From an optimization exercise on the open Yosys and OpenROAD flow, aimed at small area; shortcuts taken in it are not production practice. In this exercise RTL edits were held to simulation tests only and were not proved equivalent to the original. Some runs may be left out. An edit can pass the tests and still lose a function that they never use.

==> design/flow/design.v <==
`timescale 1ps/1ps
module PIO_TO_CTRL #(
  parameter TCQ = 1
) (
  input               clk,
  input               rst_n,
  input               req_compl,
  input               compl_done,
  input               cfg_to_turnoff,
  output  reg         cfg_turnoff_ok
  );
  reg                 trn_pending;
  always @ ( posedge clk ) begin
    if (!rst_n )
    begin
      trn_pending <= 0;
    end
    else
    begin
      if (!trn_pending && req_compl)
        trn_pending <= 1'b1;
      else if (compl_done)
        trn_pending <= 1'b0;
    end
  end
  always @ ( posedge clk ) begin
    if (!rst_n )
    begin
      cfg_turnoff_ok <= 1'b0;
    end
    else
    begin
      if ( cfg_to_turnoff  && !trn_pending)
        cfg_turnoff_ok <= 1'b1;
      else
        cfg_turnoff_ok <= 1'b0;
    end
  end
endmodule  
`default_nettype none
`timescale 1ps/1ps
module TX_MUX # (
	parameter C_DATA_WIDTH = 64,
	parameter TCQ = 1,
	parameter KEEP_WIDTH = C_DATA_WIDTH / 8
)(
	input wire clk,
	input wire sys_rst,
	input wire s_axis_tx_tready,
	output wire [C_DATA_WIDTH-1:0] s_axis_tx_tdata,
	output wire [KEEP_WIDTH-1:0] s_axis_tx_tkeep,
	output wire s_axis_tx_tlast,
	output wire s_axis_tx_tvalid,
	output wire tx_src_dsc,
	input wire s_axis_tx1_req,
	output reg s_axis_tx1_ack,
	output wire s_axis_tx1_tready,
	input wire [C_DATA_WIDTH-1:0] s_axis_tx1_tdata,
	input wire [KEEP_WIDTH-1:0] s_axis_tx1_tkeep,
	input wire s_axis_tx1_tlast,
	input wire s_axis_tx1_tvalid,
	input wire tx1_src_dsc,
	input wire s_axis_tx2_req,
	output reg s_axis_tx2_ack,
	output wire s_axis_tx2_tready,
	input wire [C_DATA_WIDTH-1:0] s_axis_tx2_tdata,
	input wire [KEEP_WIDTH-1:0] s_axis_tx2_tkeep,
	input wire s_axis_tx2_tlast,
	input wire s_axis_tx2_tvalid,
	input wire tx2_src_dsc
);
always @(posedge clk) begin
	if (sys_rst) begin
		s_axis_tx1_ack <= 1'b0;
		s_axis_tx2_ack <= 1'b0;
	end else begin
		case ({s_axis_tx2_ack, s_axis_tx1_ack})
		2'b00: begin
			if (s_axis_tx1_req)
				s_axis_tx1_ack <= 1'b1;
			else if (s_axis_tx2_req)
				s_axis_tx2_ack <= 1'b1;
			else begin
				s_axis_tx1_ack <= 1'b0;
				s_axis_tx2_ack <= 1'b0;
			end
		end
		2'b01: begin
			if (~s_axis_tx1_req) begin
				s_axis_tx1_ack <= 1'b0;
				if (s_axis_tx2_req)
					s_axis_tx2_ack <= 1'b1;
			end
		end
		2'b10: begin
			if (~s_axis_tx2_req) begin
				s_axis_tx2_ack <= 1'b0;
				if (s_axis_tx1_req)
					s_axis_tx1_ack <= 1'b1;
			end
		end
		2'b11: begin
		end
		endcase
	end
end
assign s_axis_tx1_tready= s_axis_tx_tready & s_axis_tx1_ack;
assign s_axis_tx2_tready= s_axis_tx_tready & s_axis_tx2_ack;
assign s_axis_tx_tdata  = s_axis_tx2_tdata | (s_axis_tx1_tdata & {C_DATA_WIDTH{s_axis_tx1_tvalid & ~s_axis_tx2_ack}});
assign s_axis_tx_tkeep  = s_axis_tx2_ack ? s_axis_tx2_tkeep:  s_axis_tx1_tkeep;
assign s_axis_tx_tlast  = s_axis_tx2_ack ? s_axis_tx2_tlast:  s_axis_tx1_tlast;
assign s_axis_tx_tvalid = s_axis_tx2_ack ? s_axis_tx2_tvalid: s_axis_tx1_tvalid;
assign tx_src_dsc       = s_axis_tx2_ack ? tx2_src_dsc:       tx1_src_dsc;
endmodule  
`default_nettype wire
`default_nettype none
`timescale 1ps/1ps
module PIO_EP_MEM_ACCESS  #(
	parameter TCQ = 1
) (
	input wire clk,
	input wire sys_rst,
	output wire soft_reset,
	input wire        rd_bar0,      
	input wire  [5:0] rd_idx,       
	output wire [31:0] rd_data,
	input wire  [2:0] wr_tgt,       
	input wire  [3:0] wr_be,
	input wire [31:0] wr_data,
	input wire        wr_en,
	output reg  [2:0] dma_testmode,
	output reg [31:2] dma_addrl,
	output reg [15:0] dma_addrh,
	output reg [31:2] dma_length,
	output reg [31:0] dma_para,
	input wire        st_valid,
	input wire [11:0] dma_tx_pps,
	input wire [19:0] dma_tx_dw,
	input wire [11:0] dma_rx_pps,
	input wire [21:0] dma_rx_dw,
	input wire  [2:0] debug_valid,
	input wire [31:0] debug1,
	input wire [31:0] debug2,
	input wire [31:0] debug3,
	input wire [15:0] debug4,
	input wire        user_lnk_up,
	input wire [15:0] cfg_command,
	input wire [15:0] cfg_dcommand,
	input wire [15:0] cfg_lcommand,
	output reg  [1:0] pl_directed_link_change,
	output reg  [1:0] pl_directed_link_width,
	output reg        pl_directed_link_speed,
	output wire       pl_directed_link_auton,
	input wire        pl_directed_change_done,
	input wire        pl_sel_lnk_rate,
	input wire  [1:0] pl_sel_lnk_width,
	input wire  [5:0] pl_ltssm_state
);
reg [31:0] read_data;
reg req_link_change;
reg req_link_speed;
reg [1:0] req_link_width;
function [15:0] size_bytes;
	input [2:0] code;
	case (code)
	3'b000: size_bytes = 16'd128;
	3'b001: size_bytes = 16'd256;
	3'b010: size_bytes = 16'd512;
	3'b011: size_bytes = 16'd1024;
	3'b100: size_bytes = 16'd2048;
	3'b101: size_bytes = 16'd4096;
	default: size_bytes = 16'd0;
	endcase
endfunction
wire nr = ~sys_rst;
wire s00 = (rd_idx == 6'h00) & nr;
wire s01 = (rd_idx == 6'h01) & nr;
wire s02 = (rd_idx == 6'h02) & nr;
wire s03 = (rd_idx == 6'h03) & nr;
wire s04 = (rd_idx == 6'h04) & nr;
wire s05 = (rd_idx == 6'h05) & nr;
wire s06 = (rd_idx == 6'h06) & nr;
wire s08 = (rd_idx == 6'h08) & st_valid & nr;
wire s09 = (rd_idx == 6'h09) & st_valid & nr;
wire s0a = (rd_idx == 6'h0a) & st_valid & nr;
wire s0b = (rd_idx == 6'h0b) & st_valid & nr;
wire s10 = (rd_idx == 6'h10) & debug_valid[0] & nr;
wire s11 = (rd_idx == 6'h11) & debug_valid[1] & nr;
wire s12 = (rd_idx == 6'h12) & debug_valid[2] & nr;
wire s13 = (rd_idx == 6'h13) & nr;
wire [31:0] rd_mux =
	({32{s00}} & {3'h0, pl_sel_lnk_rate, 2'h0, pl_sel_lnk_width, 21'h0, dma_testmode}) |
	({32{s01}} & dma_para) |
	({32{s02}} & {cfg_command, cfg_lcommand}) |
	({32{s03}} & {size_bytes(cfg_dcommand[7:5]), size_bytes(cfg_dcommand[14:12])}) |
	({32{s04}} & {16'h0, dma_addrh}) |
	({32{s05}} & {dma_addrl, 2'b00}) |
	({32{s06}} & {dma_length, 2'b00}) |
	({32{s08}} & {20'h0, dma_tx_pps}) |
	({32{s09}} & {12'h0, dma_tx_dw}) |
	({32{s0a}} & {20'h0, dma_rx_pps}) |
	({32{s0b}} & {10'h0, dma_rx_dw}) |
	({32{s10}} & debug1) |
	({32{s11}} & debug2) |
	({32{s12}} & debug3) |
	({32{s13}} & {16'h0, debug4});
wire [31:0] wd = wr_data & {32{nr}};
wire we0 = wr_en && (wr_tgt == 3'd1);
wire we1 = wr_en && (wr_tgt == 3'd2);
wire we4 = wr_en && (wr_tgt == 3'd3);
wire we5 = wr_en && (wr_tgt == 3'd4);
wire we6 = wr_en && (wr_tgt == 3'd5);
always @(posedge clk) begin
	if (sys_rst | rd_bar0)
		read_data <= rd_mux;
	req_link_change <= we0 & wr_be[0] & nr;
	if (sys_rst | (we0 & wr_be[0])) begin
		req_link_speed <= wd[28];
		req_link_width <= wd[25:24];
	end
	if (sys_rst | (we0 & wr_be[3])) dma_testmode <= wd[2:0];
	if (sys_rst | (we1 & wr_be[0])) dma_para[31:24] <= wd[31:24];
	if (sys_rst | (we1 & wr_be[1])) dma_para[23:16] <= wd[23:16] | {3'b000, sys_rst, 1'b0, sys_rst, sys_rst, 1'b0};
	if (sys_rst | (we1 & wr_be[2])) dma_para[15: 8] <= wd[15:8] | {4'b0000, sys_rst, 1'b0, sys_rst, 1'b0};
	if (sys_rst | (we1 & wr_be[3])) dma_para[ 7: 0] <= wd[7:0] | {3'b000, sys_rst, 4'b0000};
	if (sys_rst | (we4 & wr_be[2])) dma_addrh[15: 8] <= wd[15:8];
	if (sys_rst | (we4 & wr_be[3])) dma_addrh[ 7: 0] <= wd[7:0] | {6'b000000, sys_rst, 1'b0};
	if (sys_rst | (we5 & wr_be[0])) dma_addrl[31:24] <= wd[31:24];
	if (sys_rst | (we5 & wr_be[1])) dma_addrl[23:16] <= wd[23:16];
	if (sys_rst | (we5 & wr_be[2])) dma_addrl[15: 8] <= wd[15:8];
	if (sys_rst | (we5 & wr_be[3])) dma_addrl[ 7: 2] <= wd[7:2];
	if (sys_rst | (we6 & wr_be[0])) dma_length[31:24] <= wd[31:24];
	if (sys_rst | (we6 & wr_be[1])) dma_length[23:16] <= wd[23:16];
	if (sys_rst | (we6 & wr_be[2])) dma_length[15: 8] <= wd[15:8];
	if (sys_rst | (we6 & wr_be[3])) dma_length[ 7: 2] <= wd[7:2];
end
localparam LC_IDLE  = 2'b00;
localparam LC_WAIT  = 2'b01;
localparam LC_WAIT2 = 2'b10;
reg [1:0] lc_state;
always @(posedge clk) begin
	if (sys_rst) begin
		lc_state <= LC_IDLE;
		pl_directed_link_change <= 2'b00;
		pl_directed_link_speed <= 1'b0;
		pl_directed_link_width <= 2'b00;
	end else begin
		case (lc_state)
		LC_IDLE: begin
			if (req_link_change && ((req_link_speed != pl_sel_lnk_rate) || (req_link_width != pl_sel_lnk_width)))
				lc_state <= LC_WAIT;
		end
		LC_WAIT: begin
			if (user_lnk_up && pl_ltssm_state == 6'h16) begin
				if (req_link_speed != pl_sel_lnk_rate) begin
					pl_directed_link_change[1] <= 1'b1;
					pl_directed_link_speed <= req_link_speed;
				end
				if (req_link_width != pl_sel_lnk_width) begin
					pl_directed_link_change[0] <= 1'b1;
					pl_directed_link_width <= req_link_width;
				end
				lc_state <= LC_WAIT2;
			end
		end
		LC_WAIT2: begin
			if (pl_directed_change_done || !user_lnk_up) begin
				pl_directed_link_change <= 2'b00;
				pl_directed_link_speed <= 1'b0;
				pl_directed_link_width <= 2'b00;
				lc_state <= LC_IDLE;
			end
		end
		default: ;
		endcase
	end
end
assign pl_directed_link_auton = 1'b0;
assign soft_reset = req_link_change;
assign rd_data = rd_bar0 ? read_data : 32'h0;
endmodule
`default_nettype wire
`timescale 1ps/1ps
module PIO_RX_ENGINE  #(
  parameter TCQ = 1,
  parameter C_DATA_WIDTH = 64,
  parameter KEEP_WIDTH = C_DATA_WIDTH / 8
) (
  input                         clk,
  input                         rst_n,
  input  [C_DATA_WIDTH-1:0]     m_axis_rx_tdata,
  input                         m_axis_rx_tvalid,
  input    [21:0]               m_axis_rx_tuser,
  output reg         req_compl,
  output reg         req_compl_wd,
  input              compl_done,
  output reg [2:0]   req_tc,
  output reg         req_td,
  output reg         req_ep,
  output reg [1:0]   req_attr,
  output reg [9:0]   req_len,
  output reg [15:0]  req_rid,
  output reg [7:0]   req_tag,
  output reg [3:0]   req_be,
  output reg         req_bar0,       
  output reg [5:0]   req_idx,        
  output reg [2:0]   wr_tgt,         
  output reg [3:0]   wr_be,
  output reg [31:0]  wr_data,
  output reg         wr_en
);
  localparam S_RST   = 3'd0;
  localparam S_RD    = 3'd1;    
  localparam S_WR32  = 3'd2;    
  localparam S_WR64  = 3'd3;    
  localparam S_DW3   = 3'd4;    
  localparam S_WAITW = 3'd5;    
  localparam S_WAITR = 3'd6;    
  localparam S_WAITS = 3'd7;    
  localparam T_NONE = 3'd0;
  localparam T_R00  = 3'd1;
  localparam T_R01  = 3'd2;
  localparam T_R04  = 3'd3;
  localparam T_R05  = 3'd4;
  localparam T_R06  = 3'd5;
  reg [2:0] state;
  reg       stuck;
  reg       rx_ready;
  wire sof_present = m_axis_rx_tuser[14];
  wire sof_mid     = m_axis_rx_tuser[13];
  wire bar0 = m_axis_rx_tuser[2] & ~m_axis_rx_tuser[4] & ~m_axis_rx_tuser[8];
  wire [63:0] hdr = sof_mid ? m_axis_rx_tdata[127:64] : m_axis_rx_tdata[63:0];
  wire [6:0]  fmt_type = hdr[30:24];
  wire        fmt_b7   = hdr[31];
  wire [9:0]  len      = hdr[9:0];
  wire        len1     = (len == 10'd1);
  wire        lennz    = (len != 10'd0);
  wire is_rd32 = (fmt_type == 7'b00_00000);
  wire is_wr32 = (fmt_type == 7'b10_00000);
  wire is_rd64 = (fmt_type == 7'b01_00000);
  wire is_wr64 = (fmt_type == 7'b11_00000);
  wire is_iord = (fmt_type == 7'b00_00010);
  wire is_iowr = (fmt_type == 7'b10_00010);
  function [2:0] tgt;
    input       b0;
    input [5:0] idx;
    begin
      if (!b0)
        tgt = T_NONE;
      else case (idx)
        6'h00: tgt = T_R00;
        6'h01: tgt = T_R01;
        6'h04: tgt = T_R04;
        6'h05: tgt = T_R05;
        6'h06: tgt = T_R06;
        default: tgt = T_NONE;
      endcase
    end
  endfunction
  wire sop = m_axis_rx_tvalid && rx_ready && sof_present;
  wire ld_rd_mid  = sof_mid && (((is_rd32 || is_rd64) && lennz) || (is_iord && len1));
  wire ld_rd_rt   = !sof_mid && (is_rd32 || is_rd64 || is_iord) && len1;
  wire ld_io      = is_iowr && len1;
  wire ld_wbe     = (is_wr32 || is_wr64 || is_iowr) && len1;
  always @(posedge clk) begin
    if (sop) begin
      req_len <= len;
      if (ld_rd_mid || ld_rd_rt || ld_io) begin
        req_tc   <= hdr[22:20];
        req_td   <= hdr[15];
        req_ep   <= hdr[14];
        req_attr <= hdr[13:12];
        req_rid  <= hdr[63:48];
        req_tag  <= hdr[47:40];
      end
      if (ld_wbe)
        wr_be <= hdr[35:32];
      stuck <= fmt_b7;
    end
    if (sop && !sof_mid && (is_wr32 || is_iowr)) begin
      wr_data <= m_axis_rx_tdata[127:96];
    end else if (state == S_WR32) begin
      wr_data <= m_axis_rx_tdata[63:32];
    end else if (state == S_WR64) begin
      wr_data <= m_axis_rx_tdata[95:64];
    end else begin
      wr_data <= m_axis_rx_tdata[31:0];
    end
    if (sop && !sof_mid)
      wr_tgt <= tgt(bar0, m_axis_rx_tdata[71:66]);
    else if (state == S_WR32 || state == S_WR64)
      wr_tgt <= tgt(bar0, m_axis_rx_tdata[7:2]);
  end
  always @(posedge clk) begin
    if (!rst_n) begin
      rx_ready     <= 1'b0;
      req_compl    <= 1'b0;
      req_compl_wd <= 1'b1;
      req_be       <= 4'b0;
      req_bar0     <= 1'b0;
      req_idx      <= 6'b0;
      wr_en        <= 1'b0;
      state        <= S_RST;
    end else begin
      wr_en        <= 1'b0;
      req_compl    <= 1'b0;
      case (state)
        S_RST: begin
          rx_ready     <= 1'b1;
          req_compl_wd <= 1'b1;
          if (sop) begin
            rx_ready <= 1'b0;
            if (sof_mid) begin
              if (ld_rd_mid)
                req_be <= hdr[35:32];
              if (ld_rd_mid)
                state <= S_RD;
              else if ((is_wr32 || is_iowr) && len1)
                state <= S_WR32;
              else if (is_wr64 && len1)
                state <= S_WR64;
            end else begin
              if (ld_rd_rt) begin
                req_be    <= hdr[35:32];
                req_bar0  <= bar0;
                req_idx   <= m_axis_rx_tdata[71:66];
                req_compl <= 1'b1;
                state     <= fmt_b7 ? S_WAITS : S_WAITR;
              end else if ((is_wr32 || is_iowr) && len1) begin
                wr_en     <= 1'b1;
                if (is_iowr) begin
                  req_compl    <= 1'b1;
                  req_compl_wd <= 1'b0;
                end
                state     <= fmt_b7 ? S_WAITS : S_WAITW;
              end else if (is_wr64) begin
                if (len1)
                  state <= S_DW3;
                else
                  state <= fmt_b7 ? S_WAITS : S_WAITW;
              end
            end
          end
        end
        S_RD: if (m_axis_rx_tvalid) begin
          req_bar0     <= bar0;
          req_idx      <= m_axis_rx_tdata[7:2];
          req_compl    <= 1'b1;
          req_compl_wd <= 1'b1;
          state        <= stuck ? S_WAITS : S_WAITR;
        end
        S_WR32, S_WR64, S_DW3: if (m_axis_rx_tvalid) begin
          wr_en <= 1'b1;
          state <= stuck ? S_WAITS : S_WAITW;
        end
        S_WAITW: begin
          rx_ready <= 1'b1;
          state    <= S_RST;
        end
        S_WAITR: if (compl_done) begin
          rx_ready <= 1'b1;
          state    <= S_RST;
        end
        default: ;
      endcase
    end
  end
endmodule  
`default_nettype none
`timescale 1ps/1ps
module PIO_TX_ENGINE    #(
  parameter C_DATA_WIDTH = 64,
  parameter TCQ = 1,
  parameter KEEP_WIDTH = C_DATA_WIDTH / 8
)(
  input wire        clk,
  input wire        rst_n,
  output  reg                     s_axis_tx_req,
  input wire                      s_axis_tx_ack,
  input wire                      s_axis_tx_tready,
  output  reg [C_DATA_WIDTH-1:0]  s_axis_tx_tdata,    
  output  wire [KEEP_WIDTH-1:0]   s_axis_tx_tkeep,
  output  wire                    s_axis_tx_tlast,
  output  reg                     s_axis_tx_tvalid,
  output wire                     tx_src_dsc,
  input wire                      req_compl,
  input wire                      req_compl_wd,
  output wire                     compl_done,
  input wire [2:0]                req_tc,
  input wire                      req_td,
  input wire                      req_ep,
  input wire [1:0]                req_attr,
  input wire [9:0]                req_len,
  input wire [15:0]               req_rid,
  input wire [7:0]                req_tag,
  input wire [3:0]                req_be,
  input wire [4:0]                req_addr,      
  input wire [31:0]               rd_data,
  input wire [15:0]               completer_id
);
localparam PIO_CPLD_FMT_TYPE      = 7'b10_01010;
localparam PIO_CPL_FMT_TYPE       = 7'b00_01010;
  reg [3:0]   rd_be;
  reg [11:0]  byte_count;
  reg [6:0]   lower_addr;
  reg         req_compl_q, req_compl_wd_q;
  reg         req_compl_q2, req_compl_wd_q2;
  reg         hold_state;
  reg         keep_hi, keep_lo;
  assign tx_src_dsc = 1'b0;
  always @(posedge clk)
    rd_be <= req_be;
  always @ (rd_be) begin
    casex (rd_be[3:0])
      4'b1xx1 : byte_count = 12'h004;
      4'b01x1 : byte_count = 12'h003;
      4'b1x10 : byte_count = 12'h003;
      4'b0011 : byte_count = 12'h002;
      4'b0110 : byte_count = 12'h002;
      4'b1100 : byte_count = 12'h002;
      4'b0001 : byte_count = 12'h001;
      4'b0010 : byte_count = 12'h001;
      4'b0100 : byte_count = 12'h001;
      4'b1000 : byte_count = 12'h001;
      4'b0000 : byte_count = 12'h001;
      default : byte_count = 12'h001;
    endcase
  end
  always @ (rd_be or req_addr or req_compl_wd_q2) begin
    casex ({req_compl_wd_q2, rd_be[3:0]})
       5'b1_0000 : lower_addr = {req_addr[4:0], 2'b00};
       5'b1_xxx1 : lower_addr = {req_addr[4:0], 2'b00};
       5'b1_xx10 : lower_addr = {req_addr[4:0], 2'b01};
       5'b1_x100 : lower_addr = {req_addr[4:0], 2'b10};
       5'b1_1000 : lower_addr = {req_addr[4:0], 2'b11};
       default   : lower_addr = 7'h0;
    endcase
  end
  always @ ( posedge clk ) begin
    if (!rst_n) begin
      req_compl_q     <= 1'b0;
      req_compl_wd_q  <= 1'b1;
      req_compl_q2    <= 1'b0;
      req_compl_wd_q2 <= 1'b0;
    end else begin
      req_compl_q     <= req_compl;
      req_compl_wd_q  <= req_compl_wd;
      req_compl_q2    <= req_compl_q;
      req_compl_wd_q2 <= req_compl_wd_q;
    end
  end
  wire pending = req_compl_q2 | hold_state;
  wire send    = pending & s_axis_tx_tready & s_axis_tx_ack;
  always @ ( posedge clk ) begin
    if (send)
      s_axis_tx_tdata <= {
                          rd_data,                   
                          req_rid,                   
                          req_tag,                   
                          {1'b0},                    
                          lower_addr,                
                          completer_id,              
                          {3'b0},                    
                          {1'b0},                    
                          byte_count,                
                          {1'b0},                    
                          (req_compl_wd_q2 ?
                          PIO_CPLD_FMT_TYPE :
                          PIO_CPL_FMT_TYPE),         
                          {1'b0},                    
                          req_tc,                    
                          {4'b0},                    
                          req_td,                    
                          req_ep,                    
                          req_attr,                  
                          {2'b0},                    
                          req_len                    
                          };
  end
  always @ ( posedge clk ) begin
    if (!rst_n) begin
      s_axis_tx_tvalid  <= 1'b0;
      keep_hi           <= 1'b0;
      keep_lo           <= 1'b0;
      s_axis_tx_req     <= 1'b0;
      hold_state        <= 1'b0;
    end else if (pending) begin
      if (send) begin
        s_axis_tx_tvalid  <= 1'b1;
        keep_hi           <= req_compl_wd_q2;
        keep_lo           <= 1'b1;
        hold_state        <= 1'b0;
        s_axis_tx_req     <= 1'b0;
      end else begin
        hold_state        <= 1'b1;
        s_axis_tx_req     <= 1'b1;
      end
    end else begin
      s_axis_tx_tvalid  <= 1'b0;
      keep_hi           <= 1'b1;
      keep_lo           <= 1'b1;
    end
  end
  assign s_axis_tx_tlast = s_axis_tx_tvalid;
  assign compl_done      = s_axis_tx_tvalid;
  assign s_axis_tx_tkeep = {{4{keep_hi}}, {12{keep_lo}}};
endmodule  
`default_nettype wire
`default_nettype none
`timescale 1ps/1ps
module PIO_DMATEST # (
	parameter C_DATA_WIDTH = 64,
	parameter TCQ = 1,
	parameter KEEP_WIDTH = C_DATA_WIDTH / 8
)(
	input wire clk,
	input wire sys_rst,
	input wire soft_reset,
	input wire s_axis_other_req,
	output reg s_axis_tx_req,
	input wire s_axis_tx_ack,
	input wire s_axis_tx_tready,
	output wire [C_DATA_WIDTH-1:0] s_axis_tx_tdata,
	output wire [KEEP_WIDTH-1:0] s_axis_tx_tkeep,
	output wire s_axis_tx_tlast,
	output wire s_axis_tx_tvalid,
	output wire tx_src_dsc,
	input wire [15:0] cfg_completer_id,
	input wire [C_DATA_WIDTH-1:0] m_axis_rx_tdata,
	input wire [KEEP_WIDTH-1:0] m_axis_rx_tkeep,
	input wire m_axis_rx_tlast,
	input wire m_axis_rx_tvalid,
	input wire [21:0] m_axis_rx_tuser,
	input wire [15:0] cfg_command,
	input wire [15:0] cfg_dcommand,
	input wire [15:0] cfg_lcommand,
	input wire [15:0] cfg_dcommand2,
	input wire  [2:0] dma_testmode,
	input wire [31:2] dma_addrl,
	input wire [15:0] dma_addrh,
	input wire [31:2] dma_length,
	input wire [31:0] dma_para,
	output reg        st_valid,
	output wire [11:0] dma_tx_pps,
	output wire [19:0] dma_tx_dw,
	output wire [11:0] dma_rx_pps,
	output wire [21:0] dma_rx_dw,
	output reg  [2:0] debug_valid,
	output reg [31:0] debug1,
	output reg [31:0] debug2,
	output reg [31:0] debug3,
	output wire [15:0] debug4
);
wire sof_present = m_axis_rx_tuser[14];
reg oneshot_1sec;
reg [11:0] lfsr_1sec;
wire lfsr_end = (lfsr_1sec == 12'he9d);
always @(posedge clk) begin
	if (sys_rst) begin
		lfsr_1sec <= 12'h001;
		oneshot_1sec <= 1'b0;
	end else begin
		oneshot_1sec <= lfsr_end;
		if (lfsr_end)
			lfsr_1sec <= 12'h001;
		else
			lfsr_1sec <= {lfsr_1sec[10:0], lfsr_1sec[11] ^ lfsr_1sec[10] ^ lfsr_1sec[9] ^ lfsr_1sec[3]};
	end
end
localparam TLP_TX_IDLE      = 2'd0;
localparam TLP_TX_WRITE     = 2'd1;
localparam TLP_TX_READ      = 2'd2;
localparam TLP_TX_READWAIT  = 2'd3;
localparam K_ZERO = 3'd0;
localparam K_W1   = 3'd1;
localparam K_W2   = 3'd2;
localparam K_W3   = 3'd3;
localparam K_W4   = 3'd4;
localparam K_WH   = 3'd5;	 
localparam K_RH   = 3'd6;	 
reg [1:0] tx_state;
reg rw_wait;
reg [15:0] tlp_tx_count;
reg [11:0] tlp_tx_pps;
reg [19:0] tlp_tx_dw;
reg [11:0] tlp_rx_pps;
reg [21:0] tlp_rx_dw;
reg [11:0] st_tx_pps;
reg [19:0] st_tx_dw;
reg [11:0] st_rx_pps;
reg [21:0] st_rx_dw;
reg [31:2] dma_addr;
reg [31:2] dma_len;
reg [7:0] tlp_tx_tag;
reg [7:0] tlp_rx_tag;
reg tx_done;
reg rx_done;
reg [15:0] tlp_remain;
reg [15:0] debug4_r;
reg [2:0]  kind;
reg [31:0] b_hi;	 
reg [15:0] b_ah;	 
reg [15:0] b_cid;	 
reg [7:0]  b_tag;	 
reg [7:0]  b_len;	 
wire read_fire = (tlp_tx_count == {8'h00, dma_para[15:8]});
wire read_send = read_fire && (tlp_remain <= dma_para[31:16]);
wire go_on = s_axis_tx_tready && !s_axis_other_req;
always @(posedge clk) begin
	if (sys_rst) begin
		dma_addr <= 30'h0;
		tlp_tx_tag <= 8'h0;
		tlp_rx_tag <= 8'h0;
		tlp_tx_pps <= 12'h0;
		tlp_tx_dw <= 20'h0;
		s_axis_tx_req <= 1'b0;
		kind <= K_ZERO;
		tx_done <= 1'b0;
		tx_state <= TLP_TX_IDLE;
		rw_wait <= 1'b0;
	end else begin
		tx_done <= 1'b0;
		rw_wait <= 1'b0;
		kind <= K_ZERO;
		if (oneshot_1sec) begin
			tlp_tx_pps <= 12'h0;
			tlp_tx_dw <= 20'h0;
		end
		case (tx_state)
		TLP_TX_IDLE: begin
			tlp_tx_count <= 16'h0;
			if (rw_wait) begin
			end else if (dma_testmode != 3'h0 && s_axis_other_req == 1'b0) begin
				if (dma_addr == 30'h0) begin
					dma_addr <= dma_addrl;
					dma_len  <= dma_length;
				end
				s_axis_tx_req <= 1'b1;
				if (s_axis_tx_ack && s_axis_tx_tready) begin
					if (dma_testmode == 3'b001)
						tx_state <= TLP_TX_WRITE;
					else if (dma_testmode[1])
						tx_state <= TLP_TX_READ;
					else if (dma_testmode[2])
						rw_wait <= 1'b1;
				end
			end else
				s_axis_tx_req <= 1'b0;
		end
		TLP_TX_WRITE: begin
			tlp_tx_count <= tlp_tx_count + 16'h1;
			case (tlp_tx_count[2:0])
			3'd0: kind <= K_WH;
			3'd1: kind <= K_W1;
			3'd2: kind <= K_W2;
			3'd3: kind <= K_W3;
			3'd4: begin
				kind <= K_W4;
				tx_done <= 1'b1;
				if (!oneshot_1sec)
					tlp_tx_pps <= tlp_tx_pps + 12'h1;
				dma_addr <= dma_addr + {22'h00, dma_para[7:0]};
				dma_len <= dma_len - {22'h00, dma_para[7:0]};
				tlp_tx_tag <= tlp_tx_tag + 8'h1;
				if (dma_len == 30'h00) begin
					dma_addr <= dma_addrl;
					dma_len  <= dma_length;
				end
				if (go_on)
					tlp_tx_count <= 16'h0;
			end
			default: begin
				s_axis_tx_req <= 1'b0;
				tx_state <= TLP_TX_IDLE;
			end
			endcase
		end
		TLP_TX_READ: begin
			tlp_tx_count <= tlp_tx_count + 16'h1;
			if (read_fire) begin
				tlp_tx_count <= 16'h0;
				if (read_send) begin
					tx_done <= 1'b1;
					kind <= K_RH;
					if (!oneshot_1sec) begin
						tlp_tx_pps <= tlp_tx_pps + 12'h1;
						tlp_tx_dw <= tlp_tx_dw + {12'h0, dma_para[7:0]};
					end
					dma_addr <= dma_addr + {22'h00, dma_para[7:0]};
					dma_len <= dma_len - {22'h00, dma_para[7:0]};
					tlp_rx_tag <= tlp_rx_tag + 8'h1;
					if (dma_len == 30'h00) begin
						dma_addr <= dma_addrl;
						dma_len  <= dma_length;
					end
					if (go_on && dma_testmode[0])
						tx_state <= TLP_TX_READWAIT;
				end
				if (!go_on) begin
					s_axis_tx_req <= 1'b0;
					tx_state <= TLP_TX_IDLE;
				end
			end
		end
		TLP_TX_READWAIT: begin
			if (!go_on) begin
				s_axis_tx_req <= 1'b0;
				tx_state <= TLP_TX_IDLE;
			end else if (rx_done)
				tx_state <= TLP_TX_READ;
		end
		endcase
	end
end
always @(posedge clk) begin
	if (tx_state == TLP_TX_WRITE && tlp_tx_count[2:0] == 3'd1)
		b_hi <= {20'h0, tlp_tx_pps};
	else
		b_hi <= {dma_addr, 2'b00};
	b_ah <= dma_addrh;
	b_cid <= cfg_completer_id;
	b_tag <= (tx_state == TLP_TX_WRITE) ? tlp_tx_tag : tlp_rx_tag;
	b_len <= dma_para[7:0];
end
wire k_wh = (kind == K_WH) & s_axis_tx_ack;
wire k_rh = (kind == K_RH) & s_axis_tx_ack;
wire k_h  = k_wh | k_rh;
wire k_w1 = (kind == K_W1) & s_axis_tx_ack;
wire k_w2 = (kind == K_W2) & s_axis_tx_ack;
wire k_w3 = (kind == K_W3) & s_axis_tx_ack;
wire k_w4 = (kind == K_W4) & s_axis_tx_ack;
assign s_axis_tx_tvalid = (kind != K_ZERO);
assign s_axis_tx_tlast  = (kind == K_W4) | (kind == K_RH);
assign s_axis_tx_tkeep  = {KEEP_WIDTH{s_axis_tx_tvalid}};
assign s_axis_tx_tdata  =
	({128{k_h}}  & {b_hi, 16'h0, b_ah, b_cid, b_tag, 8'hFF, 8'h00, 8'h00, 8'h00, b_len}) |
	({128{k_wh}} & 128'h00000000_00000000_00000000_60000000) |
	({128{k_rh}} & 128'h00000000_00000000_00000000_20000000) |
	({128{k_w1}} & {b_hi, 96'hFFFF0000_FFFFFFFF_55D50040}) |
	({128{k_w2}} & 128'h0A5AC0A8_00004011_002E0000_08004500) |
	({128{k_w3}} & 128'hCC00CC00_001A0000_02660D5E_0165C0A8) |
	({128{k_w4}} & 128'h40414243_3C3D3E3F_38393A3B_34353637);
assign tx_src_dsc = 1'b0;
wire cpld = m_axis_rx_tuser[13] ? (m_axis_rx_tdata[94:88] == 7'b1001010)
                                : (m_axis_rx_tdata[30:24] == 7'b1001010);
wire rx_hit = m_axis_rx_tvalid && sof_present && cpld;
always @(posedge clk) begin
	if (sys_rst) begin
		tlp_rx_pps <= 12'h0;
		tlp_rx_dw <= 22'h0;
		rx_done <= 1'b0;
		debug_valid <= 3'b000;
	end else begin
		if (oneshot_1sec) begin
			tlp_rx_pps <= 12'h0;
			tlp_rx_dw <= 22'h0;
		end
		rx_done <= rx_hit;
		if (rx_hit) begin
			if (tlp_rx_pps == 12'd0) debug_valid[0] <= 1'b1;
			if (tlp_rx_pps == 12'd1) debug_valid[1] <= 1'b1;
			if (tlp_rx_pps == 12'd2) debug_valid[2] <= 1'b1;
			if (!oneshot_1sec) begin
				tlp_rx_pps <= tlp_rx_pps + 12'h1;
				tlp_rx_dw <= tlp_rx_dw + {12'h0, m_axis_rx_tuser[13] ? m_axis_rx_tdata[73:64] : m_axis_rx_tdata[9:0]};
			end
		end
	end
end
always @(posedge clk) begin
	if (oneshot_1sec) begin
		st_tx_pps <= tlp_tx_pps;
		st_tx_dw <= tlp_tx_dw;
		st_rx_pps <= tlp_rx_pps;
		st_rx_dw <= tlp_rx_dw;
	end
	if (rx_hit && tlp_rx_pps == 12'd0) debug1 <= m_axis_rx_tdata[127:96];
	if (rx_hit && tlp_rx_pps == 12'd1) debug2 <= m_axis_rx_tdata[127:96];
	if (rx_hit && tlp_rx_pps == 12'd2) debug3 <= m_axis_rx_tdata[127:96];
end
always @(posedge clk) begin
	if (sys_rst)
		st_valid <= 1'b0;
	else if (oneshot_1sec)
		st_valid <= 1'b1;
end
always @(posedge clk) begin
	if (sys_rst || soft_reset) begin
		tlp_remain <= 16'd0;
		if (sys_rst)
			debug4_r <= 16'h0;
	end else begin
		debug4_r <= tlp_remain;
		if (tx_done == 1'b1 && rx_done == 1'b0)
			tlp_remain <= tlp_remain + 16'd1;
		else if (tx_done == 1'b0 && rx_done == 1'b1)
			tlp_remain <= tlp_remain - 16'd1;
	end
end
assign dma_tx_pps = st_tx_pps;
assign dma_tx_dw  = st_tx_dw;
assign dma_rx_pps = st_rx_pps;
assign dma_rx_dw  = st_rx_dw;
assign debug4     = debug4_r;
endmodule
`default_nettype wire
`timescale 1ps/1ps
module PIO_EP #(
  parameter C_DATA_WIDTH = 64,	     
  parameter KEEP_WIDTH = C_DATA_WIDTH / 8,	       
  parameter TCQ	= 1
) (
  input			 sys_rst,
  input			 clk,
  input			 rst_n,
  input                  user_lnk_up,
  output  [1:0]                 pl_directed_link_change,
  output  [1:0]                 pl_directed_link_width,
  output                        pl_directed_link_speed,
  output                        pl_directed_link_auton,
  input                         pl_directed_change_done,
  input                         pl_sel_lnk_rate,
  input [1:0]                   pl_sel_lnk_width,
  input [5:0]                   pl_ltssm_state,
  input			 s_axis_tx_tready,
  output  [C_DATA_WIDTH-1:0]    s_axis_tx_tdata,
  output  [KEEP_WIDTH-1:0]      s_axis_tx_tkeep,
  output			s_axis_tx_tlast,
  output			s_axis_tx_tvalid,
  output			tx_src_dsc,
  input   [C_DATA_WIDTH-1:0]    m_axis_rx_tdata,
  input   [KEEP_WIDTH-1:0]      m_axis_rx_tkeep,
  input			 m_axis_rx_tlast,
  input			 m_axis_rx_tvalid,
  output			m_axis_rx_tready,
  input   [21:0]		m_axis_rx_tuser,
  output			req_compl,
  output			compl_done,
  input   [15:0]		cfg_completer_id,
  input [15:0]                  cfg_command,
  input [15:0]                  cfg_dcommand,
  input [15:0]                  cfg_lcommand,
  input [15:0]                  cfg_dcommand2,
	input [3:0] dipsw,
	output [7:0] led
);
    wire  [13:0]      rd_addr;
    wire  [3:0]       rd_be;
    wire  [31:0]      rd_data;
    wire  [2:0]       wr_tgt;
    wire  [3:0]       wr_be;
    wire  [31:0]      wr_data;
    wire	      wr_en;
    wire	      wr_busy;
    wire	      req_compl_int;
    wire	      req_compl_wd;
    wire	      compl_done_int;
    wire  [2:0]       req_tc;
    wire	      req_td;
    wire	      req_ep;
    wire  [1:0]       req_attr;
    wire  [9:0]       req_len;
    wire  [15:0]      req_rid;
    wire  [7:0]       req_tag;
    wire  [3:0]       req_be;
    wire              req_bar0;
    wire  [5:0]       req_idx;
    wire  [15:0]      req_addr = {1'b0, req_bar0, 6'b0, req_idx, 2'b00};
    wire              m_axis_rx_tready1;
    assign m_axis_rx_tready = 1'b1;  
wire  [2:0] dma_testmode;
wire [31:2] dma_addrl;
wire [15:0] dma_addrh;
wire [31:2] dma_length;
wire [31:0] dma_para;
wire        st_valid;
wire [11:0] dma_tx_pps;
wire [19:0] dma_tx_dw;
wire [11:0] dma_rx_pps;
wire [21:0] dma_rx_dw;
wire  [2:0] debug_valid;
wire soft_reset;
wire [7:0] debug = 8'h00;
wire [31:0] debug1, debug2, debug3;
wire [15:0] debug4;
    PIO_EP_MEM_ACCESS  #(
       .TCQ( TCQ )
       ) EP_MEM_inst (
      .sys_rst(sys_rst),
      .clk(clk),
      .soft_reset(soft_reset),
      .rd_bar0(req_bar0),
      .rd_idx(req_idx),
      .rd_data(rd_data),
      .wr_tgt(wr_tgt),
      .wr_be(wr_be),
      .wr_data(wr_data),
      .wr_en(wr_en),
      .dma_testmode(dma_testmode),
      .dma_addrl(dma_addrl),
      .dma_addrh(dma_addrh),
      .dma_length(dma_length),
      .dma_para(dma_para),
      .st_valid(st_valid),
      .dma_tx_pps(dma_tx_pps),
      .dma_tx_dw(dma_tx_dw),
      .dma_rx_pps(dma_rx_pps),
      .dma_rx_dw(dma_rx_dw),
      .debug_valid(debug_valid),
      .debug1(debug1),
      .debug2(debug2),
      .debug3(debug3),
      .debug4(debug4),
      .user_lnk_up(user_lnk_up),
      .cfg_command( cfg_command ),
      .cfg_dcommand( cfg_dcommand ),
      .cfg_lcommand( cfg_lcommand ),
      .pl_directed_link_auton( pl_directed_link_auton ),
      .pl_directed_link_change( pl_directed_link_change ),
      .pl_directed_link_speed( pl_directed_link_speed ),
      .pl_directed_link_width( pl_directed_link_width ),
      .pl_directed_change_done( pl_directed_change_done ),
      .pl_sel_lnk_rate ( pl_sel_lnk_rate ),
      .pl_sel_lnk_width ( pl_sel_lnk_width ),
      .pl_ltssm_state ( pl_ltssm_state )
      );
  PIO_RX_ENGINE #(
    .C_DATA_WIDTH( C_DATA_WIDTH ),
    .KEEP_WIDTH( KEEP_WIDTH ),
    .TCQ( TCQ )
  ) EP_RX_inst (
    .clk(clk),
    .rst_n(rst_n),
    .m_axis_rx_tdata( m_axis_rx_tdata ),
    .m_axis_rx_tvalid( m_axis_rx_tvalid ),
    .m_axis_rx_tuser ( m_axis_rx_tuser ),
    .req_compl(req_compl_int),
    .req_compl_wd(req_compl_wd),
    .compl_done(compl_done_int),
    .req_tc(req_tc),
    .req_td(req_td),
    .req_ep(req_ep),
    .req_attr(req_attr),
    .req_len(req_len),
    .req_rid(req_rid),
    .req_tag(req_tag),
    .req_be(req_be),
    .req_bar0(req_bar0),
    .req_idx(req_idx),
    .wr_tgt(wr_tgt),
    .wr_be(wr_be),
    .wr_data(wr_data),
    .wr_en(wr_en)
  );
wire s_axis_tx1_req, s_axis_tx2_req;
wire s_axis_tx1_ack, s_axis_tx2_ack;
wire s_axis_tx1_tready, s_axis_tx2_tready;
wire [C_DATA_WIDTH-1:0] s_axis_tx1_tdata, s_axis_tx2_tdata;
wire [KEEP_WIDTH-1:0] s_axis_tx1_tkeep, s_axis_tx2_tkeep;
wire s_axis_tx1_tlast, s_axis_tx2_tlast;
wire s_axis_tx1_tvalid, s_axis_tx2_tvalid;
wire tx1_src_dsc, tx2_src_dsc;
TX_MUX # (
	.C_DATA_WIDTH( C_DATA_WIDTH ),
	.KEEP_WIDTH( KEEP_WIDTH ),
	.TCQ( TCQ )
) TXMUX_inst (
	.clk(clk),
	.sys_rst(sys_rst),
	.s_axis_tx_tready(s_axis_tx_tready),
	.s_axis_tx_tdata(s_axis_tx_tdata),
	.s_axis_tx_tkeep(s_axis_tx_tkeep),
	.s_axis_tx_tlast(s_axis_tx_tlast),
	.s_axis_tx_tvalid(s_axis_tx_tvalid),
	.tx_src_dsc(tx_src_dsc),
	.s_axis_tx1_req(s_axis_tx1_req),
	.s_axis_tx1_ack(s_axis_tx1_ack),
	.s_axis_tx1_tready(s_axis_tx1_tready),
	.s_axis_tx1_tdata(s_axis_tx1_tdata),
	.s_axis_tx1_tkeep(s_axis_tx1_tkeep),
	.s_axis_tx1_tlast(s_axis_tx1_tlast),
	.s_axis_tx1_tvalid(s_axis_tx1_tvalid),
	.tx1_src_dsc(tx1_src_dsc),
	.s_axis_tx2_req(s_axis_tx2_req),
	.s_axis_tx2_ack(s_axis_tx2_ack),
	.s_axis_tx2_tready(s_axis_tx2_tready),
	.s_axis_tx2_tdata(s_axis_tx2_tdata),
	.s_axis_tx2_tkeep(s_axis_tx2_tkeep),
	.s_axis_tx2_tlast(s_axis_tx2_tlast),
	.s_axis_tx2_tvalid(s_axis_tx2_tvalid),
	.tx2_src_dsc(tx2_src_dsc)
);
  PIO_TX_ENGINE #(
    .C_DATA_WIDTH( C_DATA_WIDTH ),
    .KEEP_WIDTH( KEEP_WIDTH ),
    .TCQ( TCQ )
  )EP_TX_inst(
    .clk(clk),				   
    .rst_n(rst_n),			       
    .s_axis_tx_req(s_axis_tx1_req),
    .s_axis_tx_ack(s_axis_tx1_ack),
    .s_axis_tx_tready( s_axis_tx1_tready ),       
    .s_axis_tx_tdata( s_axis_tx1_tdata ),	 
    .s_axis_tx_tkeep( s_axis_tx1_tkeep ),	 
    .s_axis_tx_tlast( s_axis_tx1_tlast ),	 
    .s_axis_tx_tvalid( s_axis_tx1_tvalid ),       
    .tx_src_dsc( tx1_src_dsc ),		   
    .req_compl(req_compl_int),		 
    .req_compl_wd(req_compl_wd),	       
    .compl_done(compl_done_int),		 
    .req_tc(req_tc),			   
    .req_td(req_td),			   
    .req_ep(req_ep),			   
    .req_attr(req_attr),		       
    .req_len(req_len),			 
    .req_rid(req_rid),			 
    .req_tag(req_tag),			 
    .req_be(req_be),			   
    .req_addr(req_idx[4:0]),
    .rd_data(rd_data),			 
    .completer_id(cfg_completer_id)	    
    );
PIO_DMATEST # (
	.C_DATA_WIDTH( C_DATA_WIDTH ),
	.KEEP_WIDTH( KEEP_WIDTH ),
	.TCQ( TCQ )
) PIO_DMATEST_inst (
	.clk(clk),
	.sys_rst(sys_rst),
        .soft_reset(soft_reset),
	.s_axis_other_req(s_axis_tx1_req),
	.s_axis_tx_req(s_axis_tx2_req),
	.s_axis_tx_ack(s_axis_tx2_ack),
	.s_axis_tx_tready( s_axis_tx2_tready ),       
	.s_axis_tx_tdata( s_axis_tx2_tdata ),	 
	.s_axis_tx_tkeep( s_axis_tx2_tkeep ),	 
	.s_axis_tx_tlast( s_axis_tx2_tlast ),	 
	.s_axis_tx_tvalid( s_axis_tx2_tvalid ),       
	.tx_src_dsc( tx2_src_dsc ),		   
	.cfg_completer_id(cfg_completer_id),    
	.m_axis_rx_tdata( m_axis_rx_tdata ),     
	.m_axis_rx_tkeep( m_axis_rx_tkeep ),     
	.m_axis_rx_tlast( m_axis_rx_tlast ),     
	.m_axis_rx_tvalid( m_axis_rx_tvalid ),   
	.m_axis_rx_tuser ( m_axis_rx_tuser ),    
        .cfg_command( cfg_command ),
        .cfg_dcommand( cfg_dcommand ),
        .cfg_lcommand( cfg_lcommand ),
        .cfg_dcommand2( cfg_dcommand2 ),
	.dma_testmode(dma_testmode),
	.dma_addrl(dma_addrl),
	.dma_addrh(dma_addrh),
	.dma_length(dma_length),
	.dma_para(dma_para),
	.st_valid(st_valid),
	.dma_tx_pps(dma_tx_pps),
	.dma_tx_dw(dma_tx_dw),
	.dma_rx_pps(dma_rx_pps),
	.dma_rx_dw(dma_rx_dw),
	.debug_valid(debug_valid),
	.debug1(debug1),
	.debug2(debug2),
	.debug3(debug3),
	.debug4(debug4)
);
assign led = debug;
assign req_compl  = req_compl_int;
assign compl_done = compl_done_int;
endmodule  
`timescale 1ps/1ps
module PIO #(
  parameter C_DATA_WIDTH = 128,             
  parameter KEEP_WIDTH = C_DATA_WIDTH / 8,               
  parameter TCQ        = 1
)(
  input                         sys_rst,
  input                         user_clk,
  input                         user_reset,
  input                         user_lnk_up,
  output  [1:0]                 pl_directed_link_change,
  output  [1:0]                 pl_directed_link_width,
  output                        pl_directed_link_speed,
  output                        pl_directed_link_auton,
  input                         pl_directed_change_done,
  input                         pl_sel_lnk_rate,
  input [1:0]                   pl_sel_lnk_width,
  input [5:0]                   pl_ltssm_state,
  input                         s_axis_tx_tready,
  output  [C_DATA_WIDTH-1:0]    s_axis_tx_tdata,
  output  [KEEP_WIDTH-1:0]      s_axis_tx_tkeep,
  output                        s_axis_tx_tlast,
  output                        s_axis_tx_tvalid,
  output                        tx_src_dsc,
  input  [C_DATA_WIDTH-1:0]     m_axis_rx_tdata,
  input  [KEEP_WIDTH-1:0]       m_axis_rx_tkeep,
  input                         m_axis_rx_tlast,
  input                         m_axis_rx_tvalid,
  output                        m_axis_rx_tready,
  input    [21:0]               m_axis_rx_tuser,
  input                         cfg_to_turnoff,
  output                        cfg_turnoff_ok,
  input [15:0]                  cfg_completer_id,
  input [15:0]                  cfg_command,
  input [15:0]                  cfg_dcommand,
  input [15:0]                  cfg_lcommand,
  input [15:0]                  cfg_dcommand2,
	input [3:0] dipsw,
	output [7:0] led
);  
  wire          req_compl;
  wire          compl_done;
  reg           pio_reset_n;
  always @(posedge user_clk) begin
    if (user_reset)
        pio_reset_n <= 1'b0;
    else
        pio_reset_n <= user_lnk_up;
  end
  PIO_EP  #(
    .C_DATA_WIDTH( C_DATA_WIDTH ),
    .KEEP_WIDTH( KEEP_WIDTH ),
    .TCQ( TCQ )
  ) PIO_EP_inst (
    .sys_rst( sys_rst ),
    .clk( user_clk ),                              
    .rst_n( pio_reset_n ),                         
    .user_lnk_up( user_lnk_up ),
    .pl_directed_link_change( pl_directed_link_change ),
    .pl_directed_link_width( pl_directed_link_width ),
    .pl_directed_link_speed( pl_directed_link_speed ),
    .pl_directed_link_auton( pl_directed_link_auton ),
    .pl_directed_change_done ( pl_directed_change_done ),
    .pl_sel_lnk_rate ( pl_sel_lnk_rate ),
    .pl_sel_lnk_width ( pl_sel_lnk_width ),
    .pl_ltssm_state ( pl_ltssm_state ),
    .s_axis_tx_tready( s_axis_tx_tready ),         
    .s_axis_tx_tdata( s_axis_tx_tdata ),           
    .s_axis_tx_tkeep( s_axis_tx_tkeep ),           
    .s_axis_tx_tlast( s_axis_tx_tlast ),           
    .s_axis_tx_tvalid( s_axis_tx_tvalid ),         
    .tx_src_dsc( tx_src_dsc ),                     
    .m_axis_rx_tdata( m_axis_rx_tdata ),           
    .m_axis_rx_tkeep( m_axis_rx_tkeep ),           
    .m_axis_rx_tlast( m_axis_rx_tlast ),           
    .m_axis_rx_tvalid( m_axis_rx_tvalid ),         
    .m_axis_rx_tready( m_axis_rx_tready ),         
    .m_axis_rx_tuser ( m_axis_rx_tuser ),          
    .req_compl(req_compl),                         
    .compl_done(compl_done),                       
    .cfg_completer_id ( cfg_completer_id ),         
    .cfg_command( cfg_command ),
    .cfg_dcommand( cfg_dcommand ),
    .cfg_lcommand( cfg_lcommand ),
    .cfg_dcommand2( cfg_dcommand2 ),
	.dipsw(dipsw),
	.led(led)
  );
  PIO_TO_CTRL #(
    .TCQ( TCQ )
  ) PIO_TO_inst  (
    .clk( user_clk ),                        
    .rst_n( pio_reset_n ),                   
    .req_compl( req_compl ),                 
    .compl_done( compl_done ),               
    .cfg_to_turnoff( cfg_to_turnoff ),       
    .cfg_turnoff_ok( cfg_turnoff_ok )        
  );
endmodule  
==> design/flow/flow/run.sh <==
#!/bin/bash
# Standard ORFS layout (standard.sh, standard synthesis) with two changes:
#  - port buffers use sky130_fd_sc_hd__buf_1 (every port still gets its own buffer);
#  - clock tree: no dummy loads; clkbuf_16 root and trunk, clkbuf_4 leaf buffers
#    driving sink clusters of up to 8 flip-flops within 40 um.
# make's full output goes to flow_make.log; each ORFS step logs under orfs/logs/.
set -euo pipefail
bash standard.sh \
  "BUFFER_PORTS_ARGS=-buffer_cell sky130_fd_sc_hd__buf_1" \
  "CTS_ARGS=-sink_clustering_enable -repair_clock_nets -dont_use_dummy_load -buf_list {sky130_fd_sc_hd__clkbuf_4 sky130_fd_sc_hd__clkbuf_16} -root_buf sky130_fd_sc_hd__clkbuf_16 -tree_buf sky130_fd_sc_hd__clkbuf_16 -sink_clustering_buffer sky130_fd_sc_hd__clkbuf_4 -sink_clustering_size 8 -sink_clustering_max_diameter 40" \
  finish > flow_make.log 2>&1 || { tail -50 flow_make.log; exit 1; }
tail -5 flow_make.log
==> design/flow/standard.sh <==
#!/bin/bash
# synth_recipe.tcl (not shown) runs the flow's synth.tcl, then flattens the netlist and writes it again
# the make line also repeats each setting of config.mk as NAME=value (left out here)
make -C /OpenROAD-flow-scripts/flow DESIGN_CONFIG=/design/flow/config.mk WORK_HOME=/design/flow/orfs CLKGATE_MAP_FILE= SYNTH_SCRIPT=/design/flow/synth_recipe.tcl "${@:-finish}"
==> design/flow/config.mk <==
export PLATFORM = sky130hd
export DESIGN_NAME = PIO
export DESIGN_NICKNAME = PIO
export VERILOG_FILES = /design/flow/design.v
export SDC_FILE = /design/flow/constraint.sdc
export NUM_CORES = 4
export LEC_CHECK = 0
export CAP_MARGIN = 0
export CORE_MARGIN = 2
export CORE_UTILIZATION = 40
export SLEW_MARGIN = 0
==> design/flow/constraint.sdc <==
create_clock -name core_clock -period 8.0 [get_ports {user_clk}]
set_input_delay 1.6000 -clock core_clock [delete_from_list [all_inputs] [get_ports {user_clk}]]
set_output_delay 1.6000 -clock core_clock [all_outputs]
set_load 0.01 [all_outputs]
run_1/power_grid.png
Bar = 100 microns. Pins as bars on the die edge.
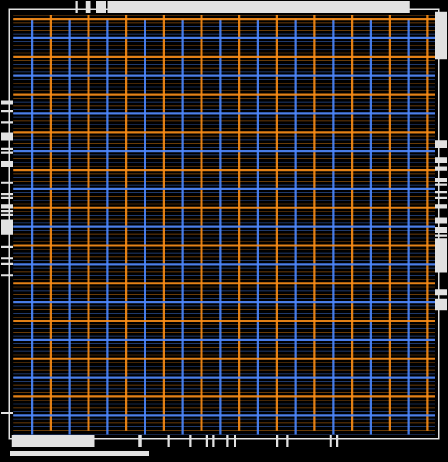
VDD -> orange
VSS -> blue
met4 straps = 22
met1 rails = 112
rows = 111
signal pins = 431
met5 straps = 22

run_1/congestion.png
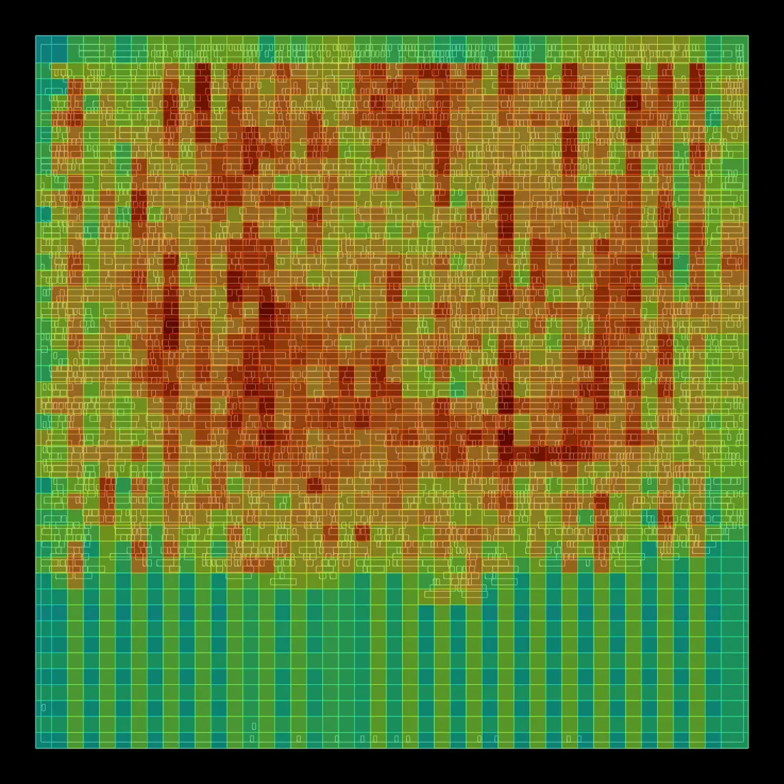
grt met1 use: 0.359
busiest layer in global routing: met2
Avg WL per Cell: 26.9 microns
met3 Use GR: 0.0710
GRT Util Overall: 0.264

run_1/clk_routes.png
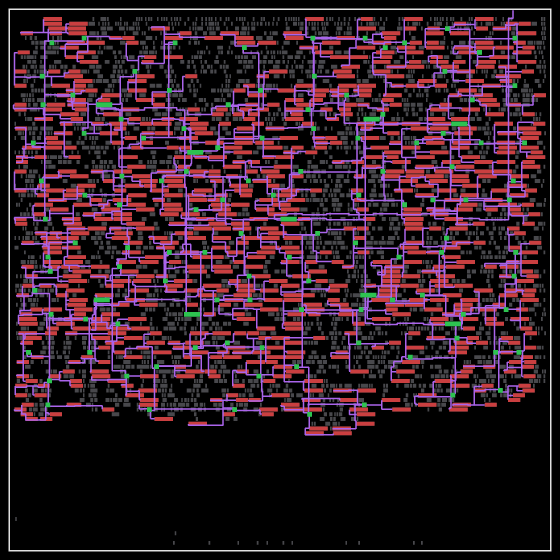
clock drivers -> green  # count 120
flip-flops -> red  # count 828
clock wires -> purple  # length 10300 microns
routed clock nets = 121
Worst-Skew Late Latency: 0.64 ns
clock skew: 0.0517 ns

run_1/wires.png
Bar = 100 microns.
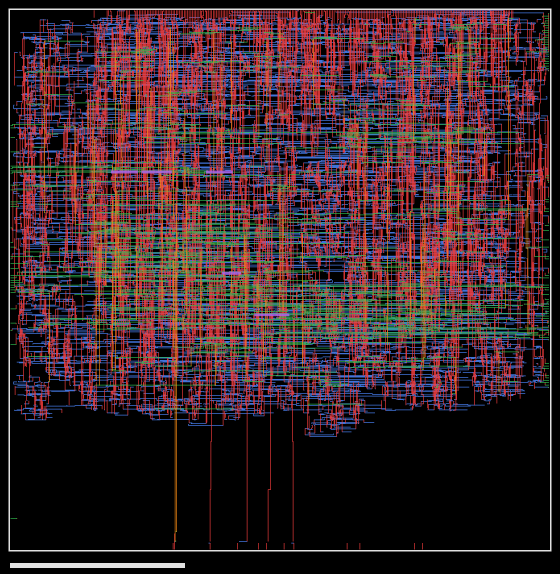
metal 2 -> red  # wire length 58.4 mm
metal 5 -> purple  # wire length 70.8 microns
metal 4 -> orange  # wire length 4510 microns
metal 3 -> green  # wire length 13400 microns
metal 1 -> blue  # wire length 53.0 mm
Post-Route WL: 129 mm
via count: 28100

==> metrics.yaml, run 1 <==
ys_seq_area_frac: 0.587
layout_min_cycle_time_ns: 5.41
period_share: 0.676
gp_congestion: 0.941
postRouteAntennaNets: 0
die-area_sq_um: 95100
final.setup.worst_slack_ns: 2.59
worstMarginPinSlew_ns: 1.45
avgSynthCellArea_sq_um: 11.4
synth-simple-area-share: 0.139
largestClassByArea: "sequential cells"
nMultiInputCombCells: 2132
whs_ns: 0.364
seq_cells: 828
clockBufferDepth: 3
reg2reg_slack_ns: 3.57
syn_inst: 3244
antenna_found_initial: 12
cts_made_buffers: 120
hp-start: "PIO_EP_inst.EP_RX_inst.req_be[3]"
place_ws_ns: 2.47
synth_top_family_by_area: "compound AO/OA/AOI/OAI gates"
diodes: 1
status: "timing/DRC/antenna clean"
firstDrtPassIters: 6
drt-met1-wl_mm: 53.0
final.clkbuf_count: 120
endpoint: "s_axis_tx_tdata[20]"
synthesis.area_sq_um: 37100
drc: 0
finalHoldViolations: 0
ys_ff_latch: 828
cp_top_family: "simple AND/OR/NAND/NOR gates"
synth_top_area_frac: 0.420
synth-xor-area-share: 0.0274
whs_endpoint: "PIO_EP_inst.EP_TX_inst.rd_be[3]"
die_w_microns: 308
final_util: 0.442
viasPerCell: 5.84
synthFlopType: "edfxtp_1"
synth_area_leaders: "edfxtp_1 42%, dfxtp_1 17%, ha_1 3.0%, nand2_1 2.5%, a21oi_1 2.4%"
rsz0062_at_grt: "false"
critPathLaunchType: "flip-flop"
grt_max_degree: 79
synthMuxAreaShare: 0.0342
relSlewSlack: 0.0332
rr_worst_depth: 9
setup-tns-final_ns: 0
root_buffer: "clkbuf_16"
ctsResizeCount: 0
multi_input_area_share: 0.349
crit_path_max_fanout: 24
buffer_area_frac: 0.0420
die_height_microns: 308
cts_tree: "done"
crit_buf_inv: 2
postPlaceCellArea_sq_um: 39500
grt_overflow: 0
cts.reportedPaths.clkPinSlew_ns: 0.09
rows: 111
dp.cells: 4688
wl_met2_mm: 58.4
regMostFlops: "PIO_EP_inst.EP_TX_inst.s_axis_tx_tdata"
grt_pass1_vias: 26000
seq_share: 0.537
core_sq_um: 91800
synth_compound_area_frac: 0.144
hold_depth: 0
gr-usage-met2: 0.406
r2r_start: "PIO_EP_inst.PIO_DMATEST_inst.dma_len[11]"
clkCellAreaFrac: 0.0261
ys_warn_count: 7
finalSetupViolCount: 0
drt_iter0_markers: 3276
drv_slew: 0
ctsHoldBuffers: 0
synth_cell_type_count: 78
fmax_mhz: 185
path_class: "flip-flop to output port"
cp_cell_sequence: "nand2_1 > nor3_2 > buf_4 > or2_2 > a21o_1 > buf_1"
==> run 2: changes to the inputs <==
--- a/design/flow/design.v
+++ b/design/flow/design.v
@@ -693,7 +693,7 @@
 reg [31:2] dma_len;
 reg [7:0] tlp_tx_tag;
 reg [7:0] tlp_rx_tag;
-reg tx_done;
+wire tx_done;
 reg rx_done;
 reg [15:0] tlp_remain;
 reg [15:0] debug4_r;
@@ -715,11 +715,9 @@
 		tlp_tx_dw <= 20'h0;
 		s_axis_tx_req <= 1'b0;
 		kind <= K_ZERO;
-		tx_done <= 1'b0;
 		tx_state <= TLP_TX_IDLE;
 		rw_wait <= 1'b0;
 	end else begin
-		tx_done <= 1'b0;
 		rw_wait <= 1'b0;
 		kind <= K_ZERO;
 		if (oneshot_1sec) begin
@@ -756,7 +754,6 @@
 			3'd3: kind <= K_W3;
 			3'd4: begin
 				kind <= K_W4;
-				tx_done <= 1'b1;
 				if (!oneshot_1sec)
 					tlp_tx_pps <= tlp_tx_pps + 12'h1;
 				dma_addr <= dma_addr + {22'h00, dma_para[7:0]};
@@ -780,8 +777,7 @@
 			if (read_fire) begin
 				tlp_tx_count <= 16'h0;
 				if (read_send) begin
-					tx_done <= 1'b1;
-					kind <= K_RH;
+						kind <= K_RH;
 					if (!oneshot_1sec) begin
 						tlp_tx_pps <= tlp_tx_pps + 12'h1;
 						tlp_tx_dw <= tlp_tx_dw + {12'h0, dma_para[7:0]};
@@ -841,6 +837,7 @@
 	({128{k_w3}} & 128'hCC00CC00_001A0000_02660D5E_0165C0A8) |
 	({128{k_w4}} & 128'h40414243_3C3D3E3F_38393A3B_34353637);
 assign tx_src_dsc = 1'b0;
+assign tx_done = (kind == K_W4) | (kind == K_RH);
 wire cpld = m_axis_rx_tuser[13] ? (m_axis_rx_tdata[94:88] == 7'b1001010)
                                 : (m_axis_rx_tdata[30:24] == 7'b1001010);
 wire rx_hit = m_axis_rx_tvalid && sof_present && cpld;
==> design/flow/config.mk (replaced) <==
export PLATFORM = sky130hd
export DESIGN_NAME = PIO
export DESIGN_NICKNAME = PIO
export VERILOG_FILES = /design/flow/design.v
export SDC_FILE = /design/flow/constraint.sdc
export NUM_CORES = 4
export LEC_CHECK = 0
export CAP_MARGIN = 20
export CORE_MARGIN = 2
export CORE_UTILIZATION = 40
export SLEW_MARGIN = 20
run_2/wires.png
Bar = 100 microns.
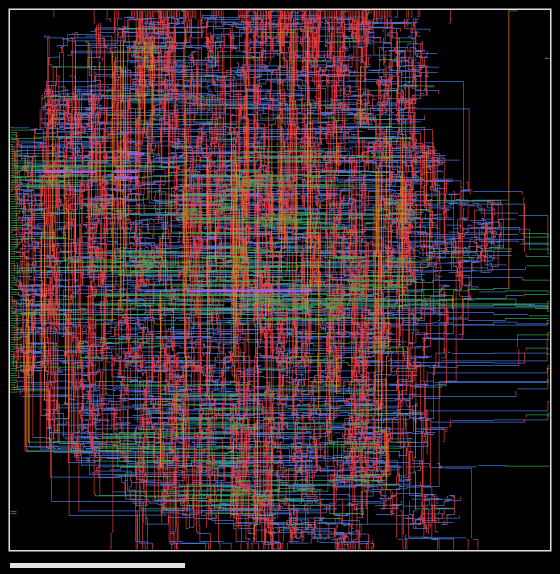
metal 4 -> orange  # wire length 6160 microns
metal 5 -> purple  # wire length 126 microns
metal 3 -> green  # wire length 13300 microns
metal 2 -> red  # wire length 55.1 mm
metal 1 -> blue  # wire length 52.0 mm
Post-Route WL: 127 mm
GRT Util Overall: 0.261

run_2/clk_routes.png
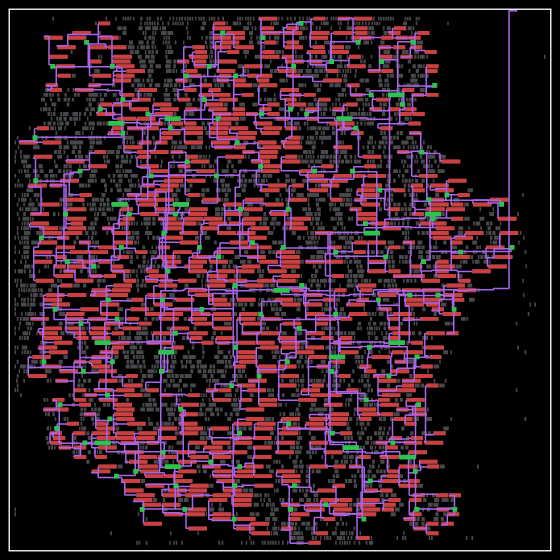
clock wires -> purple  # length 10300 microns
flip-flops -> red  # count 827
clock drivers -> green  # count 140
routed clock nets = 141

==> run 2 against run 1 <==
Sequential share of layout area shrank 0.39 points. Largest cell class unchanged. Still clean. Utilization rose by 0.35 points. Die area shrank 0.16%. Via count increased by 0.14%. Clock skew up 0.027 ns. Synthesized area decreased by 0.16%. First-iteration DRC count increased by 2.6%. Wire length decreased by 2.0%.
==> metrics.yaml, run 2 <==
finalHoldViolations: 0
ys_warn_count: 7
num-fill-cells: 8623
seq_share: 0.533
root_buffer: "clkbuf_16"
crit_buf_inv: 1
avgSynthCellArea_sq_um: 11.2
drv_slew: 0
clockBufferDepth: 3
cts_tree: "done"
die-area_sq_um: 95000
largestClassByArea: "sequential cells"
fmax_mhz: 186
dp.cells: 4689
crit_path_max_fanout: 13
insertion_delay_ns: 0.71
buffer_area_frac: 0.0428
die_height_microns: 308
critPathLaunchType: "flip-flop"
period_share: 0.673
cp_top_family: "simple AND/OR/NAND/NOR gates"
gp_congestion: 0.928
ctsResizeCount: 0
hp-start: "PIO_EP_inst.EP_RX_inst.req_len[8]"
routed.top_layer: "met5"
core_sq_um: 91700
grt_max_degree: 68
drc: 0
clock_skew_ns: 0.0785
reg2reg_slack_ns: 3.81
multi_input_area_share: 0.346
ys_ff_latch: 827
synthTopCellsByCount: "519 x edfxtp_1, 311 x nand2_1, 308 x dfxtp_1"
layout_min_cycle_time_ns: 5.38
postPlaceCellArea_sq_um: 39500
seq_cells: 827
rsz0062_at_grt: "false"
worstMarginPinSlew_ns: 1.16
cp_cell_sequence: "nand2b_1 > nor2_1 > and2_1 > or2_2 > a21o_1 > buf_1"
drt-met1-wl_mm: 52.0
synth_cell_type_count: 81
mostFrequentLayoutCells: "519 x edfxtp_1, 349 x buf_1, 310 x nand2_1"
hold_depth: 0
clkCellAreaFrac: 0.0330
whs_endpoint: "PIO_EP_inst.EP_TX_inst.s_axis_tx_tdata[8]"
cts.reportedPaths.clkPinSlew_ns: 0.09
cts_made_buffers: 140
synth_top_area_frac: 0.421
die_w_microns: 308
setup-tns-final_ns: 0
rr_worst_depth: 12
regMostFlops: "PIO_EP_inst.EP_TX_inst.s_axis_tx_tdata"
synthFlopType: "edfxtp_1"
viasPerCell: 5.82
status: "timing/DRC/antenna clean"
endpoint: "s_axis_tx_tdata[21]"
grt_overflow: 0
syn_inst: 3293
area_growth_pct: 10.3
whs_ns: 0.365
critPathMaxStageDelay_ns: 0.67
grt.busiest_layer: "met2"
worstPathRequired_ns: 6.40
synthesis.area_sq_um: 37000
firstDrtPassIters: 10
synth_top_family_by_area: "compound AO/OA/AOI/OAI gates"
relSlewSlack: 0.226
synth_compound_area_frac: 0.144
ctsHoldBuffers: 0
antenna_found_initial: 17
place_ws_ns: 2.42
r2r_start: "PIO_EP_inst.PIO_DMATEST_inst.kind[2]"
postRouteAntennaNets: 0
final.clkbuf_count: 140
synth_edf_count: 519
path_class: "flip-flop to output port"
ys_seq_area_frac: 0.588
nMultiInputCombCells: 2178
synth-xor-area-share: 0.0258
synth-simple-area-share: 0.141
drt_iter0_markers: 3362
final.setup.worst_slack_ns: 2.62
rows: 111
synth_area_leaders: "edfxtp_1 42%, dfxtp_1 17%, nand2_1 3.2%, ha_1 3.0%, a21oi_1 2.6%"
cp-startpoint: "PIO_EP_inst.TXMUX_inst.s_axis_tx2_ack"
grt_pass1_vias: 25800
fin_cells: 4833
diodes: 4
finalSetupViolCount: 0
vias: 28100
wl_met2_mm: 55.1
synthMuxAreaShare: 0.0331
run_2/congestion.png
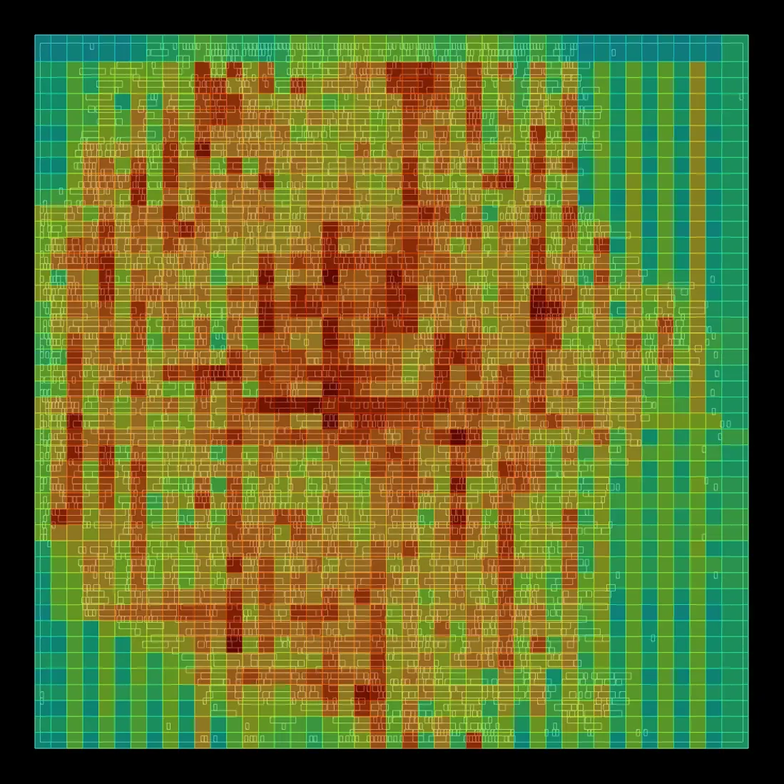
met3 Use GR: 0.0717
grt met1 use: 0.355
met2 global-route usage: 0.384
final core occ: 0.446
Avg WL per Cell: 26.2 microns

==> run 3: changes to the inputs <==
--- a/design/flow/design.v
+++ b/design/flow/design.v
@@ -706,13 +706,18 @@
 wire read_fire = (tlp_tx_count == {8'h00, dma_para[15:8]});
 wire read_send = read_fire && (tlp_remain <= dma_para[31:16]);
 wire go_on = s_axis_tx_tready && !s_axis_other_req;
+wire in_idle  = (tx_state == TLP_TX_IDLE);
+wire in_write = (tx_state == TLP_TX_WRITE);
+wire in_read  = (tx_state == TLP_TX_READ);
+wire w4       = in_write && (tlp_tx_count[2:0] == 3'd4);    
+wire rsend    = in_read && read_send;                       
+wire adv      = w4 || rsend;                                
+wire idle_go  = in_idle && !rw_wait && dma_testmode != 3'h0 && s_axis_other_req == 1'b0;
+wire reload   = (idle_go && dma_addr == 30'h0) || (adv && dma_len == 30'h00);
+wire cnt_clr  = in_idle || (tx_state == TLP_TX_READWAIT) || (w4 && go_on) || (in_read && read_fire);
+wire [7:0] adv_len = adv ? dma_para[7:0] : 8'h00;
 always @(posedge clk) begin
 	if (sys_rst) begin
-		dma_addr <= 30'h0;
-		tlp_tx_tag <= 8'h0;
-		tlp_rx_tag <= 8'h0;
-		tlp_tx_pps <= 12'h0;
-		tlp_tx_dw <= 20'h0;
 		s_axis_tx_req <= 1'b0;
 		kind <= K_ZERO;
 		tx_state <= TLP_TX_IDLE;
@@ -720,19 +725,10 @@
 	end else begin
 		rw_wait <= 1'b0;
 		kind <= K_ZERO;
-		if (oneshot_1sec) begin
-			tlp_tx_pps <= 12'h0;
-			tlp_tx_dw <= 20'h0;
-		end
 		case (tx_state)
 		TLP_TX_IDLE: begin
-			tlp_tx_count <= 16'h0;
 			if (rw_wait) begin
-			end else if (dma_testmode != 3'h0 && s_axis_other_req == 1'b0) begin
-				if (dma_addr == 30'h0) begin
-					dma_addr <= dma_addrl;
-					dma_len  <= dma_length;
-				end
+			end else if (idle_go) begin
 				s_axis_tx_req <= 1'b1;
 				if (s_axis_tx_ack && s_axis_tx_tready) begin
 					if (dma_testmode == 3'b001)
@@ -746,26 +742,12 @@
 				s_axis_tx_req <= 1'b0;
 		end
 		TLP_TX_WRITE: begin
-			tlp_tx_count <= tlp_tx_count + 16'h1;
 			case (tlp_tx_count[2:0])
 			3'd0: kind <= K_WH;
 			3'd1: kind <= K_W1;
 			3'd2: kind <= K_W2;
 			3'd3: kind <= K_W3;
-			3'd4: begin
-				kind <= K_W4;
-				if (!oneshot_1sec)
-					tlp_tx_pps <= tlp_tx_pps + 12'h1;
-				dma_addr <= dma_addr + {22'h00, dma_para[7:0]};
-				dma_len <= dma_len - {22'h00, dma_para[7:0]};
-				tlp_tx_tag <= tlp_tx_tag + 8'h1;
-				if (dma_len == 30'h00) begin
-					dma_addr <= dma_addrl;
-					dma_len  <= dma_length;
-				end
-				if (go_on)
-					tlp_tx_count <= 16'h0;
-			end
+			3'd4: kind <= K_W4;
 			default: begin
 				s_axis_tx_req <= 1'b0;
 				tx_state <= TLP_TX_IDLE;
@@ -773,22 +755,9 @@
 			endcase
 		end
 		TLP_TX_READ: begin
-			tlp_tx_count <= tlp_tx_count + 16'h1;
 			if (read_fire) begin
-				tlp_tx_count <= 16'h0;
 				if (read_send) begin
-						kind <= K_RH;
-					if (!oneshot_1sec) begin
-						tlp_tx_pps <= tlp_tx_pps + 12'h1;
-						tlp_tx_dw <= tlp_tx_dw + {12'h0, dma_para[7:0]};
-					end
-					dma_addr <= dma_addr + {22'h00, dma_para[7:0]};
-					dma_len <= dma_len - {22'h00, dma_para[7:0]};
-					tlp_rx_tag <= tlp_rx_tag + 8'h1;
-					if (dma_len == 30'h00) begin
-						dma_addr <= dma_addrl;
-						dma_len  <= dma_length;
-					end
+					kind <= K_RH;
 					if (go_on && dma_testmode[0])
 						tx_state <= TLP_TX_READWAIT;
 				end
@@ -809,6 +778,26 @@
 	end
 end
 always @(posedge clk) begin
+	tlp_tx_count <= cnt_clr ? 16'h0 : tlp_tx_count + 16'h1;
+	dma_len      <= reload ? dma_length : dma_len - {22'h00, adv_len};
+	if (sys_rst) begin
+		dma_addr   <= 30'h0;
+		tlp_tx_tag <= 8'h0;
+		tlp_rx_tag <= 8'h0;
+	end else begin
+		dma_addr   <= reload ? dma_addrl : dma_addr + {22'h00, adv_len};
+		tlp_tx_tag <= tlp_tx_tag + {7'h00, w4};
+		tlp_rx_tag <= tlp_rx_tag + {7'h00, rsend};
+	end
+	if (sys_rst || oneshot_1sec) begin
+		tlp_tx_pps <= 12'h0;
+		tlp_tx_dw  <= 20'h0;
+	end else begin
+		tlp_tx_pps <= tlp_tx_pps + {11'h000, adv};
+		tlp_tx_dw  <= tlp_tx_dw + {12'h000, rsend ? dma_para[7:0] : 8'h00};
+	end
+end
+always @(posedge clk) begin
 	if (tx_state == TLP_TX_WRITE && tlp_tx_count[2:0] == 3'd1)
 		b_hi <= {20'h0, tlp_tx_pps};
 	else
@@ -841,28 +830,26 @@
 wire cpld = m_axis_rx_tuser[13] ? (m_axis_rx_tdata[94:88] == 7'b1001010)
                                 : (m_axis_rx_tdata[30:24] == 7'b1001010);
 wire rx_hit = m_axis_rx_tvalid && sof_present && cpld;
+wire [9:0] rx_len = m_axis_rx_tuser[13] ? m_axis_rx_tdata[73:64] : m_axis_rx_tdata[9:0];
 always @(posedge clk) begin
 	if (sys_rst) begin
-		tlp_rx_pps <= 12'h0;
-		tlp_rx_dw <= 22'h0;
 		rx_done <= 1'b0;
 		debug_valid <= 3'b000;
 	end else begin
-		if (oneshot_1sec) begin
-			tlp_rx_pps <= 12'h0;
-			tlp_rx_dw <= 22'h0;
-		end
 		rx_done <= rx_hit;
 		if (rx_hit) begin
 			if (tlp_rx_pps == 12'd0) debug_valid[0] <= 1'b1;
 			if (tlp_rx_pps == 12'd1) debug_valid[1] <= 1'b1;
 			if (tlp_rx_pps == 12'd2) debug_valid[2] <= 1'b1;
-			if (!oneshot_1sec) begin
-				tlp_rx_pps <= tlp_rx_pps + 12'h1;
-				tlp_rx_dw <= tlp_rx_dw + {12'h0, m_axis_rx_tuser[13] ? m_axis_rx_tdata[73:64] : m_axis_rx_tdata[9:0]};
-			end
 		end
 	end
+	if (sys_rst || oneshot_1sec) begin
+		tlp_rx_pps <= 12'h0;
+		tlp_rx_dw <= 22'h0;
+	end else begin
+		tlp_rx_pps <= tlp_rx_pps + {11'h000, rx_hit};
+		tlp_rx_dw <= tlp_rx_dw + {12'h000, rx_hit ? rx_len : 10'h000};
+	end
 end
 always @(posedge clk) begin
 	if (oneshot_1sec) begin
@@ -881,6 +868,8 @@
 	else if (oneshot_1sec)
 		st_valid <= 1'b1;
 end
+wire rem_inc = tx_done && !rx_done;
+wire rem_dec = !tx_done && rx_done;
 always @(posedge clk) begin
 	if (sys_rst || soft_reset) begin
 		tlp_remain <= 16'd0;
@@ -888,10 +877,7 @@
 			debug4_r <= 16'h0;
 	end else begin
 		debug4_r <= tlp_remain;
-		if (tx_done == 1'b1 && rx_done == 1'b0)
-			tlp_remain <= tlp_remain + 16'd1;
-		else if (tx_done == 1'b0 && rx_done == 1'b1)
-			tlp_remain <= tlp_remain - 16'd1;
+		tlp_remain <= tlp_remain + {{15{rem_dec}}, rem_inc | rem_dec};
 	end
 end
 assign dma_tx_pps = st_tx_pps;
run_3/wires.png
Bar = 100 microns.
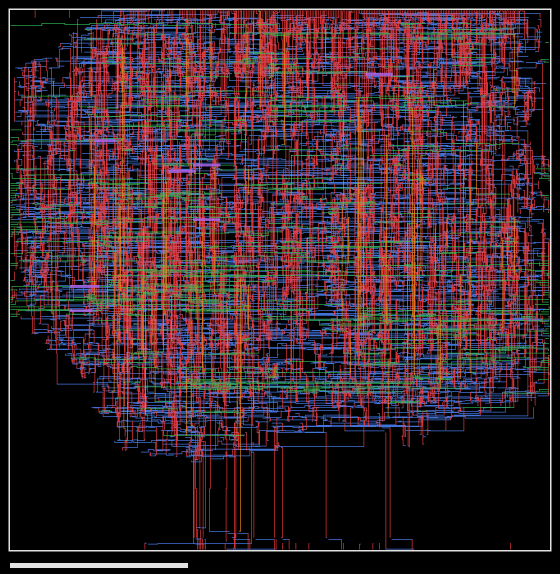
metal 1 -> blue  # wire length 51.8 mm
metal 5 -> purple  # wire length 91.1 microns
metal 3 -> green  # wire length 10700 microns
metal 2 -> red  # wire length 55.1 mm
metal 4 -> orange  # wire length 4680 microns
Post-Route WL: 122 mm
GRT Util Overall: 0.259

run_3/congestion.png
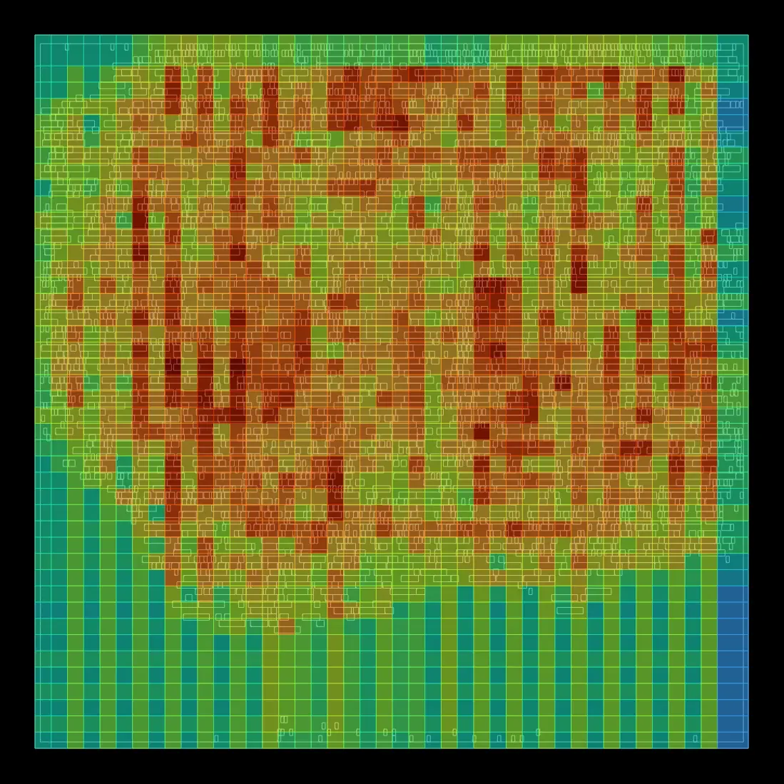
met2 global-route usage: 0.396
Avg WL per Cell: 26.4 microns
grt met1 use: 0.364

==> run 3 against run 2 <==
Still clean on timing, DRC and antenna. Worst hold slack got worse by 0.023 ns. Final cell count down 4.1%. Setup slack got worse by 0.40 ns. Critical endpoint is now PIO_EP_inst.PIO_DMATEST_inst.tlp_tx_dw[18]. Highest routed layer unchanged.
==> metrics.yaml, run 3 <==
status: "timing/DRC/antenna clean"
antenna_found_initial: 11
drt_iter0_markers: 3198
drv_slew: 0
synthMuxAreaShare: 0.0334
worstMarginPinSlew_ns: 1.12
ys_warn_count: 7
clkCellAreaFrac: 0.0326
synth_compound_area_frac: 0.129
multi_input_area_share: 0.341
cts.reportedPaths.clkPinSlew_ns: 0.09
reg2reg_slack_ns: 2.22
wl_met2_mm: 55.1
regMostFlops: "PIO_EP_inst.EP_TX_inst.s_axis_tx_tdata"
drc: 0
rsz0062_at_grt: "false"
hpwl_mm: 89.4
use_met3: 0.0488
vias: 26600
seq_share: 0.539
critPathMaxStageDelay_ns: 0.73
synth_cell_type_count: 79
crit_buf_inv: 2
drt-met1-wl_mm: 51.8
synth_edf_count: 473
rr_worst_depth: 18
synth-simple-area-share: 0.139
fmax_mhz: 173
grt.busiest_layer: "met2"
grt_max_degree: 70
firstDrtPassIters: 30
clock_skew_ns: 0.0599
cp_cell_sequence: "nor4_1 > nand4_1 > nor4_1 > nand2_1 > a21oi_1 > buf_4 > and2_1 > ha_1 > inv_1 > fa_1 > nor2b_1 > o21ai_0 > a21boi_0 > o21ai_0 > a21oi_1 > o21ai_0 > or4_1 > a21oi_1"
final_util: 0.447
whs_endpoint: "PIO_EP_inst.EP_TX_inst.rd_be[3]"
die-area_sq_um: 91800
ys_ff_latch: 827
finalSetupViolCount: 0
diodes: 3
synthTopCellsByCount: "473 x edfxtp_1, 354 x dfxtp_1, 261 x nand2_1"
endpoint: "PIO_EP_inst.PIO_DMATEST_inst.tlp_tx_dw[18]"
synth_top_family_by_area: "simple AND/OR/NAND/NOR gates"
crit_path_max_fanout: 8
postPlaceCellArea_sq_um: 38200
buffer_area_frac: 0.0430
r2r_start: "PIO_EP_inst.PIO_DMATEST_inst.tlp_tx_count[11]"
cp_top_family: "simple AND/OR/NAND/NOR gates"
synthFlopType: "edfxtp_1"
whs_ns: 0.342
syn_inst: 3101
period_share: 0.723
place_ws_ns: 1.99
mostFrequentLayoutCells: "473 x edfxtp_1, 352 x dfxtp_1, 349 x buf_1"
largestClassByArea: "sequential cells"
synth-xor-area-share: 0.0358
final.setup.worst_slack_ns: 2.22
hp-start: "PIO_EP_inst.EP_RX_inst.req_be[3]"
hold_depth: 0
grt_overflow: 0
rows: 109
synth_top_area_frac: 0.397
insertion_delay_ns: 0.68
synthesis.area_sq_um: 35700
gp_congestion: 0.923
num-fill-cells: 8391
grt_pass1_vias: 24700
cts_tree: "done"
seq_cells: 827
postRouteAntennaNets: 0
nMultiInputCombCells: 2026
worstPathRequired_ns: 8.60
cp-startpoint: "PIO_EP_inst.PIO_DMATEST_inst.tlp_tx_count[11]"
path_class: "flip-flop to flip-flop"
layout_min_cycle_time_ns: 5.78
routed.top_layer: "met5"
dp.cells: 4497
viasPerCell: 5.75
finalHoldViolations: 0
area_growth_pct: 10.6
clockBufferDepth: 3
ys_seq_area_frac: 0.596
final.clkbuf_count: 132
run_3/power_grid.png
Bar = 100 microns. Pins as bars on the die edge.
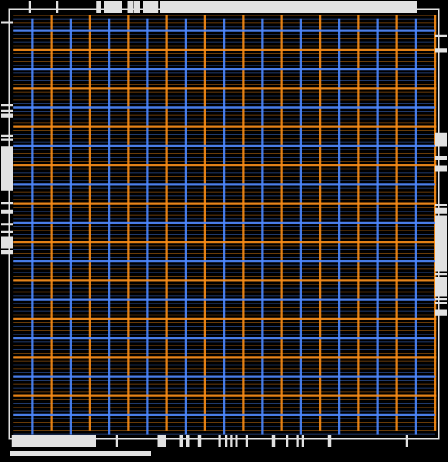
VSS -> blue
VDD -> orange
met5 straps = 21
met4 straps = 22
signal pins = 431
Die Wd: 303 microns
core area: 88500 sq um

==> run 4: changes to the inputs <==
==> design/flow/flow/run.sh (replaced) <==
#!/bin/bash
# Standard ORFS layout (standard.sh, standard synthesis) with two changes:
#  - port buffers use sky130_fd_sc_hd__buf_1 (every port still gets its own buffer);
#  - clock tree: no dummy loads; clkbuf_16 root and trunk, clkbuf_4 leaf buffers
#    driving sink clusters of up to 9 flip-flops within 40 um.
# make's full output goes to flow_make.log; each ORFS step logs under orfs/logs/.
set -euo pipefail
bash standard.sh \
  "BUFFER_PORTS_ARGS=-buffer_cell sky130_fd_sc_hd__buf_1" \
  "CTS_ARGS=-sink_clustering_enable -repair_clock_nets -dont_use_dummy_load -buf_list {sky130_fd_sc_hd__clkbuf_4 sky130_fd_sc_hd__clkbuf_16} -root_buf sky130_fd_sc_hd__clkbuf_16 -tree_buf sky130_fd_sc_hd__clkbuf_16 -sink_clustering_buffer sky130_fd_sc_hd__clkbuf_4 -sink_clustering_size 9 -sink_clustering_max_diameter 40" \
  finish > flow_make.log 2>&1 || { tail -50 flow_make.log; exit 1; }
tail -5 flow_make.log
run_4/clk_routes.png
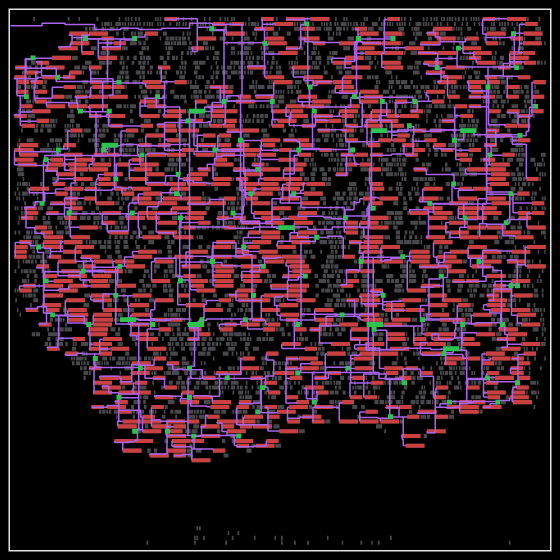
clock skew: 0.0663 ns
Worst-Skew Late Latency: 0.63 ns

run_4/placement_by_type.png
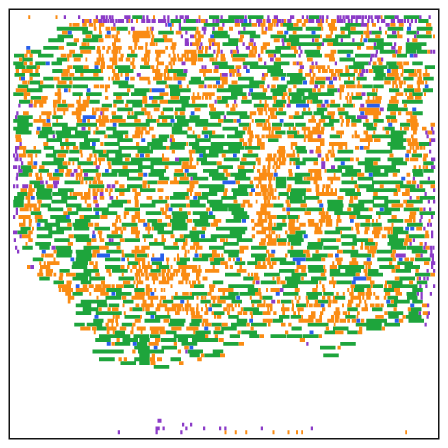
flops -> green  # cells 827, share of their area 56%
other buffers and delay cells -> purple  # cells 398, share of their area 4.5%
combinational and other logic -> orange  # cells 2108, share of their area 36%
clock drivers -> blue  # cells 119, share of their area 2.8%

==> run 4 against run 3 <==
Non-clock buffer count unchanged. Sequential share of layout area is 0.32 points higher. Critical endpoint unchanged. Worst hold slack better by 0.019 ns. Wire length shrank 0.26%. Critical path type unchanged. Final cell count is 0.26% lower. Maximum frequency shrank 1.3%. Critical path depth did not move.
==> metrics.yaml, run 4 <==
status: "timing/DRC/antenna clean"
rsz0062_at_grt: "false"
fmax_mhz: 171
synth_area_leaders: "edfxtp_1 40%, dfxtp_1 20%, ha_1 3.2%, nand2_1 2.7%, nor2_1 2.6%"
ys_warn_count: 7
postRouteAntennaNets: 0
synth-xor-area-share: 0.0358
synthFlopType: "edfxtp_1"
r2r_start: "PIO_EP_inst.PIO_DMATEST_inst.tlp_tx_count[11]"
rr_worst_depth: 18
area_growth_pct: 9.93
fin_cells: 4621
diodes: 4
vias: 26600
synth_top_area_frac: 0.397
setup-tns-final_ns: 0
drv_slew: 0
drc: 0
cts_made_buffers: 119
ctsResizeCount: 0
root_buffer: "clkbuf_16"
rows: 109
syn_inst: 3101
postPlaceCellArea_sq_um: 38200
critPathMaxStageDelay_ns: 0.79
die_w_microns: 303
buffer_area_frac: 0.0433
reg2reg_slack_ns: 2.14
drt_iter0_markers: 3248
hp-start: "PIO_EP_inst.EP_RX_inst.req_be[1]"
synth_edf_count: 473
cts_tree: "done"
nMultiInputCombCells: 2026
critPathLaunchType: "flip-flop"
cp_top_family: "simple AND/OR/NAND/NOR gates"
wl_met2_mm: 55.6
mostFrequentLayoutCells: "473 x edfxtp_1, 352 x dfxtp_1, 349 x buf_1"
synth_top_family_by_area: "simple AND/OR/NAND/NOR gates"
finalHoldViolations: 0
layout_min_cycle_time_ns: 5.86
endpoint: "PIO_EP_inst.PIO_DMATEST_inst.tlp_tx_dw[18]"
relSlewSlack: 0.238
hold_depth: 0
routed.top_layer: "met5"
avgSynthCellArea_sq_um: 11.5
finalSetupViolCount: 0
multi_input_area_share: 0.343
grt.busiest_layer: "met2"
gr-usage-all-layers: 0.257
cp-startpoint: "PIO_EP_inst.PIO_DMATEST_inst.tlp_tx_count[11]"
worstMarginPinSlew_ns: 1.13
final.setup.worst_slack_ns: 2.14
run_4/congestion.png
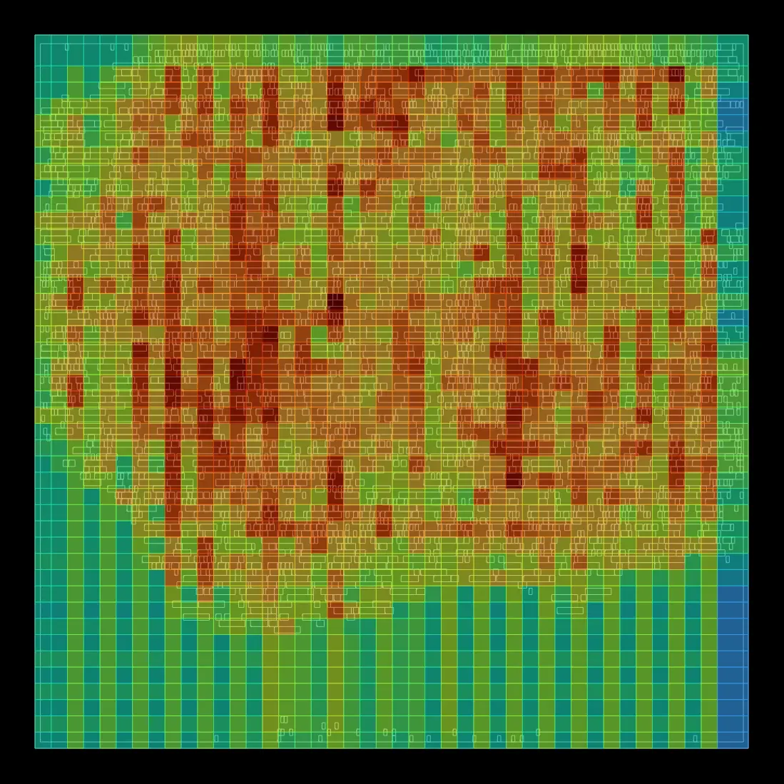
met3 Use GR: 0.0468
Avg WL per Cell: 26.4 microns
final core occ: 0.444
grt met1 use: 0.364

==> run 5: changes to the inputs <==
==> design/flow/flow/run.sh (replaced) <==
#!/bin/bash
# Standard ORFS layout (standard.sh) with these changes:
#  - synthesis is the standard flow's own script with an area-oriented ABC script
#    (flow/synth.tcl, flow/abc_area.script); the flip-flops are the same;
#  - port buffers use sky130_fd_sc_hd__buf_1 (every port still gets its own buffer);
#  - clock tree: no dummy loads; clkbuf_16 root and trunk, clkbuf_4 leaf buffers
#    driving sink clusters of up to 9 flip-flops within 40 um.
# make's full output goes to flow_make.log; each ORFS step logs under orfs/logs/.
set -euo pipefail
WORK=$(pwd)
bash standard.sh \
  "SYNTH_SCRIPT=$WORK/flow/synth.tcl" \
  "BUFFER_PORTS_ARGS=-buffer_cell sky130_fd_sc_hd__buf_1" \
  "CTS_ARGS=-sink_clustering_enable -repair_clock_nets -dont_use_dummy_load -buf_list {sky130_fd_sc_hd__clkbuf_4 sky130_fd_sc_hd__clkbuf_16} -root_buf sky130_fd_sc_hd__clkbuf_16 -tree_buf sky130_fd_sc_hd__clkbuf_16 -sink_clustering_buffer sky130_fd_sc_hd__clkbuf_4 -sink_clustering_size 9 -sink_clustering_max_diameter 40" \
  finish > flow_make.log 2>&1 || { tail -50 flow_make.log; exit 1; }
tail -5 flow_make.log
==> design/flow/flow/abc_area.script (new file) <==
&get -n
&st
&syn2
&dch
&nf -R 1000 -p
&put
==> design/flow/flow/synth.tcl (new file) <==
# The standard flow's synthesis script (synth_recipe.tcl, in the folder above this one),
# with one change: ABC maps the combinational logic with an area-oriented
# script (abc_area.script beside this file) instead of ORFS's delay-oriented
# one.  The flip-flops, which dfflibmap maps before ABC runs, are untouched.
set my_abc_script [file join [file dirname [file normalize [info script]]] abc_area.script]
proc abc {args} {
  set i [lsearch -exact $args -script]
  if {$i >= 0} {
    lset args [expr {$i + 1}] $::my_abc_script
  }
  yosys abc {*}$args
}
source [file join [file dirname [file dirname [file normalize [info script]]]] synth_recipe.tcl]
run_5/wires.png
Bar = 100 microns.
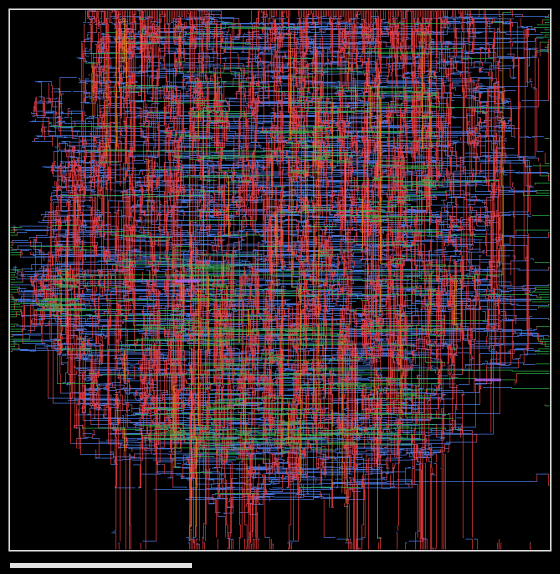
metal 4 -> orange  # wire length 3900 microns
metal 5 -> purple  # wire length 24.8 microns
metal 3 -> green  # wire length 10300 microns
metal 2 -> red  # wire length 57.6 mm
metal 1 -> blue  # wire length 50.1 mm

run_5/placement_by_type.png
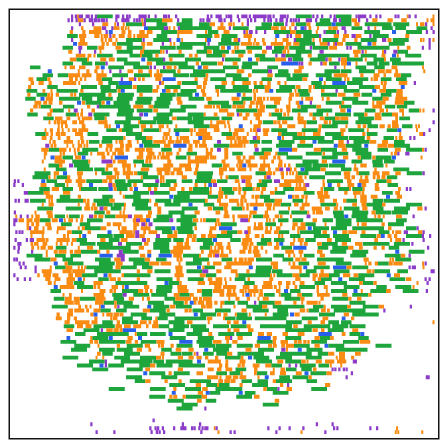
Seq/total area: 0.550
core area: 85000 sq um
design area: 38700 sq um
row cnt: 107
final core occ: 0.456

==> run 5 against run 4 <==
Register-to-register slack got worse by 0.14 ns. Utilization is 1.2 points higher. Non-clock buffer count is 4 higher. Final cell count fell by 2.3%. Synthesized cell count shrank 8.0%. Critical path depth increased by 5. Flip-flop and latch count unchanged. Die area fell by 4.0%. First-iteration DRC count shrank 6.9%.
==> metrics.yaml, run 5 <==
status: "timing/DRC/antenna clean"
die_height_microns: 297
crit_buf_inv: 2
synthesis.area_sq_um: 34300
drv_slew: 0
hpwl_mm: 85.3
hp-start: "PIO_EP_inst.EP_RX_inst.req_be[2]"
synth_top_family_by_area: "simple AND/OR/NAND/NOR gates"
grt.busiest_layer: "met2"
clockBufferDepth: 3
r2r_start: "PIO_EP_inst.PIO_DMATEST_inst.tlp_tx_count[12]"
cp_cell_sequence: "or4_1 > nor4_1 > nand4_1 > nor2_1 > clkinv_1 > o21ai_0 > buf_4 > and2_0 > ha_1 > fa_1 > nand3b_1 > nand2_1 > a21o_1 > a21oi_1 > nor2_1 > nor2_1 > nand2_1 > nor4b_1 > nand2_1 > nor3_1 > nor3b_1 > xnor2_1 > o21ai_0"
mostFrequentLayoutCells: "473 x edfxtp_1, 353 x dfxtp_1, 349 x buf_1"
final.clkbuf_count: 130
clock_skew_ns: 0.0505
cp-startpoint: "PIO_EP_inst.PIO_DMATEST_inst.tlp_tx_count[12]"
critPathMaxStageDelay_ns: 0.67
wl_mm: 122
grt_max_degree: 106
ctsHoldBuffers: 0
whs_ns: 0.356
synth_top_area_frac: 0.414
hold_depth: 0
layout_min_cycle_time_ns: 6.00
grt_overflow: 0
firstDrtPassIters: 10
finalHoldViolations: 0
synthMuxAreaShare: 0.0233
syn_inst: 2853
final.setup.worst_slack_ns: 2.00
fin_cells: 4513
cts.reportedPaths.clkPinSlew_ns: 0.10
postPlaceCellArea_sq_um: 37400
routed.top_layer: "met5"
ys_warn_count: 7
period_share: 0.751
synth_edf_count: 473
grt_pass1_vias: 25300
synthTopCellsByCount: "473 x edfxtp_1, 354 x dfxtp_1, 275 x nor2_1"
path_class: "flip-flop to flip-flop"
synth_area_leaders: "edfxtp_1 41%, dfxtp_1 21%, ha_1 3.3%, nor2_1 3.0%, nand2_1 2.8%"
viasPerCell: 5.81
critPathLaunchType: "flip-flop"
root_buffer: "clkbuf_16"
buffer_area_frac: 0.0446
seq_cells: 827
largestClassByArea: "sequential cells"
relSlewSlack: 0.220
synth-simple-area-share: 0.148
multi_input_area_share: 0.329
worstMarginPinSlew_ns: 1.16
rsz0062_at_grt: "false"
avgSynthCellArea_sq_um: 12.0
regMostFlops: "PIO_EP_inst.EP_TX_inst.s_axis_tx_tdata"
num-fill-cells: 8010
diodes: 4
run_5/congestion.png
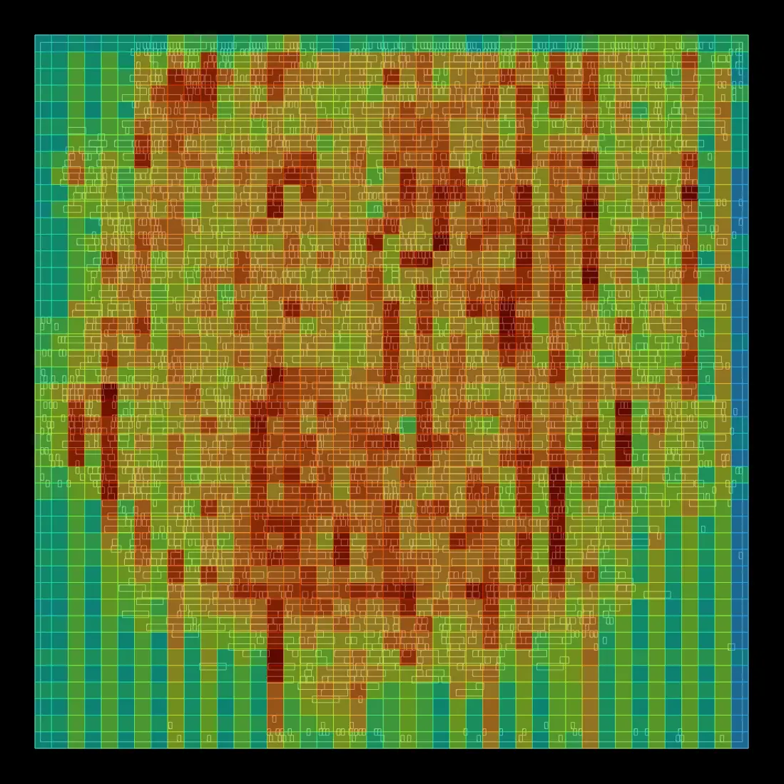
met3 Use GR: 0.0527
met2 global-route usage: 0.439
GRT Util Overall: 0.270
grt met1 use: 0.357
Avg WL per Cell: 27.0 microns

==> run 6: changes to the inputs <==
==> design/flow/flow/run.sh (replaced) <==
#!/bin/bash
# Standard ORFS layout (standard.sh) with these changes:
#  - synthesis is the standard flow's own script with an area-oriented ABC script
#    (flow/synth.tcl, flow/abc_area.script); the flip-flops are the same;
#  - port buffers use sky130_fd_sc_hd__buf_1 (every port still gets its own buffer);
#  - clock tree: no dummy loads; clkbuf_16 root and trunk, clkbuf_4 leaf buffers
#    driving sink clusters of up to 9 flip-flops within 45 um.
# make's full output goes to flow_make.log; each ORFS step logs under orfs/logs/.
set -euo pipefail
WORK=$(pwd)
bash standard.sh \
  "SYNTH_SCRIPT=$WORK/flow/synth.tcl" \
  "BUFFER_PORTS_ARGS=-buffer_cell sky130_fd_sc_hd__buf_1" \
  "CTS_ARGS=-sink_clustering_enable -repair_clock_nets -dont_use_dummy_load -buf_list {sky130_fd_sc_hd__clkbuf_4 sky130_fd_sc_hd__clkbuf_16} -root_buf sky130_fd_sc_hd__clkbuf_16 -tree_buf sky130_fd_sc_hd__clkbuf_16 -sink_clustering_buffer sky130_fd_sc_hd__clkbuf_4 -sink_clustering_size 9 -sink_clustering_max_diameter 45" \
  finish > flow_make.log 2>&1 || { tail -50 flow_make.log; exit 1; }
tail -5 flow_make.log
==> design/flow/flow/abc_area.script (replaced) <==
&get -n
&st
&dc2
&dch -f
&nf -R 1000 -p -F 8 -A 4
&put
run_6/placement_by_type.png
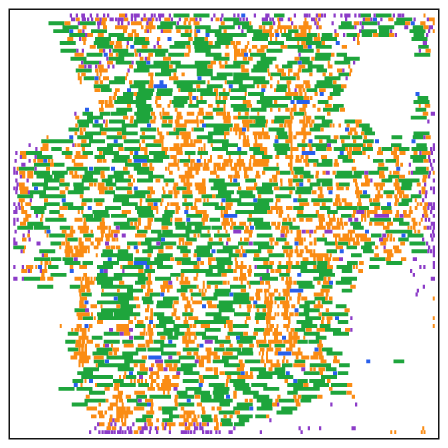
flops -> green  # cells 827, share of their area 58%
clock drivers -> blue  # cells 116, share of their area 2.8%
combinational and other logic -> orange  # cells 1981, share of their area 35%
other buffers and delay cells -> purple  # cells 399, share of their area 4.6%
core area: 84900 sq um
Seq/total area: 0.555
design area: 38400 sq um
final core occ: 0.452

run_6/clk_routes.png
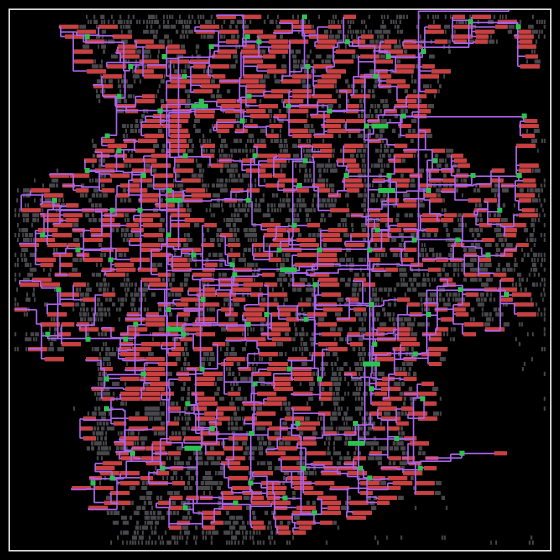
clock wires -> purple  # length 10100 microns
flip-flops -> red  # count 827
clock drivers -> green  # count 116
flops lie = spread over the die
routed clock nets = 117
Worst-Skew Late Latency: 0.65 ns
clock skew: 0.0848 ns

==> run 6 against run 5 <==
Maximum frequency fell by 1.5%. Clock skew is 0.034 ns higher. Via count down 2.7%. Global-route usage decreased by 1.5 points. Design area down 0.93%. Highest routed layer unchanged.
==> metrics.yaml, run 6 <==
synth-xor-area-share: 0.0192
synthFlopType: "edfxtp_1"
die_height_microns: 296
finalHoldViolations: 0
path_class: "flip-flop to flip-flop"
final.clkbuf_count: 116
layout_min_cycle_time_ns: 6.09
area_growth_pct: 12.4
hp-start: "PIO_EP_inst.EP_RX_inst.req_len[2]"
place_ws_ns: 1.60
synthMuxAreaShare: 0.0255
rsz0062_at_grt: "false"
diodes: 2
postRouteAntennaNets: 0
synth_edf_count: 473
synth_compound_area_frac: 0.140
cp_top_family: "compound AO/OA/AOI/OAI gates"
finalSetupViolCount: 0
ys_warn_count: 7
layout.nets: 3689
postPlaceCellArea_sq_um: 37300
rows: 107
ctsResizeCount: 0
ioPinCount: 431
firstDrtPassIters: 7
cts.reportedPaths.clkPinSlew_ns: 0.10
synthesis.area_sq_um: 34100
r2r_start: "PIO_EP_inst.EP_MEM_inst.dma_para[17]"
hold_depth: 0
seq_cells: 827
ys_seq_area_frac: 0.624
grt_overflow: 0
synth_top_family_by_area: "compound AO/OA/AOI/OAI gates"
use_met3: 0.0521
whs_ns: 0.375
grtUsageMet1: 0.355
regMostFlops: "PIO_EP_inst.EP_TX_inst.s_axis_tx_tdata"
synthTopCellsByCount: "473 x edfxtp_1, 354 x dfxtp_1, 240 x nand2_1"
period_share: 0.762
multi_input_area_share: 0.329
dr_wl_met3_mm: 11.2
crit_path_max_fanout: 10
grt_pass1_vias: 23500
grt_max_degree: 87
drt-met1-wl_mm: 47.9
synth_area_leaders: "edfxtp_1 42%, dfxtp_1 21%, ha_1 3.3%, a21oi_1 2.9%, nand2_1 2.6%"
drc: 0
drv_slew: 0
nMultiInputCombCells: 1904
fmax_mhz: 164
root_buffer: "clkbuf_16"
synth_cell_type_count: 62
synth-simple-area-share: 0.140
largestClassByArea: "sequential cells"
buffer_area_frac: 0.0447
syn_inst: 2828
fin_cells: 4469
clockBufferDepth: 3
rr_worst_depth: 26
cts_tree: "done"
gp_congestion: 0.940
mostFrequentLayoutCells: "473 x edfxtp_1, 353 x dfxtp_1, 349 x buf_1"
die-area_sq_um: 87700
status: "timing/DRC/antenna clean"
crit_buf_inv: 2
avgSynthCellArea_sq_um: 12.1
crit_cells: 26
synth_fa_ha_area_frac: 0.0363
grt.busiest_layer: "met2"
num-fill-cells: 8006
die_w_microns: 296
endpoint: "PIO_EP_inst.PIO_DMATEST_inst.dma_len[29]"
reg2reg_slack_ns: 1.91
ctsHoldBuffers: 0
cp-startpoint: "PIO_EP_inst.EP_MEM_inst.dma_para[17]"
relSlewSlack: 0.232
critPathLaunchType: "flip-flop"
worstMarginPinSlew_ns: 1.15
drt_iter0_markers: 3276
hpwl_mm: 82.3
wl_met2_mm: 50.9
routed.top_layer: "met5"
cp-end-kind: "flip-flop"
cts_made_buffers: 116
viasPerCell: 5.71
synth_top_area_frac: 0.416
antenna_found_initial: 12
whs_endpoint: "PIO_EP_inst.EP_TX_inst.s_axis_tx_tdata[2]"
clkCellAreaFrac: 0.0268
final.setup.worst_slack_ns: 1.91
ys_ff_latch: 827
dp.cells: 4349
run_6/wires.png
Bar = 100 microns.
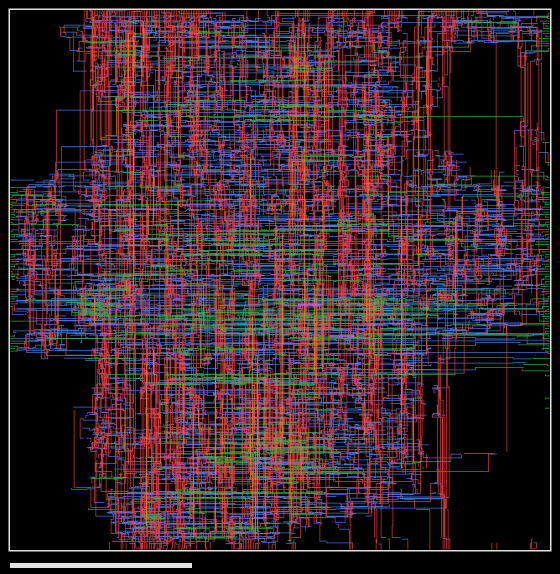
metal 2 -> red  # wire length 50.9 mm
metal 1 -> blue  # wire length 47.9 mm
metal 5 -> purple  # wire length 23.0 microns
metal 3 -> green  # wire length 11200 microns
metal 4 -> orange  # wire length 4200 microns
Post-Route WL: 114 mm
GRT Util Overall: 0.255
Avg WL per Cell: 25.6 microns
via count: 25500

==> run 7: changes to the inputs <==
==> design/flow/flow/abc_area.script (replaced) <==
&get -n
&st
&deepsyn -T 60
&dc2
&dch -f
&nf -R 1000 -p -F 8 -A 4
&put
run_7/clk_routes.png
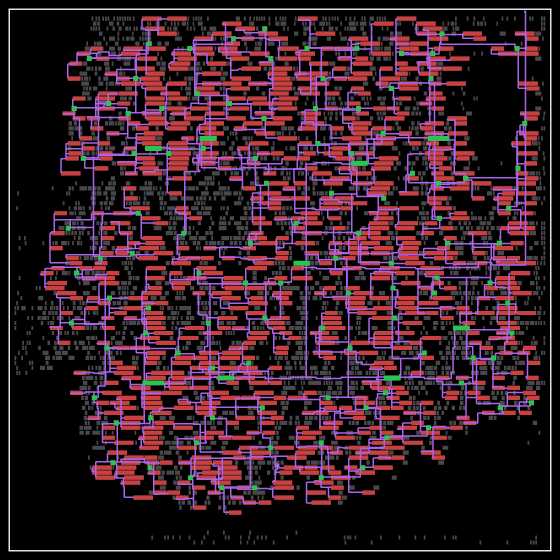
clock drivers -> green  # count 116
flip-flops -> red  # count 827
clock wires -> purple  # length 9860 microns
flops lie = spread over the die

run_7/wires.png
Bar = 100 microns.
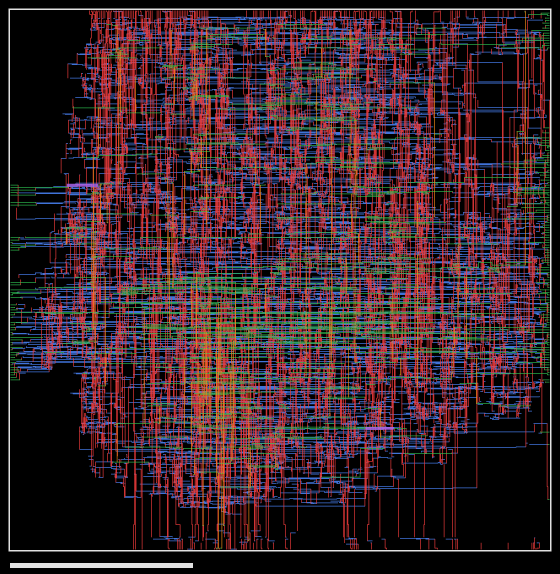
metal 1 -> blue  # wire length 47.1 mm
metal 4 -> orange  # wire length 3510 microns
metal 2 -> red  # wire length 52.9 mm
metal 5 -> purple  # wire length 29.4 microns
metal 3 -> green  # wire length 10800 microns

==> run 7 against run 6 <==
Clock skew down 0.0052 ns. Register-to-register slack worse by 1.1 ns. Die area decreased by 1.2%. Wire length barely moved. Critical endpoint is now PIO_EP_inst.PIO_DMATEST_inst.dma_len[31]. Critical path depth rose by 14. Largest cell class unchanged.
==> metrics.yaml, run 7 <==
status: "timing/DRC/antenna clean"
mostFrequentLayoutCells: "473 x edfxtp_1, 353 x dfxtp_1, 349 x buf_1"
postRouteAntennaNets: 0
finalHoldViolations: 0
synth_compound_area_frac: 0.142
final.setup.worst_slack_ns: 0.781
critPathLaunchType: "flip-flop"
synthFlopType: "edfxtp_1"
buffer_area_frac: 0.0488
seq_cells: 827
wl_per_cell_microns: 26.2
die_height_microns: 294
routed.top_layer: "met5"
rr_worst_depth: 40
cts_tree: "done"
synth_top_area_frac: 0.421
regMostFlops: "PIO_EP_inst.EP_TX_inst.s_axis_tx_tdata"
viasPerCell: 5.83
synth_area_leaders: "edfxtp_1 42%, dfxtp_1 21%, ha_1 3.4%, and2_0 2.4%, a21oi_1 2.3%"
dp.cells: 4238
synth_edf_count: 473
ioPinCount: 431
worstMarginPinSlew_ns: 1.16
synth_top_family_by_area: "simple AND/OR/NAND/NOR gates"
path_class: "flip-flop to flip-flop"
relSlewSlack: 0.219
antenna_found_initial: 9
firstDrtPassIters: 9
grt.busiest_layer: "met2"
grt_max_degree: 70
final.clkbuf_count: 116
grt_overflow: 0
nMultiInputCombCells: 1829
die_w_microns: 294
die-area_sq_um: 86700
ctsResizeCount: 0
drt-met1-wl_mm: 47.1
run_7/placement_by_type.png
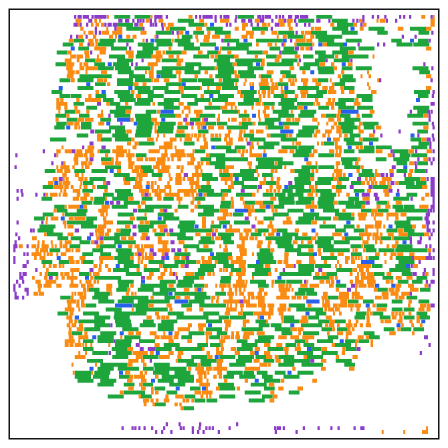
other buffers and delay cells -> purple  # cells 421, share of their area 5.1%
combinational and other logic -> orange  # cells 1910, share of their area 34%
flops -> green  # cells 827, share of their area 58%
clock drivers -> blue  # cells 116, share of their area 2.8%
row cnt: 106
design area: 38000 sq um
final core occ: 0.454
core area: 83600 sq um
Seq/total area: 0.561

==> run 8: changes to the inputs <==
==> design/flow/flow/abc_area.script (replaced) <==
&get -n
&st
&deepsyn -T 150
&dc2
&dch -f
&nf -R 1000 -p -F 8 -A 4
&put
run_8/congestion.png
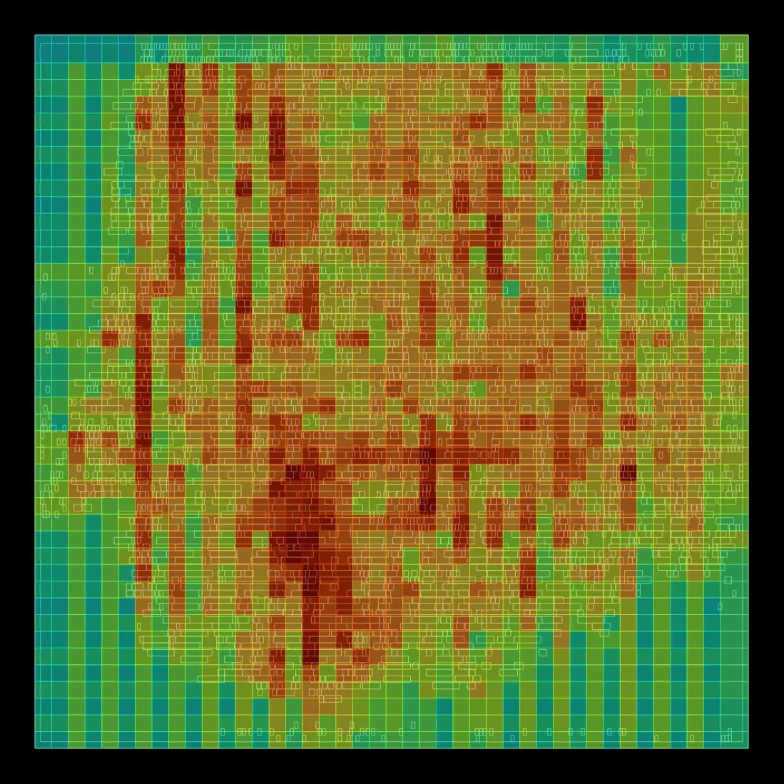
GRT Util Overall: 0.258
met2 global-route usage: 0.413
grt met1 use: 0.350
met3 Use GR: 0.0535
Avg WL per Cell: 26.2 microns

==> run 8 against run 7 <==
Synthesized area unchanged. Design area did not move. Wire length stayed put. Critical endpoint unchanged. Critical path type unchanged.
==> metrics.yaml, run 8 <==
synth-simple-area-share: 0.142
synthesis.area_sq_um: 33700
drc: 0
dr_wl_met3_mm: 10.8
vias: 25400
grt_overflow: 0
cp-end-kind: "flip-flop"
ys_seq_area_frac: 0.631
final_area_sq_um: 38000
cts_tree: "done"
final.setup.worst_slack_ns: 0.781
ioPinCount: 431
insertion_delay_ns: 0.64
final.clkbuf_count: 116
layout_min_cycle_time_ns: 7.22
fin_cells: 4358
fmax_mhz: 139
finalSetupViolCount: 0
synth_compound_area_frac: 0.142
viasPerCell: 5.83
wl_met2_mm: 52.9
buffer_area_frac: 0.0488
drv_slew: 0
postRouteAntennaNets: 0
clock_skew_ns: 0.0795
synth_edf_count: 473
setup-tns-final_ns: 0
crit_buf_inv: 3
grt_pass1_vias: 23900
drt_iter0_markers: 3031
path_class: "flip-flop to flip-flop"
crit_path_max_fanout: 4
cp_top_family: "simple AND/OR/NAND/NOR gates"
wl_mm: 114
relSlewSlack: 0.219
hold_depth: 0
synthMuxAreaShare: 0.0213
die_w_microns: 294
seq_cells: 827
synth_top_family_by_area: "simple AND/OR/NAND/NOR gates"
critPathMaxStageDelay_ns: 0.43
synthFlopType: "edfxtp_1"
core_sq_um: 83600
synthTopCellsByCount: "473 x edfxtp_1, 354 x dfxtp_1, 195 x nand2_1"
regMostFlops: "PIO_EP_inst.EP_TX_inst.s_axis_tx_tdata"
grt_max_degree: 70
cts.reportedPaths.clkPinSlew_ns: 0.11
r2r_start: "PIO_EP_inst.EP_MEM_inst.dma_para[18]"
avgSynthCellArea_sq_um: 12.2
mostFrequentLayoutCells: "473 x edfxtp_1, 353 x dfxtp_1, 349 x buf_1"
reg2reg_slack_ns: 0.78
cts_made_buffers: 116
die_height_microns: 294
cp-startpoint: "PIO_EP_inst.EP_MEM_inst.dma_para[18]"
synth_area_leaders: "edfxtp_1 42%, dfxtp_1 21%, ha_1 3.4%, and2_0 2.4%, a21oi_1 2.3%"
worstMarginPinSlew_ns: 1.16
root_buffer: "clkbuf_16"
rows: 106
rr_worst_depth: 40
multi_input_area_share: 0.319
status: "timing/DRC/antenna clean"
ctsHoldBuffers: 0
endpoint: "PIO_EP_inst.PIO_DMATEST_inst.dma_len[31]"
whs_endpoint: "PIO_EP_inst.EP_TX_inst.rd_be[0]"
synth_cell_type_count: 64
seq_share: 0.561
finalHoldViolations: 0
rsz0062_at_grt: "false"
num-fill-cells: 7828
run_8/power_grid.png
Bar = 100 microns. Pins as bars on the die edge.
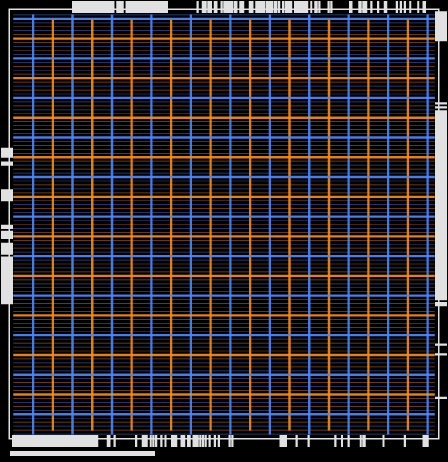
VSS -> blue
VDD -> orange
met5 straps = 21
signal pins = 431
met1 rails = 107
met4 straps = 21


==> screenshots <==
Floorplan with the power grid.
Bar = 100 microns. Pins as bars on the die edge.
picture 1
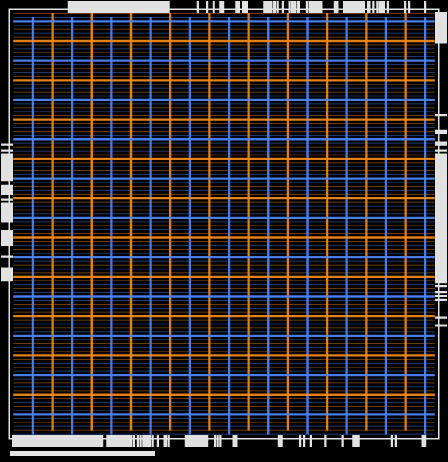
picture 2
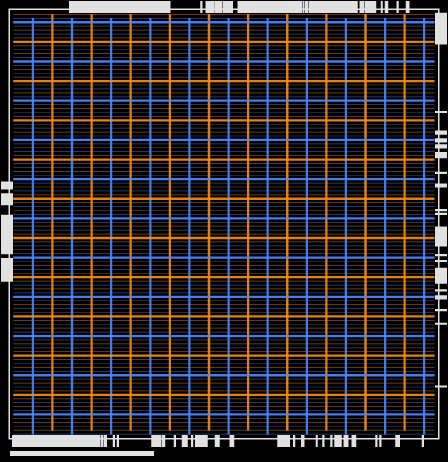
picture 3
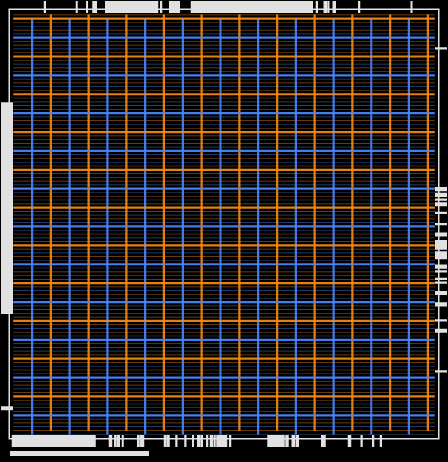
For run 2, see picture 3.
For run 5, see picture 2.
For run 6, see picture 1.

Key to picture 1:
VDD -> orange
VSS -> blue
signal pins = 431
met1 rails = 108
rows = 107
met4 straps = 21


## Gallery

Cells coloured by class.
panel A
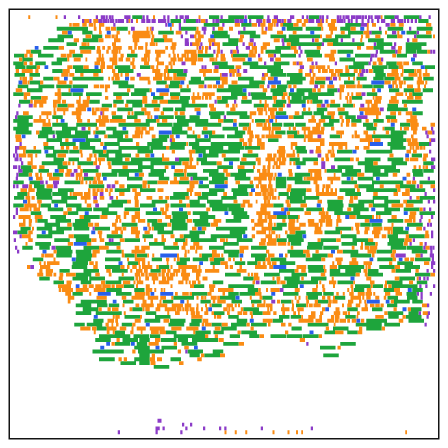
panel B
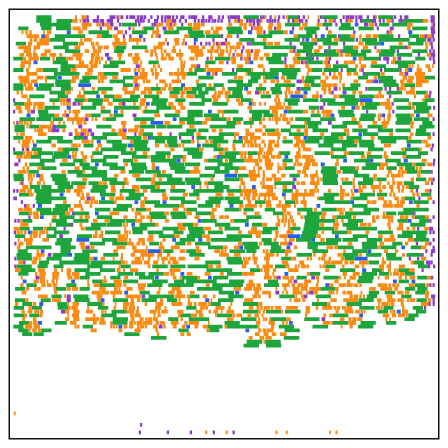
panel C
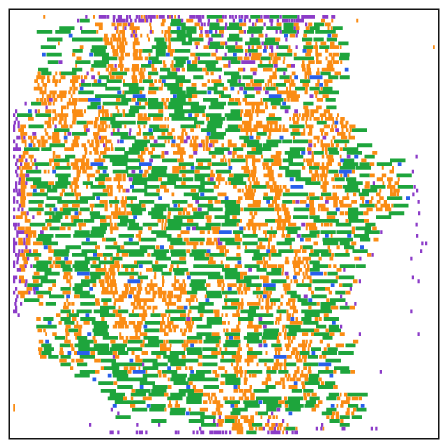
For run 3, see panel A.
For run 1, see panel B.
For run 2, see panel C.

Key to panel C:
flops -> green  # cells 827, share of their area 55%
other buffers and delay cells -> purple  # cells 405, share of their area 4.4%
clock drivers -> blue  # cells 140, share of their area 3.4%
combinational and other logic -> orange  # cells 2271, share of their area 37%

[what the ideal ports hide]
No port has a modelled driver above. Below, the same layouts with a new extraction and two added sets of constraints. Step 1, drivers: a clkbuf_16 drives user_clk and a buf_2 each remaining input, both assumed. Step 2 times the ports against the registers' clock, not the clock port: input delays grow and output delays shrink by t, the midpoint of the rising clock arrivals with the driver on. Three values: ideal, step 1, step 2; two values: the first two.
run | t (ns) | setup WS [ns] | pins driven straight from the clock port
run 1 | 0.685 | 2.591 / 2.522 / 2.383 | 1
run 2 | 0.743 | 2.619 / 2.551 / 2.368 | 1
run 3 | 0.730 | 2.217 / 2.217 / 1.889 | 1
run 4 | 0.673 | 2.138 / 2.138 / 1.880 | 1
run 5 | 0.746 | 1.995 / 1.995 / 1.484 | 1
run 6 | 0.673 | 1.905 / 1.905 / 1.643 | 1
run 7 | 0.668 | 0.781 / 0.781 / 0.614 | 1
run 8 | 0.668 | 0.781 / 0.781 / 0.614 | 1
After both steps every run listed still meets setup and hold. For run 5, which loses most, drivers alone change the setup slack by 0.000 ns; drivers and shift together by -0.511 ns.
